Context: an optimization exercise on an open-source flow, tuned for small area and a short achievable clock period. The choices shown serve that exercise and are no tape-out recipe.
In this exercise RTL edits were held to simulation tests only and were not proved equivalent to the original.
The series may have gaps, and a smaller design here may also do less where the tests do not look.
Power figures rest on the tool's default switching activity, not on a simulated workload.

[design.v]
`timescale 1ns / 1ps
`default_nettype none
module status(
	input		clk,
	input [1:0]	CRSEL,
	input [31:0]	MIR,
	input		ACR16,
	input		BCR16,
	input [3:0]	LEV,
	input [7:0]	BSUM7_0,
	input		BSUM15,
	input		SKL,	 
	input		ASH15,
	input		BSH15,
	input		BC15,
	input		ASH0,
	input		BSH0,
	input		BSH6,
	input		AC0,
	input		BZRO,
	input		AZRO,
	input		STSRD,
	input		BAKL,
	input		WSHC,
	input		SHCKL,
	output [15:0]	IB_ut,
	output		TERM,
	output [5:0]	SHC,
	output		ASHM,
	output reg	BSHM,
	output		ASHX,
	output		BSHX,
	output [7:0]	STS,
	output		ACR0,
	output		BCR0
);
	wire [7:0]	DST = BSUM7_0;	 
	wire		PM, TG, M, Z, C, Q, O, K;
	reg [6:0] shcnt;
	always @(posedge clk) begin
		if (WSHC && SHCKL)
			shcnt <= { BSUM7_0[5], BSUM7_0[5:0] };
		else if (~TERM && SHCKL) begin
			if (shcnt[6])
				shcnt <= shcnt + 1;
			else
				shcnt <= shcnt - 1;
		end
	end
	assign SHC = shcnt[5:0];
	wire x_zero = ~|SHC;
	reg x_term;
	always @(*) begin
		casez ({MIR[3:2], BSH15})
		3'b00?: x_term = 0;	 
		3'b010: x_term = C;	 
		3'b011: x_term = ~C;	 
		3'b100: x_term = 0;	 
		3'b101: x_term = 1;	 
		3'b11?: x_term = BSH6;	 
		endcase
	end
	assign TERM = x_zero | x_term;
	wire TGSEL0 = MIR[8] & MIR[31];
	wire TGSEL1 = MIR[9] & MIR[31];
	(* ram_style = "DISTRIBUTED" *)
	reg [7:0]	rSTS[15:0];
	always @(posedge clk)
		if (SKL)
			rSTS[LEV] <= DST;
	assign STS = rSTS[LEV];
	reg [7:0] x_stff;
	always @(posedge clk) begin
		if (SKL)
			x_stff[7:2] <= STS[7:2];
		if (BAKL)
			x_stff[1:0] <= STS[1:0];
	end
	assign IB_ut = STSRD ? { 8'b0, x_stff } : 16'b0;
	assign PM = x_stff[0], TG = x_stff[1], K = x_stff[2];
	assign Z = x_stff[3], Q = x_stff[4], O = x_stff[5];
	assign C = x_stff[6], M = x_stff[7];
	assign ACR0 = ~CRSEL[0] ? 0 : CRSEL[1] ? 1 : C;
	assign BCR0 = MIR[31] ? ACR16 : ACR0;
	reg x_19d7, x_19d9, x_16d9;
	wire x_13d4, x_13d7;
	always @(*) begin	 
		case (MIR[14:13])
		2'b00: begin
			x_19d7 = 1'b0;
			x_19d9 = ASH15;
			BSHM = BSH15;
			x_16d9 = 0;
		end
		2'b01: begin
			x_19d7 = BSH15;
			x_19d9 = ASH0;
			BSHM = x_13d4;
			x_16d9 = x_13d7;
		end
		2'b10: begin
			x_19d7 = 1'b0;
			x_19d9 = 1'b0; 
			BSHM = 1'b0;
			x_16d9 = 1'b0;
		end
		2'b11: begin
			x_19d7 = M;
			x_19d9 = M;
			BSHM = M;
			x_16d9 = M;
		end
		endcase
	end
	assign x_13d4 = MIR[12] ? ASH0 : BSH0;
	assign x_13d7 = MIR[12] ? BSH15 : ASH15;
	assign BSHX = MIR[12] ? ASH15 : x_19d7;
	assign ASHM = MIR[12] ? BSH0 : x_19d9;
	reg x_10d5;
	always @(*) begin
		case ({ BC15, BCR16})
		2'b00: x_10d5 = 1'b0;
		2'b01: x_10d5 = ASH0;
		2'b10: x_10d5 = ASH0;
		2'b11: x_10d5 = 1'b1;
		endcase
	end
	assign ASHX = MIR[1] ? x_10d5 : x_16d9;
endmodule
`timescale 1ns / 1ps
`default_nettype none
module arithmetic (
	input			clk,
	input			C,
	input [15:0]		AA,
	input [15:0]		BB,
	input			ACKL,
	input			AKL,
	input [5:0]		SHC,
	input [1:0]		SHS,
	input			SHKL,
	input			SHM,
	input			SHX,
	input [2:0]		SL,
	input [3:0]		S,
	input			M,
	input			BC15,
	input			BC0,
	input [15:12]		MIR15_12,
	output			SH6,
	output			AC15,
	output			AC0,
	output			ZERO,
	output			SH15,
	output			SH0,
	output 			CO,
	output [15:0]		SUM
);
	reg [15:0]	A, B, AC, BH, SH;
	always @(posedge clk) begin
		if (SHKL) begin
			if (&SHS)
				SH <= SUM;
			else if (SHS[0])
				SH <= { SH[14:0], SHX };
			else if (SHS[1])
				SH <= { SHM, SH[15:1] };
		end
	end
	assign SH15 = SH[15];
	assign SH6 = SH[6];
	assign SH0 = SH[0];
	always @(*) begin
		case (MIR15_12)
		4'd00: BH = 16'o000001;
		4'd01: BH = 16'o000002;
		4'd02: BH = 16'o000004;
		4'd03: BH = 16'o000010;
		4'd04: BH = 16'o000020;
		4'd05: BH = 16'o000040;
		4'd06: BH = 16'o000100;
		4'd07: BH = 16'o000200;
		4'd08: BH = 16'o000400;
		4'd09: BH = 16'o001000;
		4'd10: BH = 16'o002000;
		4'd11: BH = 16'o004000;
		4'd12: BH = 16'o010000;
		4'd13: BH = 16'o020000;
		4'd14: BH = 16'o040000;
		4'd15: BH = 16'o100000;
		endcase
	end
	always @(posedge clk)
		if (AKL)
			A <= AA;
	always @(*) begin
		case (SL)
		3'o0: B = { {10{SHC[5]}}, SHC };
		3'o1: B = SH;
		3'o2: B = BH;
		3'o3: B = AC;
		3'o4: B = { BC0, AC[15:1] };
		3'o5: B = { AC[14:0], BC15 };
		3'o6: B = 0;	 
		3'o7: B = BB;
		endcase
	end
	wire [15:0]	invB = ~B, invA = ~A, mone = 16'o177777;
	reg [15:0]	xSUM;
	reg		xCO;
	always @(*) begin
		xCO = 1'b0;	 
		case ({ M, S })
		5'o00: { xCO, xSUM } = { 1'b0, B } + { 1'b0, mone} ;
		5'o01: { xCO, xSUM } = { 1'b0, B } + { 1'b0, A} ;
		5'o02: { xCO, xSUM } = { 1'b0, B } + { 1'b0, invA} ;
		5'o03: { xCO, xSUM } = { 1'b0, B } + { 17'b0 } ;
		5'o04: { xCO, xSUM } = { 1'b0, B } + { 1'b0, mone } + { 16'b0, C};
		5'o05: { xCO, xSUM } = { 1'b0, B } + { 1'b0, A } + { 16'b0, C};
		5'o06: { xCO, xSUM } = { 1'b0, B } + { 1'b0, invA } + { 16'b0, C};
		5'o07: { xCO, xSUM } = { 1'b0, B } + { 17'b0 } + { 16'b0, C};
		5'o10: { xCO, xSUM } = { 1'b0, B } + { 1'b0, mone} ; 
		5'o11: { xCO, xSUM } = { 1'b0, B } + { 1'b0, A} ;    
		5'o12: { xCO, xSUM } = { 1'b0, B } + { 1'b0, invA} ; 
		5'o13: { xCO, xSUM } = { 1'b0, B } + { 17'b0 } ;    
		5'o14: { xCO, xSUM } = { 1'b0, B } + { 1'b0, mone } + 1;
		5'o15: { xCO, xSUM } = { 1'b0, B } + { 1'b0, A } + 1;
		5'o16: { xCO, xSUM } = { 1'b0, B } + { 1'b0, invA } + 1;
		5'o17: { xCO, xSUM } = { 1'b0, B } + { 17'b0 } + 1;
		5'o20: xSUM = invB;
		5'o21: xSUM = ~(A & B);
		5'o22: xSUM = invB | A;
		5'o23: xSUM = 1;
		5'o24: xSUM = ~(A | B);
		5'o25: xSUM = invA;
		5'o26: xSUM = ~(A ^ B);
		5'o27: xSUM = A | invB;
		5'o30: xSUM = invB & A;
		5'o31: xSUM = A ^ B;
		5'o32: xSUM = A;
		5'o33: xSUM = A | B; 
		5'o34: xSUM = 0;
		5'o35: xSUM = B & invA;
		5'o36: xSUM = B & A;
		5'o37: xSUM = B;
		endcase
	end
	assign ZERO = ~|SUM;
	assign CO = xCO;
	assign SUM = xSUM;
	always @(posedge clk)
		if (ACKL)
			AC <= SUM;
	assign AC15 = AC[15];
	assign AC0 = AC[0];
endmodule
`timescale 1ns / 1ps
`default_nettype none
module nord10_arith (
	input		clk,
	input [15:0]	AA,
	input [15:0]	BB,
	input [31:0]	MIR,
	input [3:0]	S,
	input		ARM,
	input [2:0]	SL,
	input [3:0]	LEV,
	input		AAKL,
	input		BAKL,
	input		ACKL,
	input		BCKL,
	input		SHKL,
	input [1:0]	ASHS,
	input [1:0]	BSHS,
	input		SKL,
	input		STSRD,
	input		WSHC,
	input		SHCKL,
	output [15:0]	ASUM,
	output [15:0]	BSUM,
	output		ACR16,
	output		BCR16,
	output		AZERO,
	output		BZERO,
	output [15:0]	IB_STS,
	output [7:0]	STS,
	output		TERM,
	output [5:0]	SHC,
	output		ACR0,
	output		BCR0,
	output		ASHX,
	output		ASHM,
	output		BSHX,
	output		BSHM,
	output		ASH0,
	output		ASH15,
	output		BSH0,
	output		BSH15,
	output		BSH6,
	output		AC0,
	output		AC15,
	output		BC0,
	output		BC15
);
	wire [1:0]	CRSEL = S[3:2];	 
	status status (.clk(clk),
		.CRSEL(CRSEL), .MIR(MIR), .ACR16(ACR16), .BCR16(BCR16),
		.LEV(LEV), .BSUM7_0(BSUM[7:0]), .BSUM15(BSUM[15]), .SKL(SKL),
		.ASH0(ASH0), .ASH15(ASH15), .AZRO(AZERO), .BZRO(BZERO),
		.AC0(AC0), .BSH0(BSH0), .BSH6(BSH6), .STSRD(STSRD),
		.BSH15(BSH15), .BC15(BC15), .BAKL(BAKL), .WSHC(WSHC),
		.SHCKL(SHCKL),
		.TERM(TERM),
		.SHC(SHC), .ASHX(ASHX), .ASHM(ASHM), .IB_ut(IB_STS),
		.BSHM(BSHM), .BSHX(BSHX), .STS(STS), .ACR0(ACR0), .BCR0(BCR0));
	wire		BSH6_unused_a;
	arithmetic ar_b(.clk(clk),
		.C(BCR0), .AA(AA), .BB(BB), .ACKL(BCKL), .AKL(BAKL),
		.SHC(SHC), .SHS(BSHS), .SHKL(SHKL), .SHM(BSHM),
		.SHX(BSHX), .SL(SL), .S(S), .M(ARM), .BC15(AC15),
		.BC0(AC0),
		.MIR15_12(MIR[15:12]),
		.AC15(BC15), .AC0(BC0), .ZERO(BZERO), .SH6(BSH6),
		.SH15(BSH15), .SH0(BSH0), .CO(BCR16), .SUM(BSUM));
	arithmetic ar_a(.clk(clk),
		.C(ACR0), .AA(AA), .BB(BB), .ACKL(ACKL), .AKL(AAKL),
		.SHC(SHC), .SHS(ASHS), .SHKL(SHKL), .SHM(ASHM),
		.SHX(ASHX), .SL(SL), .S(S), .M(ARM), .BC15(BC0),
		.BC0(BC0),
		.MIR15_12(MIR[15:12]),
		.AC15(AC15), .AC0(AC0), .ZERO(AZERO), .SH6(BSH6_unused_a),
		.SH15(ASH15), .SH0(ASH0), .CO(ACR16), .SUM(ASUM));
endmodule
[run.sh]
#!/bin/bash
# synth_recipe.tcl (not shown) runs the flow's synth.tcl, then flattens the netlist and writes it again
# the make line also repeats each setting of config.mk as NAME=value (left out here)
make -C /OpenROAD-flow-scripts/flow DESIGN_CONFIG=/design/flow/config.mk WORK_HOME=/design/flow/orfs CLKGATE_MAP_FILE= SYNTH_SCRIPT=/design/flow/synth_recipe.tcl finish
[config.mk]
export PLATFORM = sky130hd
export DESIGN_NAME = nord10_arith
export DESIGN_NICKNAME = nord10_arith
export VERILOG_FILES = /design/flow/design.v
export SDC_FILE = /design/flow/constraint.sdc
export NUM_CORES = 4
export LEC_CHECK = 0
export CAP_MARGIN = 20
export CORE_MARGIN = 2
export CORE_UTILIZATION = 40
export PLACE_DENSITY = 0.6
export SLEW_MARGIN = 20
[constraint.sdc]
create_clock -name core_clock -period 16.0 [get_ports {clk}]
set_input_delay 3.2000 -clock core_clock [delete_from_list [all_inputs] [get_ports {clk}]]
set_output_delay 3.2000 -clock core_clock [all_outputs]
set_load 0.01 [all_outputs]
Fig. 1: run 1, drive-strength map
(1.5 px per µm)
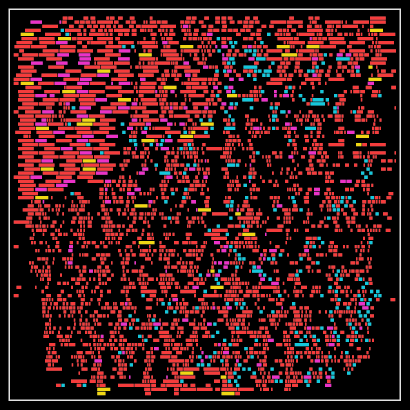
Key: drive 2 = magenta [cells 186, share 5.7%]; drive 6 and up = yellow [cells 41, share 1.2%]; drive 1 or less = red [cells 2779, share 85%]; drive 3 to 4 = cyan [cells 275, share 8.4%]
Area Growth Syn to Fin: 17.58%
fin worst setup slack: 0.1640 ns
buffers outside the clock class: 394

Fig. 2: run 1, placement by cell class
(2 px per µm) Fill, decap, tap and diode cells in grey.
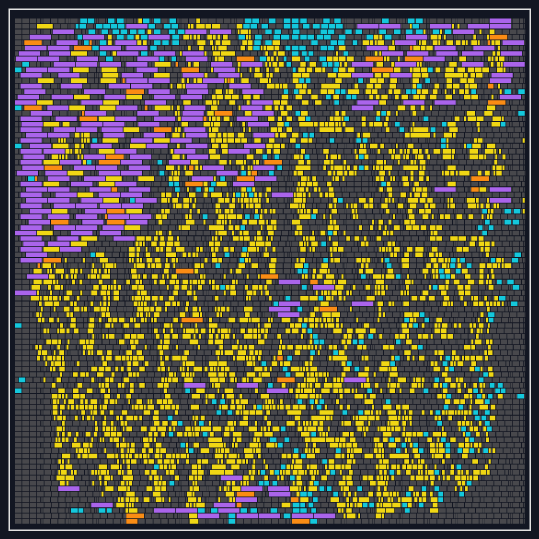
Key: other buffers and delay cells = cyan [cells 394, share of their area 11%]; clock drivers and dummy loads = orange [cells 55, share of their area 3.3%]; flip-flops = purple [cells 239, share of their area 24%]; all other logic = yellow [cells 2593, share of their area 61%]

==> flow_metrics.py, run 1 <==
metrics = {
    "worst_setup_path": {
        "startpoint_type": "input pin",
        "r2r-start": "ar_a.SH[0]",
        "cpPeakStageDelay_ns": 0.54,
        "cpMostUsedCell": "buf_4",
        "crit_cells": 35,
        "crit_end": "BZERO",
        "cp-startpoint": "SL[2]",
        "worstSetupPathType": "in -> out",
        "cp.arrival_ns": 12.64,
        "crit_fanout": 10,
    },
    "layout": {
        "seq_share_pct": 23.33,
        "largestClassByArea": "multi-input combinational cells",
        "seqCellArea_um2": 7177,
        "buf_share_pct": 10.71,
    },
    "timing": {
        "worst_slew_pin_slew_ns": 1.215,
        "finClkSkew_ns": 0.02403,
        "drv_slew": 0,
        "post-route-period-util_pct": 98.98,
        "hold_violations": 0,
        "setup_viol": 0,
    },
    "synthesis": {
        "yosysMostFrequentCell": "nor2_1",
        "synthTopCellsByArea": "edfxtp_1, ha_1, xnor2_1",
        "syn_area_um2": 26160,
        "synthArstFlopShare_pct": 0,
        "synth.top_cell.area_share_pct": 27.43,
        "synth_edf_count": 239,
    },
    "hold_path": {
        "min-delay-start": "ar_a.SH[9]",
        "worstHoldPathCells": 1,
        "hp-class": "reg -> reg",
        "whs_endpoint": "ar_a.SH[8]",
    },
    "pwr": {
        "combPwrFrac_pct": 55.7,
        "powerComb_uw": 1930,
        "powerSeq_uw": 849,
        "power_uw": 3467,
        "swShare_pct": 45.82,
        "clkPwrFrac_pct": 19.8,
        "power_switching_uw": 1588,
        "power_frac_seq_pct": 24.5,
    },
    "floorplan": {
        "io_pins": 172,
        "rows": 93,
        "nWellTaps": 855,
        "dieArea_um2": 67470,
        "fp.dieH_um": 259.7,
        "coreArea_um2": 64580,
    },
    "placement": {
        "dpl_cell_area_um2": 29610,
        "portBuffers": 139,
        "hpwl_um": 97300,
    },
    "routing": {
        "dr_wl_met2_um": 56730,
        "routedWlPerCell_um": 31.35,
        "wl_met1_um": 49640,
        "drtIter0Drc": 3486,
        "dr.pass1.iters": 6,
    },
    "status": {
        "status": "no timing/DRC/antenna violations",
    },
    "global_route": {
        "overflow": 0,
        "track_usage_pct": 37.32,
        "grt_pass1_vias": 27030,
        "antenna_found_initial": 2,
        "grt_pass1_wl_um": 185500,
        "busiest_layer": "met2",
        "grtUsageMet1_pct": 46.90,
    },
    "clocking": {
        "clock_latency_ns": 0.61,
        "clock-sinks": 239,
        "clkSlewWorstSetupHoldPaths_ns": 0.06,
        "cts_buffers": 30,
    },
}
Fig. 3: run 1, zoomed window
Region (40, 170) to (90, 220) µm. Cells in grey, sequential cells in the stronger grey; small squares are vias.
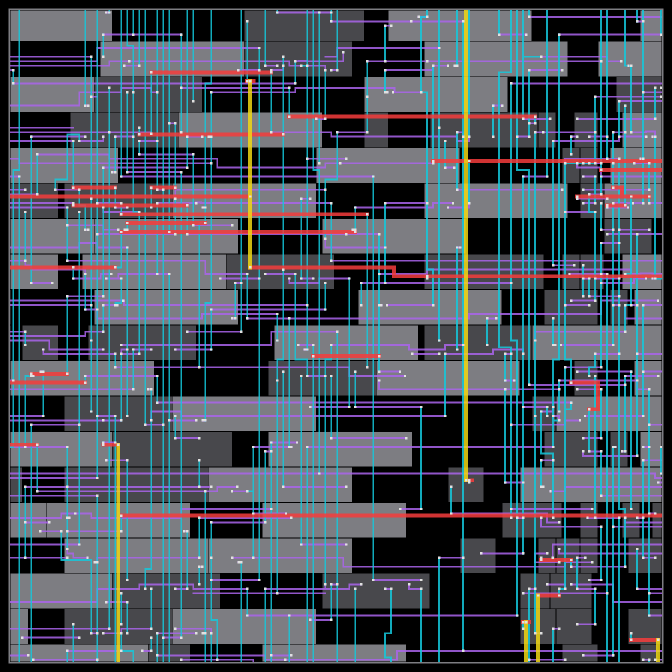
Key: met2 = cyan; met4 = yellow; met1 = purple; met3 = red
Sequential cells in the window: 35. Most frequent: edfxtp_1 (35), mux4_2 (13), buf_4 (6). Netlist names of flops here include status.rSTS (32), ar_b.SH (2). 85 logic cells have their middle in the window.

Fig. 4: run 1, critical path on the layout
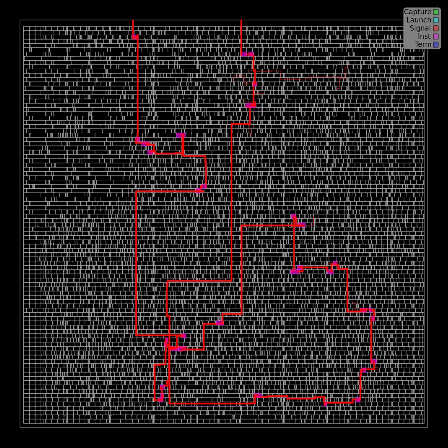
Final Core Density: 47.63%
setup tns final: 0 ns
fin cells: 4139
crit path time final: 15.84 ns

[run 1: kinds of logic (layout without fill, tap and decap cells)]
| family | after synthesis | in the layout | synth area share (%) |
|---|---|---|---|
| XOR/XNOR | 181 | 181 | 6.059 |
| buffers and inverters | 359 | 580 | 5.940 |
| multiplexers | 143 | 143 | 7.475 |
| flip-flops | 239 | 239 | 27.43 |
| adder cells (fa/ha/maj) | 172 | 172 | 8.484 |
| AND/OR/NAND/NOR | 1018 | 1018 | 19.67 |
| AO/OA/AOI/OAI | 940 | 940 | 24.93 |
| other | 1 | 11 | 0.01433 |
[run 1: registers in the layout, summed over array words and instances (netlist names)]
name / cells
status.rSTS: 128
status.shcnt: 7
ar_a.SH: 16
ar_b.A: 16
ar_a.AC: 16
ar_b.SH: 16
ar_a.A: 16
ar_b.AC: 16
status.x_stff: 8
[run 1: repair_timing]
item,4_1_cts,5_1_grt
resized for setup,12,20
setup endpoints to repair,1,1
endpoints found under the hold margin,0,0
gates cloned,0,0
[run 1: through the flow]
| step | hold slack, ns | instances |
|---|---|---|
| 2_1_floorplan | 0.5291 | 3060 |
| 3_3_place_gp | 0.5850 | 4081 |
| 3_5_place_dp | 0.5774 | 4081 |
| 4_1_cts | 0.6062 | 4136 |
| 5_1_grt | 0.6297 | 4136 |
| 6_report | 0.6049 | 4139 |
[run 1: cell usage in the layout (no fill, tap or decap), types with 19 or more instances in the layout]
cell / Yosys / layout
nor2_1: 302 / 293
buf_4: 26 / 255
edfxtp_1: 239 / 239
nand2_1: 239 / 238
a21oi_1: 206 / 205
o21ai_0: 173 / 172
ha_1: 163 / 160
xnor2_1: 142 / 142
clkdlybuf4s50_1: 0 / 135
inv_1: 106 / 106
nand3_1: 85 / 84
mux2i_1: 84 / 84
nor3_1: 79 / 71
o22ai_1: 50 / 49
nor4_1: 51 / 46
a211oi_1: 44 / 43
nand4_1: 41 / 41
mux4_2: 40 / 40
xor2_1: 39 / 39
o211ai_1: 33 / 33
a31oi_1: 34 / 31
a221oi_1: 34 / 31
a221o_1: 30 / 30
a22oi_1: 30 / 30
clkbuf_16: 0 / 30
a21o_1: 27 / 27
o2111ai_1: 28 / 27
o221ai_1: 27 / 27
nand2b_1: 25 / 24
nor2b_1: 25 / 24
or3_1: 23 / 23
o21bai_1: 21 / 21
and2_1: 21 / 21
o21a_1: 20 / 20
and3_1: 20 / 20
o31ai_1: 20 / 19
Fig. 5: run 1, sequential cells coloured by netlist name
(2 px per µm) Other sequential cells in the stronger grey, the rest of the logic in the fainter grey.
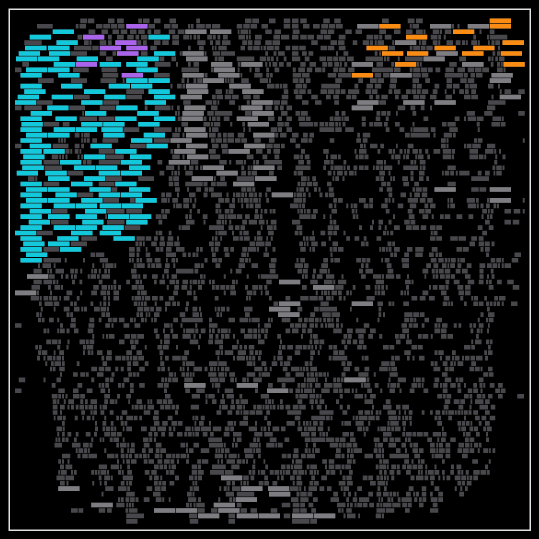

--- run 2 (changed files replaced; the others as in run 1) ---
==> design.v <==
`timescale 1ns / 1ps
`default_nettype none
module status(
	input		clk,
	input [1:0]	CRSEL,
	input [31:0]	MIR,
	input		ACR16,
	input		BCR16,
	input [3:0]	LEV,
	input [7:0]	BSUM7_0,
	input		SKL,	 
	input		ASH15,
	input		BSH15,
	input		BC15,
	input		ASH0,
	input		BSH0,
	input		BSH6,
	input		STSRD,
	input		BAKL,
	input		WSHC,
	input		SHCKL,
	output [15:0]	IB_ut,
	output		TERM,
	output [5:0]	SHC,
	output		ASHM,
	output reg	BSHM,
	output		ASHX,
	output		BSHX,
	output [7:0]	STS,
	output		ACR0,
	output		BCR0
);
	wire [7:0]	DST = BSUM7_0;	 
	wire		M, C;
	reg [5:0] shcnt;
	always @(posedge clk) begin
		if (WSHC && SHCKL)
			shcnt <= BSUM7_0[5:0];
		else if (~TERM && SHCKL) begin
			if (shcnt[5])
				shcnt <= shcnt + 1;
			else
				shcnt <= shcnt - 1;
		end
	end
	assign SHC = shcnt;
	wire x_zero = ~|SHC;
	reg x_term;
	always @(*) begin
		casez ({MIR[3:2], BSH15})
		3'b00?: x_term = 0;	 
		3'b010: x_term = C;	 
		3'b011: x_term = ~C;	 
		3'b100: x_term = 0;	 
		3'b101: x_term = 1;	 
		3'b11?: x_term = BSH6;	 
		endcase
	end
	assign TERM = x_zero | x_term;
	reg [7:0]	rSTS[15:0];
	always @(posedge clk)
		if (SKL)
			rSTS[LEV] <= DST;
	assign STS = rSTS[LEV];
	reg [7:0] x_stff;
	always @(posedge clk) begin
		if (SKL)
			x_stff[7:2] <= STS[7:2];
		if (BAKL)
			x_stff[1:0] <= STS[1:0];
	end
	assign IB_ut = STSRD ? { 8'b0, x_stff } : 16'b0;
	assign C = x_stff[6], M = x_stff[7];
	assign ACR0 = ~CRSEL[0] ? 0 : CRSEL[1] ? 1 : C;
	assign BCR0 = MIR[31] ? ACR16 : ACR0;
	reg x_19d7, x_19d9, x_16d9;
	wire x_13d4, x_13d7;
	always @(*) begin	 
		case (MIR[14:13])
		2'b00: begin
			x_19d7 = 1'b0;
			x_19d9 = ASH15;
			BSHM = BSH15;
			x_16d9 = 0;
		end
		2'b01: begin
			x_19d7 = BSH15;
			x_19d9 = ASH0;
			BSHM = x_13d4;
			x_16d9 = x_13d7;
		end
		2'b10: begin
			x_19d7 = 1'b0;
			x_19d9 = 1'b0; 
			BSHM = 1'b0;
			x_16d9 = 1'b0;
		end
		2'b11: begin
			x_19d7 = M;
			x_19d9 = M;
			BSHM = M;
			x_16d9 = M;
		end
		endcase
	end
	assign x_13d4 = MIR[12] ? ASH0 : BSH0;
	assign x_13d7 = MIR[12] ? BSH15 : ASH15;
	assign BSHX = MIR[12] ? ASH15 : x_19d7;
	assign ASHM = MIR[12] ? BSH0 : x_19d9;
	reg x_10d5;
	always @(*) begin
		case ({ BC15, BCR16})
		2'b00: x_10d5 = 1'b0;
		2'b01: x_10d5 = ASH0;
		2'b10: x_10d5 = ASH0;
		2'b11: x_10d5 = 1'b1;
		endcase
	end
	assign ASHX = MIR[1] ? x_10d5 : x_16d9;
endmodule
`timescale 1ns / 1ps
`default_nettype none
module arithmetic (
	input			clk,
	input			C,
	input [15:0]		AA,
	input [15:0]		BCOM,	 
	input			ACKL,
	input			AKL,
	input [1:0]		SHS,
	input			SHKL,
	input			SHM,
	input			SHX,
	input [2:0]		SL,
	input [3:0]		S,
	input			M,
	input			BC15,
	input			BC0,
	output			SH6,
	output			AC15,
	output			AC0,
	output			ZERO,
	output			SH15,
	output			SH0,
	output 			CO,
	output [15:0]		SUM
);
	reg [15:0]	A, AC, SH;
	always @(posedge clk) begin
		if (SHKL) begin
			if (&SHS)
				SH <= SUM;
			else if (SHS[0])
				SH <= { SH[14:0], SHX };
			else if (SHS[1])
				SH <= { SHM, SH[15:1] };
		end
	end
	assign SH15 = SH[15];
	assign SH6 = SH[6];
	assign SH0 = SH[0];
	always @(posedge clk)
		if (AKL)
			A <= AA;
	wire sl1 = SL == 3'o1;
	wire sl3 = SL == 3'o3;
	wire sl4 = SL == 3'o4;
	wire sl5 = SL == 3'o5;
	wire [15:0] B = BCOM | ({16{sl1}} & SH) | ({16{sl3}} & AC) |
		({16{sl4}} & { BC0, AC[15:1] }) |
		({16{sl5}} & { AC[14:0], BC15 });
	reg [3:0] t;
	always @(*) begin
		case ({ M, S })
		5'o20: t = 4'b0101;	 
		5'o21: t = 4'b0111;	 
		5'o22: t = 4'b1101;	 
		5'o23: t = 4'b0000;	 
		5'o24: t = 4'b0001;	 
		5'o25: t = 4'b0011;	 
		5'o26: t = 4'b1001;	 
		5'o27: t = 4'b1101;	 
		5'o30: t = 4'b0100;	 
		5'o31: t = 4'b0110;	 
		5'o32: t = 4'b1100;	 
		5'o33: t = 4'b1110;	 
		5'o34: t = 4'b0000;	 
		5'o35: t = 4'b0010;	 
		5'o36: t = 4'b1000;	 
		5'o37: t = 4'b1010;	 
		default: t = { S[1], ~S[1], S[0], ~S[0] };
		endcase
	end
	wire logic1 = M & (S == 4'o3);
	wire [3:0] t0 = t | {4{logic1}};
	wire xs0 = ~S[0] & ~M;
	wire xs1 = ~S[1] & ~M;
	wire cin = ~M & S[2] & (S[3] | C);
	wire [15:0] X = (A & {16{xs1}}) | (~A & {16{xs0}});
	wire [15:0] g = B & X;
	wire [15:0] p = B | X;
	wire [15:0] Y;
	genvar i;
	generate
	for (i = 0; i < 16; i = i + 1) begin : yb
		wire [3:0] tt = (i == 0) ? t0 : t;
		wire y0 = A[i] ? tt[2] : tt[0];
		wire y1 = A[i] ? tt[3] : tt[1];
		assign Y[i] = B[i] ? y1 : y0;
	end
	endgenerate
	wire [15:0] gg [0:4];
	wire [15:0] pp [0:4];
	assign gg[0] = g;
	assign pp[0] = p;
	genvar k;
	generate
	for (k = 0; k < 4; k = k + 1) begin : lv
		for (i = 0; i < 16; i = i + 1) begin : bt
			if (i & (1 << k)) begin : m
				localparam integer j = ((i >> k) << k) - 1;
				assign gg[k+1][i] = gg[k][i] | (pp[k][i] & gg[k][j]);
				assign pp[k+1][i] = pp[k][i] & pp[k][j];
			end else begin : n
				assign gg[k+1][i] = gg[k][i];
				assign pp[k+1][i] = pp[k][i];
			end
		end
	end
	endgenerate
	wire [16:0] c;
	assign c[0] = cin;
	assign c[16:1] = gg[4] | (pp[4] & {16{cin}});
	assign SUM = Y ^ c[15:0];
	assign CO = c[16];
	assign ZERO = ~|SUM;
	always @(posedge clk)
		if (ACKL)
			AC <= SUM;
	assign AC15 = AC[15];
	assign AC0 = AC[0];
endmodule
`timescale 1ns / 1ps
`default_nettype none
module nord10_arith (
	input		clk,
	input [15:0]	AA,
	input [15:0]	BB,
	input [31:0]	MIR,
	input [3:0]	S,
	input		ARM,
	input [2:0]	SL,
	input [3:0]	LEV,
	input		AAKL,
	input		BAKL,
	input		ACKL,
	input		BCKL,
	input		SHKL,
	input [1:0]	ASHS,
	input [1:0]	BSHS,
	input		SKL,
	input		STSRD,
	input		WSHC,
	input		SHCKL,
	output [15:0]	ASUM,
	output [15:0]	BSUM,
	output		ACR16,
	output		BCR16,
	output		AZERO,
	output		BZERO,
	output [15:0]	IB_STS,
	output [7:0]	STS,
	output		TERM,
	output [5:0]	SHC,
	output		ACR0,
	output		BCR0,
	output		ASHX,
	output		ASHM,
	output		BSHX,
	output		BSHM,
	output		ASH0,
	output		ASH15,
	output		BSH0,
	output		BSH15,
	output		BSH6,
	output		AC0,
	output		AC15,
	output		BC0,
	output		BC15
);
	wire [1:0]	CRSEL = S[3:2];	 
	wire [15:0] SHCX = { {10{SHC[5]}}, SHC };
	wire [15:0] BH = 16'b1 << MIR[15:12];
	wire [15:0] BCOM = ({16{SL == 3'o0}} & SHCX) |
		({16{SL == 3'o2}} & BH) | ({16{SL == 3'o7}} & BB);
	status status (.clk(clk),
		.CRSEL(CRSEL), .MIR(MIR), .ACR16(ACR16), .BCR16(BCR16),
		.LEV(LEV), .BSUM7_0(BSUM[7:0]), .SKL(SKL),
		.ASH0(ASH0), .ASH15(ASH15),
		.BSH0(BSH0), .BSH6(BSH6), .STSRD(STSRD),
		.BSH15(BSH15), .BC15(BC15), .BAKL(BAKL), .WSHC(WSHC),
		.SHCKL(SHCKL),
		.TERM(TERM),
		.SHC(SHC), .ASHX(ASHX), .ASHM(ASHM), .IB_ut(IB_STS),
		.BSHM(BSHM), .BSHX(BSHX), .STS(STS), .ACR0(ACR0), .BCR0(BCR0));
	wire		BSH6_unused_a;
	arithmetic ar_b(.clk(clk),
		.C(BCR0), .AA(AA), .BCOM(BCOM), .ACKL(BCKL), .AKL(BAKL),
		.SHS(BSHS), .SHKL(SHKL), .SHM(BSHM),
		.SHX(BSHX), .SL(SL), .S(S), .M(ARM), .BC15(AC15),
		.BC0(AC0),
		.AC15(BC15), .AC0(BC0), .ZERO(BZERO), .SH6(BSH6),
		.SH15(BSH15), .SH0(BSH0), .CO(BCR16), .SUM(BSUM));
	arithmetic ar_a(.clk(clk),
		.C(ACR0), .AA(AA), .BCOM(BCOM), .ACKL(ACKL), .AKL(AAKL),
		.SHS(ASHS), .SHKL(SHKL), .SHM(ASHM),
		.SHX(ASHX), .SL(SL), .S(S), .M(ARM), .BC15(BC0),
		.BC0(BC0),
		.AC15(AC15), .AC0(AC0), .ZERO(AZERO), .SH6(BSH6_unused_a),
		.SH15(ASH15), .SH0(ASH0), .CO(ACR16), .SUM(ASUM));
endmodule
==> config.mk <==
export PLATFORM = sky130hd
export DESIGN_NAME = nord10_arith
export DESIGN_NICKNAME = nord10_arith
export VERILOG_FILES = /design/flow/design.v
export SDC_FILE = /design/flow/constraint.sdc
export NUM_CORES = 4
export LEC_CHECK = 0
export CAP_MARGIN = 20
export CORE_MARGIN = 2
export CORE_UTILIZATION = 40
export PLACE_DENSITY = 0.6
export SETUP_SLACK_MARGIN = 5
export SLEW_MARGIN = 20
Fig. 6: run 2, sequential cells coloured by netlist name
(3 px per µm) Other sequential cells in the stronger grey, the rest of the logic in the fainter grey.
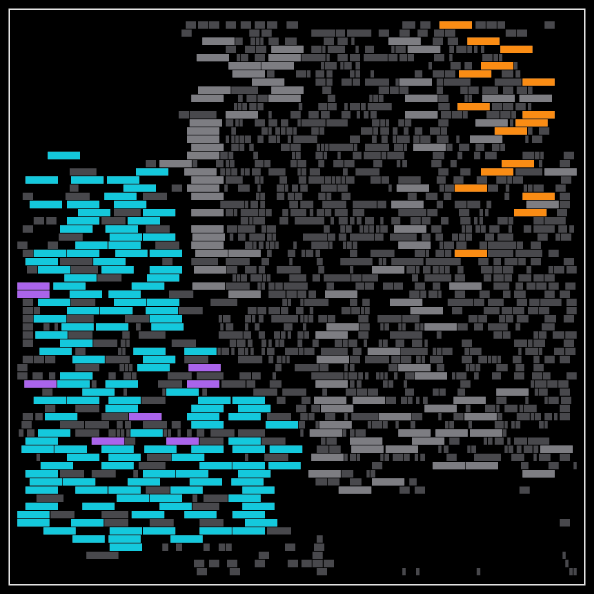
Key: status.rSTS = cyan [placed flops 128]; ar_a.SH = orange [placed flops 16, where upper right]; status.x_stff = purple [placed flops 8]

==> flow_metrics.py, run 2 <==
metrics = {
    "status": {
        "status": "no timing/DRC/antenna violations",
    },
    "synthesis": {
        "synth_commonest_cells": "edfxtp_1, nor2_1, nand2_1",
        "yosys_warnings": 2,
        "syn_area_per_cell_um2": 12.64,
        "syn_area_um2": 14030,
        "yosysMostFrequentCell": "edfxtp_1",
        "synth_edf_count": 238,
        "synthArstFlopShare_pct": 0,
        "ys_seq_area_share_pct": 50.93,
        "synthAdderAreaFrac_pct": 2.033,
        "yosysUniqueCellTypes": 92,
        "yosys_most_used_dff": "edfxtp_1",
        "synth.top_cell.area_share_pct": 50.93,
        "synth.mux.area_fraction_pct": 17.04,
        "synth-xor-area-share_pct": 2.184,
        "synthTopCellsByArea": "edfxtp_1, mux4_2, mux2i_1",
        "synth_top_family_by_area": "multiplexers",
        "synthCells": 1110,
        "synth_top_cell_by_area": "edfxtp_1",
        "synth_simple_gate_area_share_pct": 11.03,
        "synth-compound-area-share_pct": 12.85,
        "ys_ff_latch": 238,
    },
    "layout": {
        "multi_input_area_um2": 6640,
        "fill_cells": 3057,
        "top_register": "status.rSTS",
        "final_cell_mix": "edfxtp_1, clkdlybuf4s50_1, nor2_1",
        "final_common_cell": "edfxtp_1",
        "n_antenna_cell": 0,
        "largest_register_ffs": 128,
        "fin_nets": 1345,
        "seqCellArea_um2": 7147,
        "drive_above_1_share_pct": 20.71,
        "syn_to_final_growth_pct": 22.35,
    },
    "routing": {
        "drtIter0Drc": 912,
        "routed_via_density": 6.037,
        "drcViolationCount": 0,
        "routedWlPerCell_um": 24.76,
        "antenna_left": 0,
        "dr.pass1.iters": 5,
        "via_count": 10380,
        "routed_wl_um": 42590,
    },
    "global_route": {
        "grt_pass1_vias": 9792,
        "overflow": 0,
        "grt_pass1_wl_um": 62390,
        "antenna_found_initial": 2,
        "track_usage_pct": 22.79,
        "grt_start_max_net_pins": 57,
    },
    "worst_setup_path": {
        "crit_path_end_kind": "output pin",
        "cpLargestDelayFamily": "simple AND/OR/NAND/NOR gates",
        "cpPeakStageDelay_ns": 0.55,
        "cp.arrival_ns": 7.78,
        "crit_path_cell_trace": "buf_2 -> buf_12 -> and3_4 -> a221o_1 -> or2_2 -> maj3_2 -> a32oi_2 -> a211oi_4 -> buf_4 -> a2111oi_4 -> nor2_1 -> xnor2_2 -> buf_4 -> or3_1 -> nor3_2 -> nand4b_1 -> nor3_2 -> clkdlybuf4s50_1",
        "crit_fanout": 56,
        "r2r-start": "status.shcnt[3]",
        "r2r_slack_ns": 11.19,
        "critPathBufInv": 5,
        "slowest_stage": "clkdlybuf4s50_1",
        "r2r_cells": 18,
        "worstSetupPathType": "in -> out",
        "startpoint_type": "input pin",
        "required_ns": 12.80,
        "r2r-end": "ar_a.SH[0]",
    },
    "hold_path": {
        "min-delay-start": "ar_a.SH[7]",
        "hp-class": "reg -> reg",
        "worstHoldPathCells": 2,
        "whs_endpoint": "ar_a.SH[6]",
    },
    "floorplan": {
        "dieWidth_um": 191.3,
        "dieArea_um2": 36600,
        "fp.dieH_um": 191.3,
        "start_util_pct": 40.63,
        "io_pins": 172,
        "coreArea_um2": 34540,
        "rows": 68,
    },
    "timing": {
        "hold_violations": 0,
        "setup_tns_ns": 0,
        "post-route-period-util_pct": 68.66,
        "holdWs_ns": 0.6140,
        "relSlewSlack_pct": 32.25,
        "fmaxAchievable_mhz": 91.03,
        "drv_slew": 0,
        "setup_viol": 0,
        "rsz0062_at_grt": "true",
        "period_needed_ns": 10.98,
        "finClkSkew_ns": 0.02173,
        "worst_slew_pin_slew_ns": 1.013,
    },
    "pwr": {
        "power.density_nw_per_um2": 119.7,
        "ir_worst_vdd_v": 0.00007909,
        "p_leak_uw": 0.006040,
    },
    "placement": {
        "hpwl_um": 29600,
        "gp_congestion": 0.8918,
        "portBuffers": 139,
    },
    "clocking": {
        "cts-root-buf": "clkbuf_16",
        "cts_buffers": 26,
        "cts_max_path_buffers": 3,
        "clock-sinks": 238,
        "hold_buffers": 0,
        "cts_tree": "built",
        "htree_num_levels": 1,
        "post_cts.repair.setup_buffers": 13,
        "clock_latency_ns": 0.56,
        "cts_resized": 60,
        "clkSlewWorstSetupHoldPaths_ns": 0.06,
    },
    "job": {
        "drv_cap": 0,
    },
}
Fig. 7: run 2, drive-strength map
(2 px per µm)
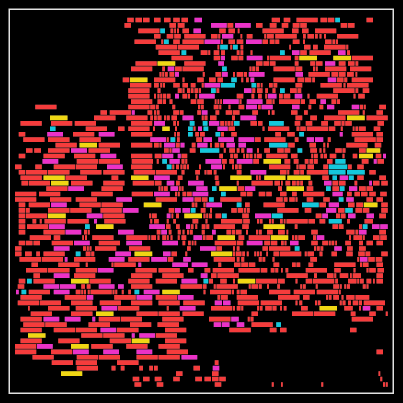
Key: drive 3 to 4 = cyan [cells 57, share 4.5%]; drive 6 and up = yellow [cells 38, share 3.0%]; drive 2 = magenta [cells 167, share 13%]; drive 1 or less = red [cells 1003, share 79%]

==> run 2: cell count changes in the layout (fill, tap and decap cells not counted), sizes merged, moves of 40 or more <==
cell / previous run / this run
nor2: 308 / 90
nor4: 57 / 7
o21ai: 177 / 42
nand4: 46 / 6
nor3: 84 / 24
inv: 127 / 25
xnor2: 142 / 19
nand2: 239 / 81
nand3: 86 / 10
buf: 258 / 46
a21oi: 208 / 62
ha: 163 / 7
==> run 2: layer usage <==
layer	share of wire, %	track usage [%]	up-vias	routed length, µm
li1	-	-	4636	-
met5	0.031	0	-	13
met2	47	36.35	480	20050
met4	3.2	7.071	2	1342
met3	7.5	2.956	73	3178
met1	42	32.44	5193	18000
==> run 2: final cells by class <==
type | instances | share of cell area (%)
Timing Repair Buffer | 183 | 10.46
Clock inverter | 18 | 1.392
Tap cell | 455 | 3.316
Clock buffer | 28 | 3.833
Sequential cell | 238 | 41.62
Inverter | 27 | 0.6340
Multi-Input combinational cell | 769 | 38.67
Timing Repair inverter | 2 | 0.07287
==> run 2: worst register-to-register path, cell delays in order, from the launching register on <==
cell      delay (ns)
edfxtp_1        0.46
nor4b_1         0.22
a221oi_1        0.65
a31oi_1         0.29
a21oi_1         0.26
o21ai_0         0.14
a311o_2         0.47
or2_2           0.32
o22ai_1         0.19
nand2_2         0.12
a21oi_4         0.19
maj3_1          0.25
ha_1            0.25
a21oi_1         0.14
o21ai_0         0.08
a21boi_2        0.16
buf_4           0.14
mux2i_1         0.11
a21oi_1         0.08
==> run 2: worst max-delay path by stage <==
stage	startpoint	end	slack (ns)	cells past startpoint
floorplan	SL[0]	ASHX	5.91	18
global placement	MIR[15]	ASHX	3.72	18
detailed placement	MIR[15]	ASHX	3.69	18
CTS	SL[2]	BZERO	5.00	18
global route	SL[0]	BZERO	4.77	18
finish	SL[2]	BZERO	5.02	18
==> run 2: power breakdown <==
group          internal, µW  switching [µW]  leakage [µW]
logic                   262             332       0.00337
clock network           378             250      0.000443
registers               784            49.0       0.00222
==> run 2: metrics by stage <==
stage / power (µW) / util [%] / cells / area, µm² / setup slack, ns
CTS: 2055 / 49.40 / 1716 / 17060 / 5.004
finish: 2055 / 49.71 / 1720 / 17170 / 5.015
floorplan: 1157 / - / 1117 / 14060 / 5.907
global route: 2134 / 49.71 / 1720 / 17170 / 4.773
global placement: 1405 / 45.72 / 1653 / 15790 / 3.723
detailed placement: 1413 / 45.73 / 1653 / 15800 / 3.694
Fig. 8: run 2, placement by cell class
(2 px per µm) Fill, decap, tap and diode cells in grey.
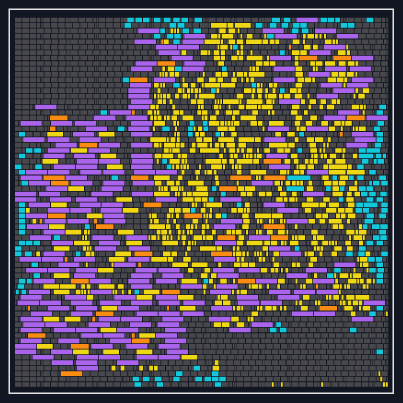

==> run 3: changes to the inputs <==
--- a/config.mk
+++ b/config.mk
@@ -9,5 +9,4 @@
 export CORE_MARGIN = 2
 export CORE_UTILIZATION = 40
 export PLACE_DENSITY = 0.6
-export SETUP_SLACK_MARGIN = 5
 export SLEW_MARGIN = 20
Fig. 9: run 3, placement by cell class
(2 px per µm) Fill, decap, tap and diode cells in grey.
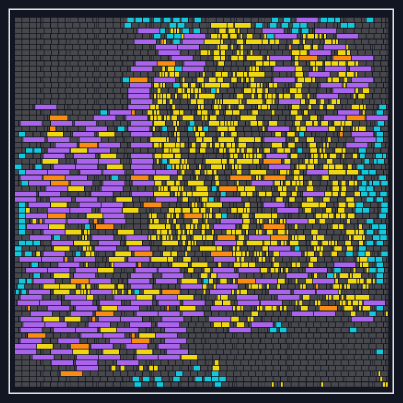
Final Core Density: 48.35%
total core area: 34540 µm²
row count: 68

Fig. 10: run 3, critical path on the layout
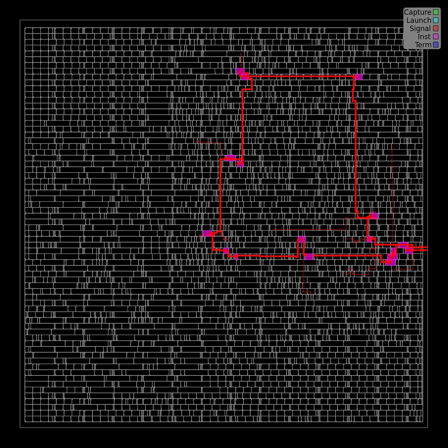
fin worst setup slack: 3.791 ns
crit path time final: 12.21 ns
fin cells: 1699

==> flow_metrics.py, run 3 <==
metrics = {
    "synthesis": {
        "syn_area_um2": 14030,
        "synthArstFlopShare_pct": 0,
        "ys_ff_latch": 238,
        "yosysMostFrequentCell": "edfxtp_1",
        "synth_top_cell_by_area": "edfxtp_1",
        "synth_commonest_cells": "edfxtp_1, nor2_1, nand2_1",
        "yosys_warnings": 2,
        "ys_seq_area_share_pct": 50.93,
        "yosysUniqueCellTypes": 92,
        "synthCells": 1110,
        "syn_area_per_cell_um2": 12.64,
        "synthTopCellsByArea": "edfxtp_1, mux4_2, mux2i_1",
        "synth.top_cell.area_share_pct": 50.93,
    },
    "floorplan": {
        "dieWidth_um": 191.3,
        "io_pins": 172,
        "dieArea_um2": 36600,
        "fp.dieH_um": 191.3,
    },
    "clocking": {
        "cts_buffers": 26,
        "post_cts.repair.setup_buffers": 0,
        "clock_latency_ns": 0.56,
        "cts-root-buf": "clkbuf_16",
        "cts_max_path_buffers": 3,
        "cts_tree": "built",
        "cts_resized": 0,
        "clkSlewWorstSetupHoldPaths_ns": 0.06,
    },
    "routing": {
        "routed_wl_um": 41800,
        "dr.pass1.iters": 5,
        "via_count": 10190,
        "dr_wl_met3_um": 2889,
        "drtIter0Drc": 951,
        "drcViolationCount": 0,
        "routedWlPerCell_um": 24.60,
        "routed_via_density": 5.998,
        "dr_wl_met2_um": 19500,
        "top_layer_used": "met5",
    },
    "worst_setup_path": {
        "crit_fanout": 14,
        "cp-startpoint": "MIR[13]",
        "required_ns": 12.80,
        "crit_end": "ASHX",
        "worstSetupPathType": "in -> out",
        "crit_path_end_kind": "output pin",
        "r2r-end": "ar_a.SH[0]",
        "r2r-start": "status.shcnt[5]",
        "startpoint_type": "input pin",
        "r2r_slack_ns": 10.66,
    },
    "placement": {
        "portBuffers": 139,
        "gp_congestion": 0.8918,
        "hpwl_um": 29600,
    },
    "status": {
        "status": "no timing/DRC/antenna violations",
    },
    "timing": {
        "rsz0062_at_grt": "false",
        "drv_slew": 0,
        "post-route-period-util_pct": 76.31,
        "worst_slew_pin_slew_ns": 1.089,
        "setup_tns_ns": 0,
        "setup_viol": 0,
        "relSlewSlack_pct": 27.38,
        "hold_violations": 0,
    },
    "layout": {
        "syn_to_final_growth_pct": 19.01,
        "seqCellArea_um2": 7147,
        "fin_nets": 1324,
        "top_register": "status.rSTS",
        "final_cell_mix": "edfxtp_1, clkdlybuf4s50_1, nor2_1",
        "final_common_cell": "edfxtp_1",
        "n_antenna_cell": 0,
    },
    "job": {
        "drv_cap": 0,
    },
    "global_route": {
        "track_usage_pct": 22.45,
        "antenna_found_initial": 2,
        "overflow": 0,
        "grt_start_max_net_pins": 56,
        "grt_pass1_vias": 9671,
        "grt_pass1_wl_um": 61350,
    },
    "hold_path": {
        "min-delay-start": "ar_a.SH[7]",
        "worstHoldPathCells": 2,
        "hp-class": "reg -> reg",
        "whs_endpoint": "ar_a.SH[6]",
    },
    "pwr": {
        "p_leak_uw": 0.005840,
        "power.density_nw_per_um2": 121.7,
        "ir_worst_vdd_v": 0.00007885,
    },
}
-- run 3: cell count changes in the layout (fill, tap and decap cells not counted), sizes merged --
cell | before | now
buf | 46 | 30
bufbuf | 1 | 0
clkbuf | 29 | 28
clkdlybuf4s15 | 5 | 0
clkdlybuf4s50 | 127 | 135
clkinvlp | 4 | 0
dlygate4sd2 | 1 | 0
dlymetal6s2s | 2 | 0
inv | 25 | 27
nor4b | 7 | 6
-- run 3: power breakdown --
part           internal [µW]  total (µW)  switching [µW]
combinational            249         571             322
sequential               784         832            48.3
clock                    378         629             250
total                   1410        2030             621
-- run 3: cell type report --
class                      instances  area share (%)
inverter                          27          0.6068
multi-input combinational        768           38.44
timing repair buffer             165           9.380
clock buffer                      28           3.941
sequential                       238           42.79
clock inverter                    18           1.431
tap                              455           3.409
-- run 3: per-stage QoR --
stage | util [%] | area (µm²) | setup slack [ns] | power [µW] | hold WS [ns]
after floorplan | - | 14060 | 5.907 | 1157 | 0.5419
after detailed placement | 45.73 | 15800 | 3.694 | 1413 | 0.5977
final | 48.35 | 16700 | 3.791 | 2032 | 0.5988
after CTS | 48.33 | 16690 | 3.675 | 2040 | 0.6080
after global routing | 48.35 | 16700 | 3.516 | 2112 | 0.6324
after global placement | 45.72 | 15790 | 3.723 | 1405 | 0.5876
-- run 3: cell families (layout without fill, tap and decap cells) --
logic type | count (synthesis) | count (layout) | synth area share [%]
simple gates | 299 | 299 | 11.03
compound gates | 252 | 252 | 12.85
flops | 238 | 238 | 50.93
mux | 149 | 149 | 17.04
buf+inv | 111 | 238 | 3.914
xor+xnor | 35 | 35 | 2.184
fa+ha+maj | 25 | 25 | 2.033
other cells | 1 | 8 | 0.02672
-- run 3: worst max-delay path, cell delays in order --
cell and delay, ns:
clkdlybuf4s50_1 0.64, and3_1 0.34, a211oi_1 0.74, o221ai_1 0.51, maj3_1 0.48, o21ai_2 0.12
o211ai_1 0.16, a211oi_2 0.44, a21boi_2 0.17, o22ai_1 0.20, nand2_1 0.14, a21oi_2 0.26
maj3_1 0.26, ha_1 0.14, a21oi_1 0.06, o21ai_0 0.14, a21boi_0 0.38, clkdlybuf4s50_1 0.62
-- run 3: metal layers --
metal | up-vias | track usage [%]
met2 | 440 | 35.41
met3 | 71 | 3.158
met5 | - | 0
met1 | 5076 | 32.03
li1 | 4602 | -
met4 | 2 | 7.189
Fig. 11: run 3, drive-strength map
(2 px per µm)
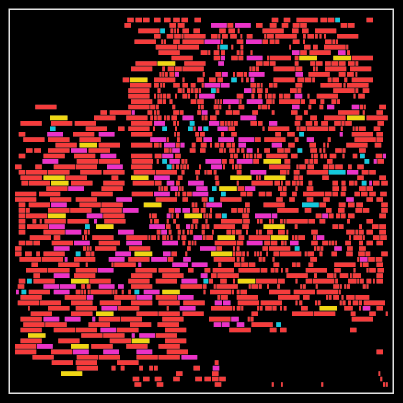

==> run 4: changes to the inputs <==
--- a/config.mk
+++ b/config.mk
@@ -7,6 +7,8 @@
 export LEC_CHECK = 0
 export CAP_MARGIN = 20
 export CORE_MARGIN = 2
-export CORE_UTILIZATION = 40
-export PLACE_DENSITY = 0.6
+export CORE_UTILIZATION = 60
+export CTS_BUF_LIST = sky130_fd_sc_hd__clkbuf_4 sky130_fd_sc_hd__clkbuf_8
+export PLACE_DENSITY = 0.7
+export SETUP_SLACK_MARGIN = 5
 export SLEW_MARGIN = 20
Fig. 12: run 4, drive-strength map
(2 px per µm)
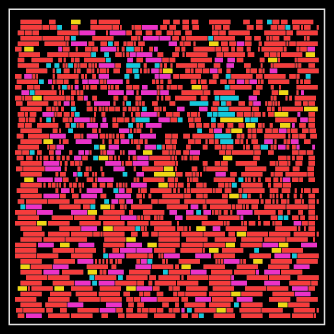
post-route cell area: 16790 µm²
buffers outside the clock class: 188
fin worst setup slack: 5.165 ns
Area Growth Syn to Fin: 19.63%

==> flow_metrics.py, run 4 <==
metrics = {
    "status": {
        "status": "no timing/DRC/antenna violations",
    },
    "job": {
        "drv_cap": 0,
    },
    "clocking": {
        "clock-sinks": 238,
        "clkSlewWorstSetupHoldPaths_ns": 0.06,
        "cts_tree": "built",
        "clock_latency_ns": 0.56,
        "cts_buffers": 40,
        "cts_max_path_buffers": 3,
        "cts-root-buf": "clkbuf_8",
    },
    "worst_setup_path": {
        "cp.arrival_ns": 7.63,
        "crit_path_cell_trace": "buf_2 -> buf_12 -> or4bb_4 -> o2111ai_4 -> a211oi_1 -> a2111oi_2 -> nand4_1 -> buf_4 -> o211ai_1 -> a211oi_4 -> buf_4 -> a31o_2 -> maj3_2 -> xor2_1 -> clkdlybuf4s50_1",
        "cpPeakStageDelay_ns": 0.65,
        "crit_cells": 15,
        "cpLargestDelayFamily": "compound AO/OA/AOI/OAI gates",
        "slowest_stage": "clkdlybuf4s50_1",
        "worstSetupPathType": "in -> out",
        "crit_path_end_kind": "output pin",
        "crit_fanout": 28,
        "critPathBufInv": 5,
    },
    "layout": {
        "final_cell_mix": "edfxtp_1, clkdlybuf4s50_1, nor2_1",
        "fin_nets": 1363,
        "largest_register_ffs": 128,
        "final_common_cell": "edfxtp_1",
        "drive_above_1_share_pct": 21.89,
        "top_register": "status.rSTS",
    },
    "global_route": {
        "overflow": 0,
        "antenna_found_initial": 0,
        "grt_pass1_wl_um": 59970,
        "grt_pass1_vias": 9839,
        "grt_start_max_net_pins": 55,
        "track_usage_pct": 33.29,
    },
    "synthesis": {
        "yosysUniqueCellTypes": 92,
        "synth_top_family_by_area": "multiplexers",
        "synth-xor-area-share_pct": 2.184,
        "synth_top_cell_by_area": "edfxtp_1",
        "synthCells": 1110,
        "yosysMostFrequentCell": "edfxtp_1",
        "syn_area_per_cell_um2": 12.64,
        "ys_ff_latch": 238,
        "yosys_most_used_dff": "edfxtp_1",
        "syn_area_um2": 14030,
        "yosys_warnings": 2,
        "synth_edf_count": 238,
        "synth-compound-area-share_pct": 12.85,
        "ys_seq_area_share_pct": 50.93,
        "synth.mux.area_fraction_pct": 17.04,
    },
    "routing": {
        "antenna_left": 0,
        "routed_wl_um": 40730,
        "routedWlPerCell_um": 25.36,
        "drcViolationCount": 0,
        "via_count": 10580,
        "drtIter0Drc": 1417,
    },
    "timing": {
        "post-route-period-util_pct": 67.72,
        "hold_violations": 0,
        "drv_slew": 0,
        "finClkSkew_ns": 0.03670,
        "rsz0062_at_grt": "true",
    },
    "pwr": {
        "power_frac_seq_pct": 42.4,
        "clkPwrFrac_pct": 27.4,
        "power_switching_uw": 628.8,
        "p_leak_uw": 0.005985,
        "power.density_nw_per_um2": 116.9,
    },
    "floorplan": {
        "dieWidth_um": 156.9,
        "fp.dieH_um": 156.9,
        "dieArea_um2": 24630,
        "start_util_pct": 61.61,
    },
    "placement": {
        "dpl_cell_area_um2": 15610,
        "place_inst": 1511,
        "portBuffers": 139,
        "gp_congestion": 0.9380,
    },
}
Fig. 13: run 4, critical path on the layout
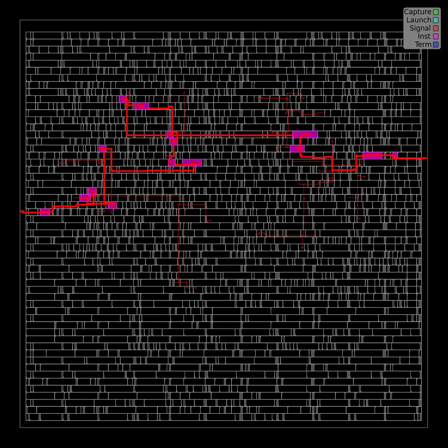
crit path time final: 10.83 ns
fin cells: 1606
Final Core Density: 73.71%

-- run 4: path summary, 6_finish.rpt --
path | end | from | slack, ns
worst min register to register | ar_a.SH[3] | ar_a.SH[4] | 0.61
worst max register to register | ar_a.SH[0] | status.shcnt[5] | 11.19
worst max-delay path | BSUM[10] | SL[2] | 5.17
worst min-delay path | ar_a.SH[3] | ar_a.SH[4] | 0.61
-- run 4: power groups by stage --
stage / clock network, µW / registers, µW / logic (µW)
finish: 537 / 832 / 593
global route: 568 / 836 / 634
CTS: 546 / 830 / 580
detailed placement: 0 / 843 / 565
global placement: 0 / 841 / 557
floorplan: 0 / 826 / 330
-- run 4: through the flow --
stage | total power (µW) | util [%] | worst slack (ns)
floorplan | 1157 | - | 5.907
global placement | 1398 | 68.49 | 3.986
detailed placement | 1408 | 68.52 | 3.960
CTS | 1957 | 73.42 | 4.947
global route | 2038 | 73.71 | 4.988
finish | 1962 | 73.71 | 5.165
-- run 4: kinds of logic (layout without fill, tap and decap cells) --
logic type,Yosys count,count (layout)
other cells,1,8
mux,149,149
xor+xnor,35,35
flops,238,238
simple gates,299,299
compound gates,252,252
fa+ha+maj,25,25
buf+inv,111,287
-- run 4: worst register-to-register path: cells and delay by family, from the launching register on --
family                     cells  cell delay [ns]
AOI/OAI and AO/OA             12             2.12
and+or+nand+nor                3             0.93
adders and majority gates      2             0.67
DFF                            1             0.47
buffers and inverters          1             0.22
muxes                          1             0.14
-- run 4: timing repair --
| item | CTS | global route |
|---|---|---|
| hold buffers | 0 | 0 |
| pin swaps | 11 | 7 |
| resized for setup | 59 | 14 |
| gates cloned | 3 | 0 |
| setup endpoints to repair | 16 | 3 |
| setup buffers | 17 | 5 |
-- run 4: layout make-up --
class / count / area [µm²] / area share, %
Clock buffer: 56 / 676.9 / 4.032
Tap cell: 313 / 391.6 / 2.333
Timing Repair inverter: 2 / 15.01 / 0.08943
Timing Repair Buffer: 188 / 1784 / 10.63
Clock inverter: 14 / 103.9 / 0.6186
Sequential cell: 238 / 7147 / 42.57
Inverter: 27 / 108.9 / 0.6484
Multi-Input combinational cell: 768 / 6561 / 39.08
-- run 4: layer usage --
metal  wire [µm]  part of all wire [%]  GRT usage [%]
met2       17390                    43          46.74
met5           0                     0              0
met3        5471                    13          10.60
met1       16920                    42          50.54
met4         947                   2.3          8.388
Fig. 14: run 4, sequential cells coloured by netlist name
(4 px per µm) Other sequential cells in the stronger grey, the rest of the logic in the fainter grey.
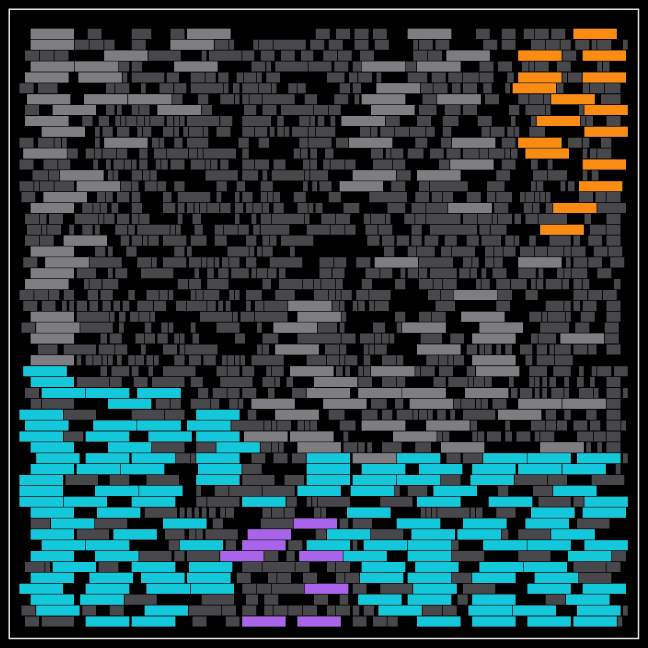

==> run 5: changes to the inputs <==
==> flow/run.sh (new file) <==
#!/bin/bash
export BUFFER_PORTS_ARGS="-buffer_cell sky130_fd_sc_hd__buf_1"
export SETUP_SLACK_MARGIN=7
bash standard.sh > standard.log 2>&1
==> standard.sh (new file) <==
#!/bin/bash
# synth_recipe.tcl (not shown) runs the flow's synth.tcl, then flattens the netlist and writes it again
# the make line also repeats each setting of config.mk as NAME=value (left out here)
make -C /OpenROAD-flow-scripts/flow DESIGN_CONFIG=/design/flow/config.mk WORK_HOME=/design/flow/orfs CLKGATE_MAP_FILE= SYNTH_SCRIPT=/design/flow/synth_recipe.tcl "${@:-finish}"
--- a/config.mk
+++ b/config.mk
@@ -10,5 +10,4 @@
 export CORE_UTILIZATION = 60
 export CTS_BUF_LIST = sky130_fd_sc_hd__clkbuf_4 sky130_fd_sc_hd__clkbuf_8
 export PLACE_DENSITY = 0.7
-export SETUP_SLACK_MARGIN = 5
 export SLEW_MARGIN = 20
removed: run.sh
Fig. 15: run 5, sequential cells coloured by netlist name
(4 px per µm) Other sequential cells in the stronger grey, the rest of the logic in the fainter grey.
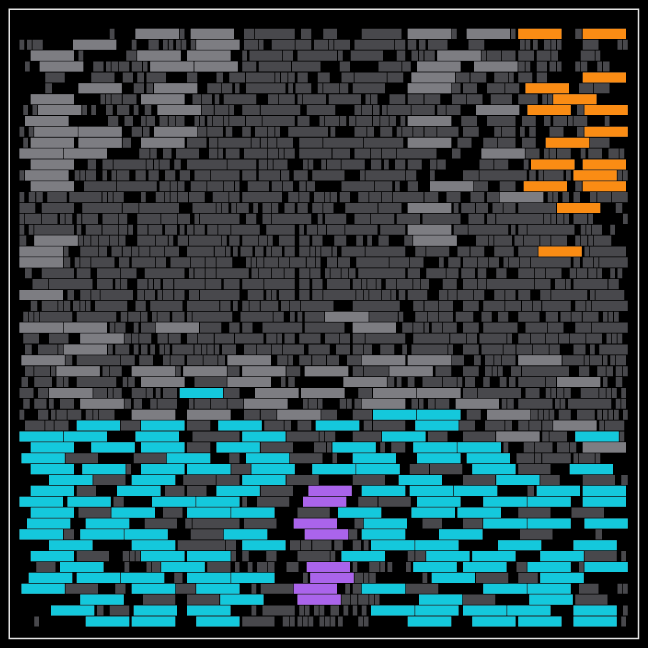
Key: status.rSTS = cyan [placed flops 128]; status.x_stff = purple [placed flops 8, where bottom centre]; ar_a.SH = orange [placed flops 16, where upper right]
Another 86 sequential cells are not coloured.

==> flow_metrics.py, run 5 <==
metrics = {
    "status": {
        "status": "no timing/DRC/antenna violations",
    },
    "layout": {
        "seqCellArea_um2": 7147,
        "fill_cells": 1233,
        "largest_register_ffs": 128,
        "final_cell_mix": "edfxtp_1, buf_4, buf_1",
        "n_antenna_cell": 0,
        "drive_above_1_share_pct": 38.16,
        "syn_to_final_growth_pct": 33.13,
        "fin_area_um2": 18680,
        "fin_nets": 1494,
        "multi_input_area_um2": 7619,
        "final_common_cell": "edfxtp_1",
    },
    "routing": {
        "drtIter0Drc": 1682,
        "antenna_left": 0,
        "routed_via_density": 6.833,
        "routed_wl_um": 46820,
        "drcViolationCount": 0,
        "routedWlPerCell_um": 26.97,
        "via_count": 11860,
        "dr.pass1.iters": 8,
    },
    "worst_setup_path": {
        "required_ns": 12.80,
        "cpPeakStageDelay_ns": 0.41,
        "cp.arrival_ns": 7.31,
        "worstSetupPathType": "in -> out",
        "slowest_stage": "nor4bb_4",
        "startpoint_type": "input pin",
        "crit_path_end_kind": "output pin",
        "crit_fanout": 7,
        "crit_path_cell_trace": "clkbuf_16 -> buf_12 -> nor4bb_4 -> buf_4 -> a221o_2 -> nor3_4 -> a2111oi_4 -> nand4_1 -> buf_4 -> a211oi_4 -> a211oi_4 -> a21boi_4 -> o22ai_1 -> nand2_1 -> a21oi_4 -> maj3_2 -> ha_4 -> a21oi_2 -> o21ai_1 -> a21boi_4 -> buf_6",
    },
    "pwr": {
        "power.density_nw_per_um2": 117.5,
        "ir_worst_vdd_v": 0.0001176,
        "p_leak_uw": 0.006888,
    },
    "timing": {
        "drv_slew": 0,
        "fmaxAchievable_mhz": 95.15,
        "relSlewSlack_pct": 26.14,
        "worst_slew_pin_slew_ns": 1.108,
        "finClkSkew_ns": 0.03452,
        "post-route-period-util_pct": 65.68,
        "hold_violations": 0,
        "setup_viol": 0,
        "rsz0062_at_grt": "true",
    },
    "global_route": {
        "grt_pass1_vias": 11040,
        "grt_pass1_wl_um": 67780,
        "antenna_found_initial": 1,
        "overflow": 0,
        "track_usage_pct": 37.62,
    },
    "synthesis": {
        "synth.top_cell.area_share_pct": 50.93,
        "synth_top_cell_by_area": "edfxtp_1",
        "yosys_warnings": 2,
        "synth_edf_count": 238,
        "synthCells": 1110,
        "syn_area_per_cell_um2": 12.64,
        "syn_area_um2": 14030,
        "ys_ff_latch": 238,
        "synthTopCellsByArea": "edfxtp_1, mux4_2, mux2i_1",
        "yosys_most_used_dff": "edfxtp_1",
        "ys_seq_area_share_pct": 50.93,
        "synthArstFlopShare_pct": 0,
        "synth_commonest_cells": "edfxtp_1, nor2_1, nand2_1",
        "yosysUniqueCellTypes": 92,
    },
    "floorplan": {
        "start_util_pct": 61.61,
        "io_pins": 172,
        "dieWidth_um": 156.9,
        "rows": 55,
        "coreArea_um2": 22780,
        "fp.dieH_um": 156.9,
        "dieArea_um2": 24630,
    },
    "placement": {
        "gp_congestion": 0.9597,
        "hpwl_um": 28010,
        "portBuffers": 139,
        "dpl_cell_area_um2": 15100,
    },
    "clocking": {
        "htree_num_levels": 2,
        "hold_buffers": 0,
        "clock-sinks": 238,
        "cts_buffers": 40,
        "cts_tree": "built",
        "clkSlewWorstSetupHoldPaths_ns": 0.06,
    },
    "hold_path": {
        "hp-class": "reg -> reg",
    },
    "job": {
        "drv_cap": 0,
    },
}
Fig. 16: run 5, critical path on the layout
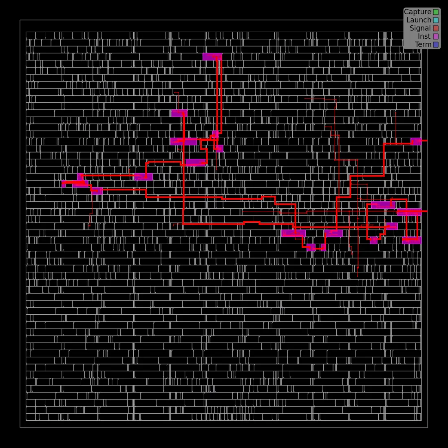
crit path time final: 10.51 ns
fin cells: 1736

[run 5: worst max-delay path: cells and delay by family]
| family | cells | cell delay (ns) |
|---|---|---|
| AO/OA/AOI/OAI | 10 | 1.79 |
| buffers and inverters | 5 | 0.79 |
| AND/OR/NAND/NOR | 4 | 0.81 |
| adder cells (fa/ha/maj) | 2 | 0.70 |
[run 5: layout make-up]
type                    instances  area share, %
repair inverters                3         0.1072
inverters                      27         0.6697
flip-flops and latches        238          38.25
repair buffers                314          13.65
clock buffers                  48          3.302
clock inverters                21          1.145
multi-input cells             772          40.78
well taps                     313          2.096
[run 5: cell families after synthesis]
group           count (synthesis)  share of synthesized area, %
xor+xnor                       35                         2.184
simple gates                  299                         11.03
compound gates                252                         12.85
fa+ha+maj                      25                         2.033
flops                         238                         50.93
other cells                     1                       0.02672
buf+inv                       111                         3.914
mux                           149                         17.04
[run 5: worst paths after layout]
| path | from | to | slack (ns) | cells past startpoint |
|---|---|---|---|---|
| setup reg to reg | status.shcnt[5] | ar_b.SH[8] | 11.17 | 22 |
| hold reg to reg | ar_a.SH[10] | ar_a.SH[9] | 0.62 | 2 |
| setup / recovery | SL[0] | ASHX | 5.49 | 21 |
| hold / removal | ar_a.SH[10] | ar_a.SH[9] | 0.62 | 2 |
[run 5: repair_timing]
item / CTS / global route
cloned: 18 / 1
setup endpoints to repair: 38 / 38
pin swaps: 70 / 29
resized for setup: 207 / 53
buffers inserted: 113 / 27
[run 5: stage by stage]
| step | instances | worst slack (ns) | utilization, % | hold WS, ns | power [µW] |
|---|---|---|---|---|---|
| 2_1_floorplan | 1117 | 6.175 | - | 0.5419 | 1190 |
| 3_3_place_gp | 1508 | 4.445 | 66.30 | 0.5971 | 1355 |
| 3_5_place_dp | 1508 | 4.394 | 66.30 | 0.6000 | 1367 |
| 4_1_cts | 1708 | 5.654 | 80.18 | 0.6155 | 2131 |
| 5_1_grt | 1736 | 5.377 | 82.02 | 0.6643 | 2267 |
| 6_report | 1736 | 5.491 | 82.02 | 0.6243 | 2196 |
[run 5: power breakdown]
part	switching, µW	internal, µW
clock	253	322
sequential	49.9	783
combinational	426	362
total	728	1470
[run 5: per-layer routing]
layer | GRT usage [%] | share of wire, % | up-vias
met1 | 57.13 | 39 | 5782
li1 | - | - | 4946
met2 | 53.03 | 43 | 981
met3 | 9.499 | 14 | 151
met5 | 0 | 0.023 | -
met4 | 13.37 | 3.9 | 2
Fig. 17: run 5, placement by cell class
(3 px per µm) Fill, decap, tap and diode cells in grey.
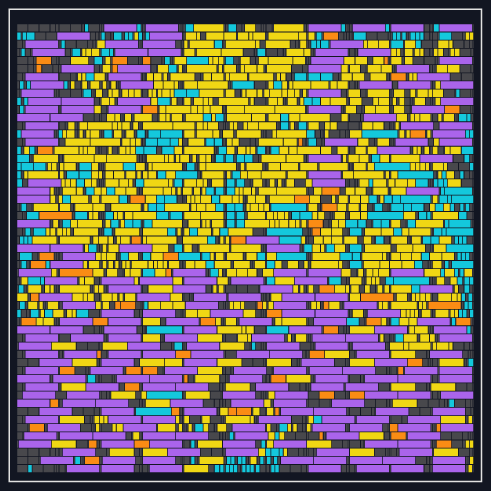

==> run 6: changes to the inputs <==
==> flow/run.sh (replaced) <==
#!/bin/bash
# The standard layout (standard.sh, unchanged synthesis), with plain
# buf_1 cells as the port buffers instead of the default buffer choice.
export BUFFER_PORTS_ARGS="-buffer_cell sky130_fd_sc_hd__buf_1"
bash standard.sh > standard.log 2>&1
--- a/config.mk
+++ b/config.mk
@@ -10,4 +10,5 @@
 export CORE_UTILIZATION = 60
 export CTS_BUF_LIST = sky130_fd_sc_hd__clkbuf_4 sky130_fd_sc_hd__clkbuf_8
 export PLACE_DENSITY = 0.7
+export SETUP_SLACK_MARGIN = 5
 export SLEW_MARGIN = 20
Fig. 18: run 6, placement by cell class
(3 px per µm) Fill, decap, tap and diode cells in grey.
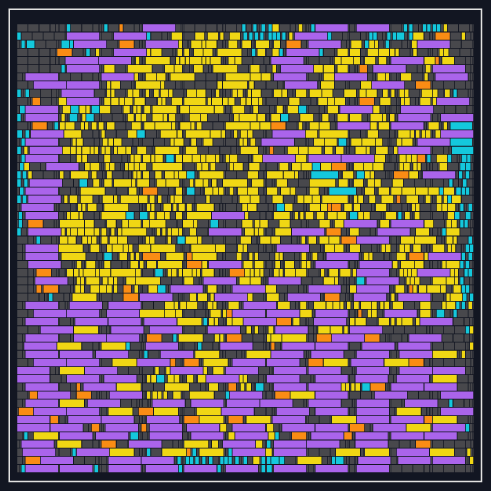
Key: flip-flops = purple [cells 238, share of their area 46%]; all other logic = yellow [cells 798, share of their area 43%]; clock drivers and dummy loads = orange [cells 68, share of their area 4.7%]; other buffers and delay cells = cyan [cells 178, share of their area 5.8%]
row count: 55
total core area: 22780 µm²
sequential share of cell area: 45.23%
Final Core Density: 69.37%
post-route cell area: 15800 µm²

==> flow_metrics.py, run 6 <==
metrics = {
    "status": {
        "status": "no timing/DRC/antenna violations",
    },
    "placement": {
        "dpl_cell_area_um2": 14790,
        "place_inst": 1514,
        "place_worst_setup_slack_ns": 4.567,
        "portBuffers": 139,
    },
    "synthesis": {
        "synthArstFlopShare_pct": 0,
        "synth_edf_count": 238,
        "syn_area_um2": 14030,
        "syn_area_per_cell_um2": 12.64,
        "synth.top_cell.area_share_pct": 50.93,
        "yosys_most_used_dff": "edfxtp_1",
        "yosysUniqueCellTypes": 92,
        "synthCells": 1110,
        "yosysMostFrequentCell": "edfxtp_1",
        "ys_ff_latch": 238,
    },
    "layout": {
        "syn_to_final_growth_pct": 12.59,
        "largest_register_ffs": 128,
        "fill_cells": 1688,
        "fin_nets": 1354,
        "final_cell_mix": "edfxtp_1, buf_1, nor2_1",
        "top_register": "status.rSTS",
        "n_antenna_cell": 0,
        "drive_above_1_share_pct": 20.20,
        "final_common_cell": "edfxtp_1",
    },
    "global_route": {
        "track_usage_pct": 32.45,
        "grt_start_max_net_pins": 56,
        "grt_pass1_wl_um": 58480,
        "overflow": 0,
        "antenna_found_initial": 0,
        "grtUsageMet1_pct": 52.47,
        "grt_use_met2_pct": 44.88,
        "grt_use_met3_pct": 5.892,
    },
    "worst_setup_path": {
        "cpPeakStageDelay_ns": 0.37,
        "cpMostUsedCell": "buf_4",
        "crit_path_cell_trace": "clkbuf_2 -> buf_12 -> nor4b_4 -> buf_4 -> a221o_1 -> or2_2 -> maj3_2 -> a32oi_2 -> a211oi_4 -> buf_4 -> a2111oi_4 -> o21bai_1 -> a31oi_1 -> xnor2_1 -> inv_1 -> buf_4 -> nor4_1 -> nand4b_1 -> nor3_2 -> buf_1",
        "r2r_slack_ns": 11.16,
        "cp-startpoint": "SL[1]",
        "critPathBufInv": 7,
        "worstSetupPathType": "in -> out",
        "required_ns": 12.80,
        "r2r_cells": 18,
        "startpoint_type": "input pin",
        "cpLargestDelayFamily": "compound AO/OA/AOI/OAI gates",
        "r2r-end": "ar_a.SH[0]",
    },
    "routing": {
        "routedWlPerCell_um": 25.18,
        "antenna_left": 0,
        "via_count": 10680,
        "drcViolationCount": 0,
        "routed_via_density": 6.695,
    },
    "pwr": {
        "p_leak_uw": 0.005540,
        "power.density_nw_per_um2": 117.9,
        "ir_worst_vdd_v": 0.0001033,
    },
    "floorplan": {
        "dieWidth_um": 156.9,
        "io_pins": 172,
    },
    "job": {
        "drv_cap": 0,
    },
    "clocking": {
        "clkSlewWorstSetupHoldPaths_ns": 0.06,
        "clock_latency_ns": 0.56,
        "htree_num_levels": 2,
        "hold_buffers": 0,
        "cts_max_path_buffers": 3,
        "cts_buffers": 40,
    },
    "timing": {
        "worst_slew_pin_slew_ns": 1.045,
        "fmaxAchievable_mhz": 92.08,
        "fin_ws_ns": 5.140,
        "drv_slew": 0,
        "rsz0062_at_grt": "false",
        "post-route-period-util_pct": 67.87,
        "relSlewSlack_pct": 30.36,
        "hold_violations": 0,
    },
    "hold_path": {
        "hp-class": "reg -> reg",
    },
}
Fig. 19: run 6, critical path on the layout
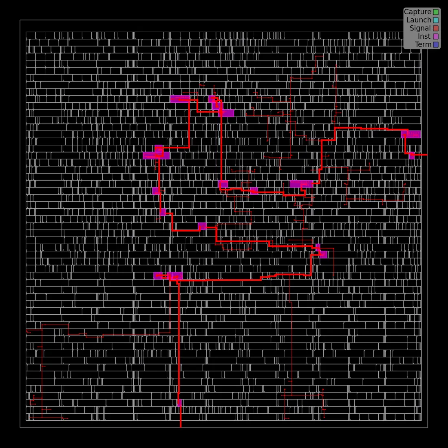
crit path time final: 10.86 ns
fin cells: 1595

-- run 6: cell counts after synthesis --
No cell type changed its count.
-- run 6: per-layer routing --
layer / vias up / share of wire [%]
li1: 4669 / -
met1: 5209 / 43
met2: 720 / 43
met3: 81 / 12
met4: 0 / 2.7
met5: - / 0
-- run 6: how the worst min path moves through the flow --
stage / depth (start not counted) / from / slack, ns / endpoint
3_3_place_gp: 1 / ar_a.SH[4] / 0.58 / ar_a.SH[3]
4_1_cts: 1 / ar_a.SH[4] / 0.59 / ar_a.SH[3]
5_1_grt: 1 / ar_a.SH[4] / 0.62 / ar_a.SH[3]
6_report: 1 / ar_a.SH[4] / 0.60 / ar_a.SH[3]
2_1_floorplan: 2 / ar_a.SH[10] / 0.54 / ar_a.SH[9]
3_5_place_dp: 1 / ar_a.SH[4] / 0.59 / ar_a.SH[3]
-- run 6: final cells by class --
| class | count | area [µm²] | area share (%) |
|---|---|---|---|
| clock buffers | 51 | 639.4 | 4.047 |
| clock inverters | 17 | 87.58 | 0.5543 |
| inverters | 27 | 108.9 | 0.6889 |
| multi-input cells | 769 | 6516 | 41.24 |
| flip-flops and latches | 238 | 7147 | 45.23 |
| well taps | 313 | 391.6 | 2.479 |
| repair buffers | 178 | 899.6 | 5.694 |
| repair inverters | 2 | 10.01 | 0.06335 |
-- run 6: per-stage QoR --
step / hold WS, ns / power [µW]
after floorplan: 0.5419 / 1157
after global placement: 0.5787 / 1335
after detailed placement: 0.5881 / 1344
after CTS: 0.5906 / 1849
after global routing: 0.6202 / 1938
final: 0.5962 / 1863
-- run 6: power by group --
group          switching (µW)  internal, µW
Sequential               48.1           784
Combinational             331           193
Clock                     244           262
Total                     624          1240
-- run 6: what timing repair did --
item	4_1_cts	5_1_grt
gates cloned	2	3
gates resized for setup	16	19
buffers inserted	4	4
endpoints found under the setup margin	2	2
pin swaps	2	7
-- run 6: logic make-up after synthesis --
family / share of synthesized area [%]
flip-flops: 50.93
AND/OR/NAND/NOR: 11.03
other: 0.02672
AO/OA/AOI/OAI: 12.85
multiplexers: 17.04
XOR/XNOR: 2.184
buffers and inverters: 3.914
adder cells (fa/ha/maj): 2.033

re-timing with driven ports:
No port has a modelled driver above. Below, the same layouts with a new extraction and two added sets of constraints. Step 1 sets driving cells, clkbuf_16 on the clock port and buf_2 on the other inputs (assumed; they add their load-dependent delay and slew). Step 2 also shifts input and output timing later by t, the mid clock arrival at the registers, as if the neighbouring blocks saw the same clock. Three values: ideal, step 1, step 2; two values: the first two.
| run | t (ns) | slack for setup (ns) | hold WS [ns] | cell pins on the clock port's net |
|---|---|---|---|---|
| run 1 | 0.666 | 0.164 / 0.133 / 0.133 | 0.605 / 0.605 / 0.605 | 1 |
| run 2 | 0.597 | 5.015 / 4.994 / 4.994 | 0.614 / 0.614 / 0.614 | 1 |
| run 3 | 0.598 | 3.791 / 3.766 / 3.766 | 0.599 / 0.599 / 0.599 | 1 |
| run 4 | 0.592 | 5.165 / 5.127 / 5.127 | 0.614 / 0.614 / 0.614 | 1 |
| run 5 | 0.593 | 5.491 / 5.445 / 5.445 | 0.624 / 0.624 / 0.624 | 1 |
| run 6 | 0.594 | 5.140 / 5.117 / 5.117 | 0.596 / 0.596 / 0.596 | 1 |
After both steps setup and hold are still met in every run listed. The setup slack of run 5, which loses most, moves by -0.046 ns with the drivers and by -0.046 ns with both steps.
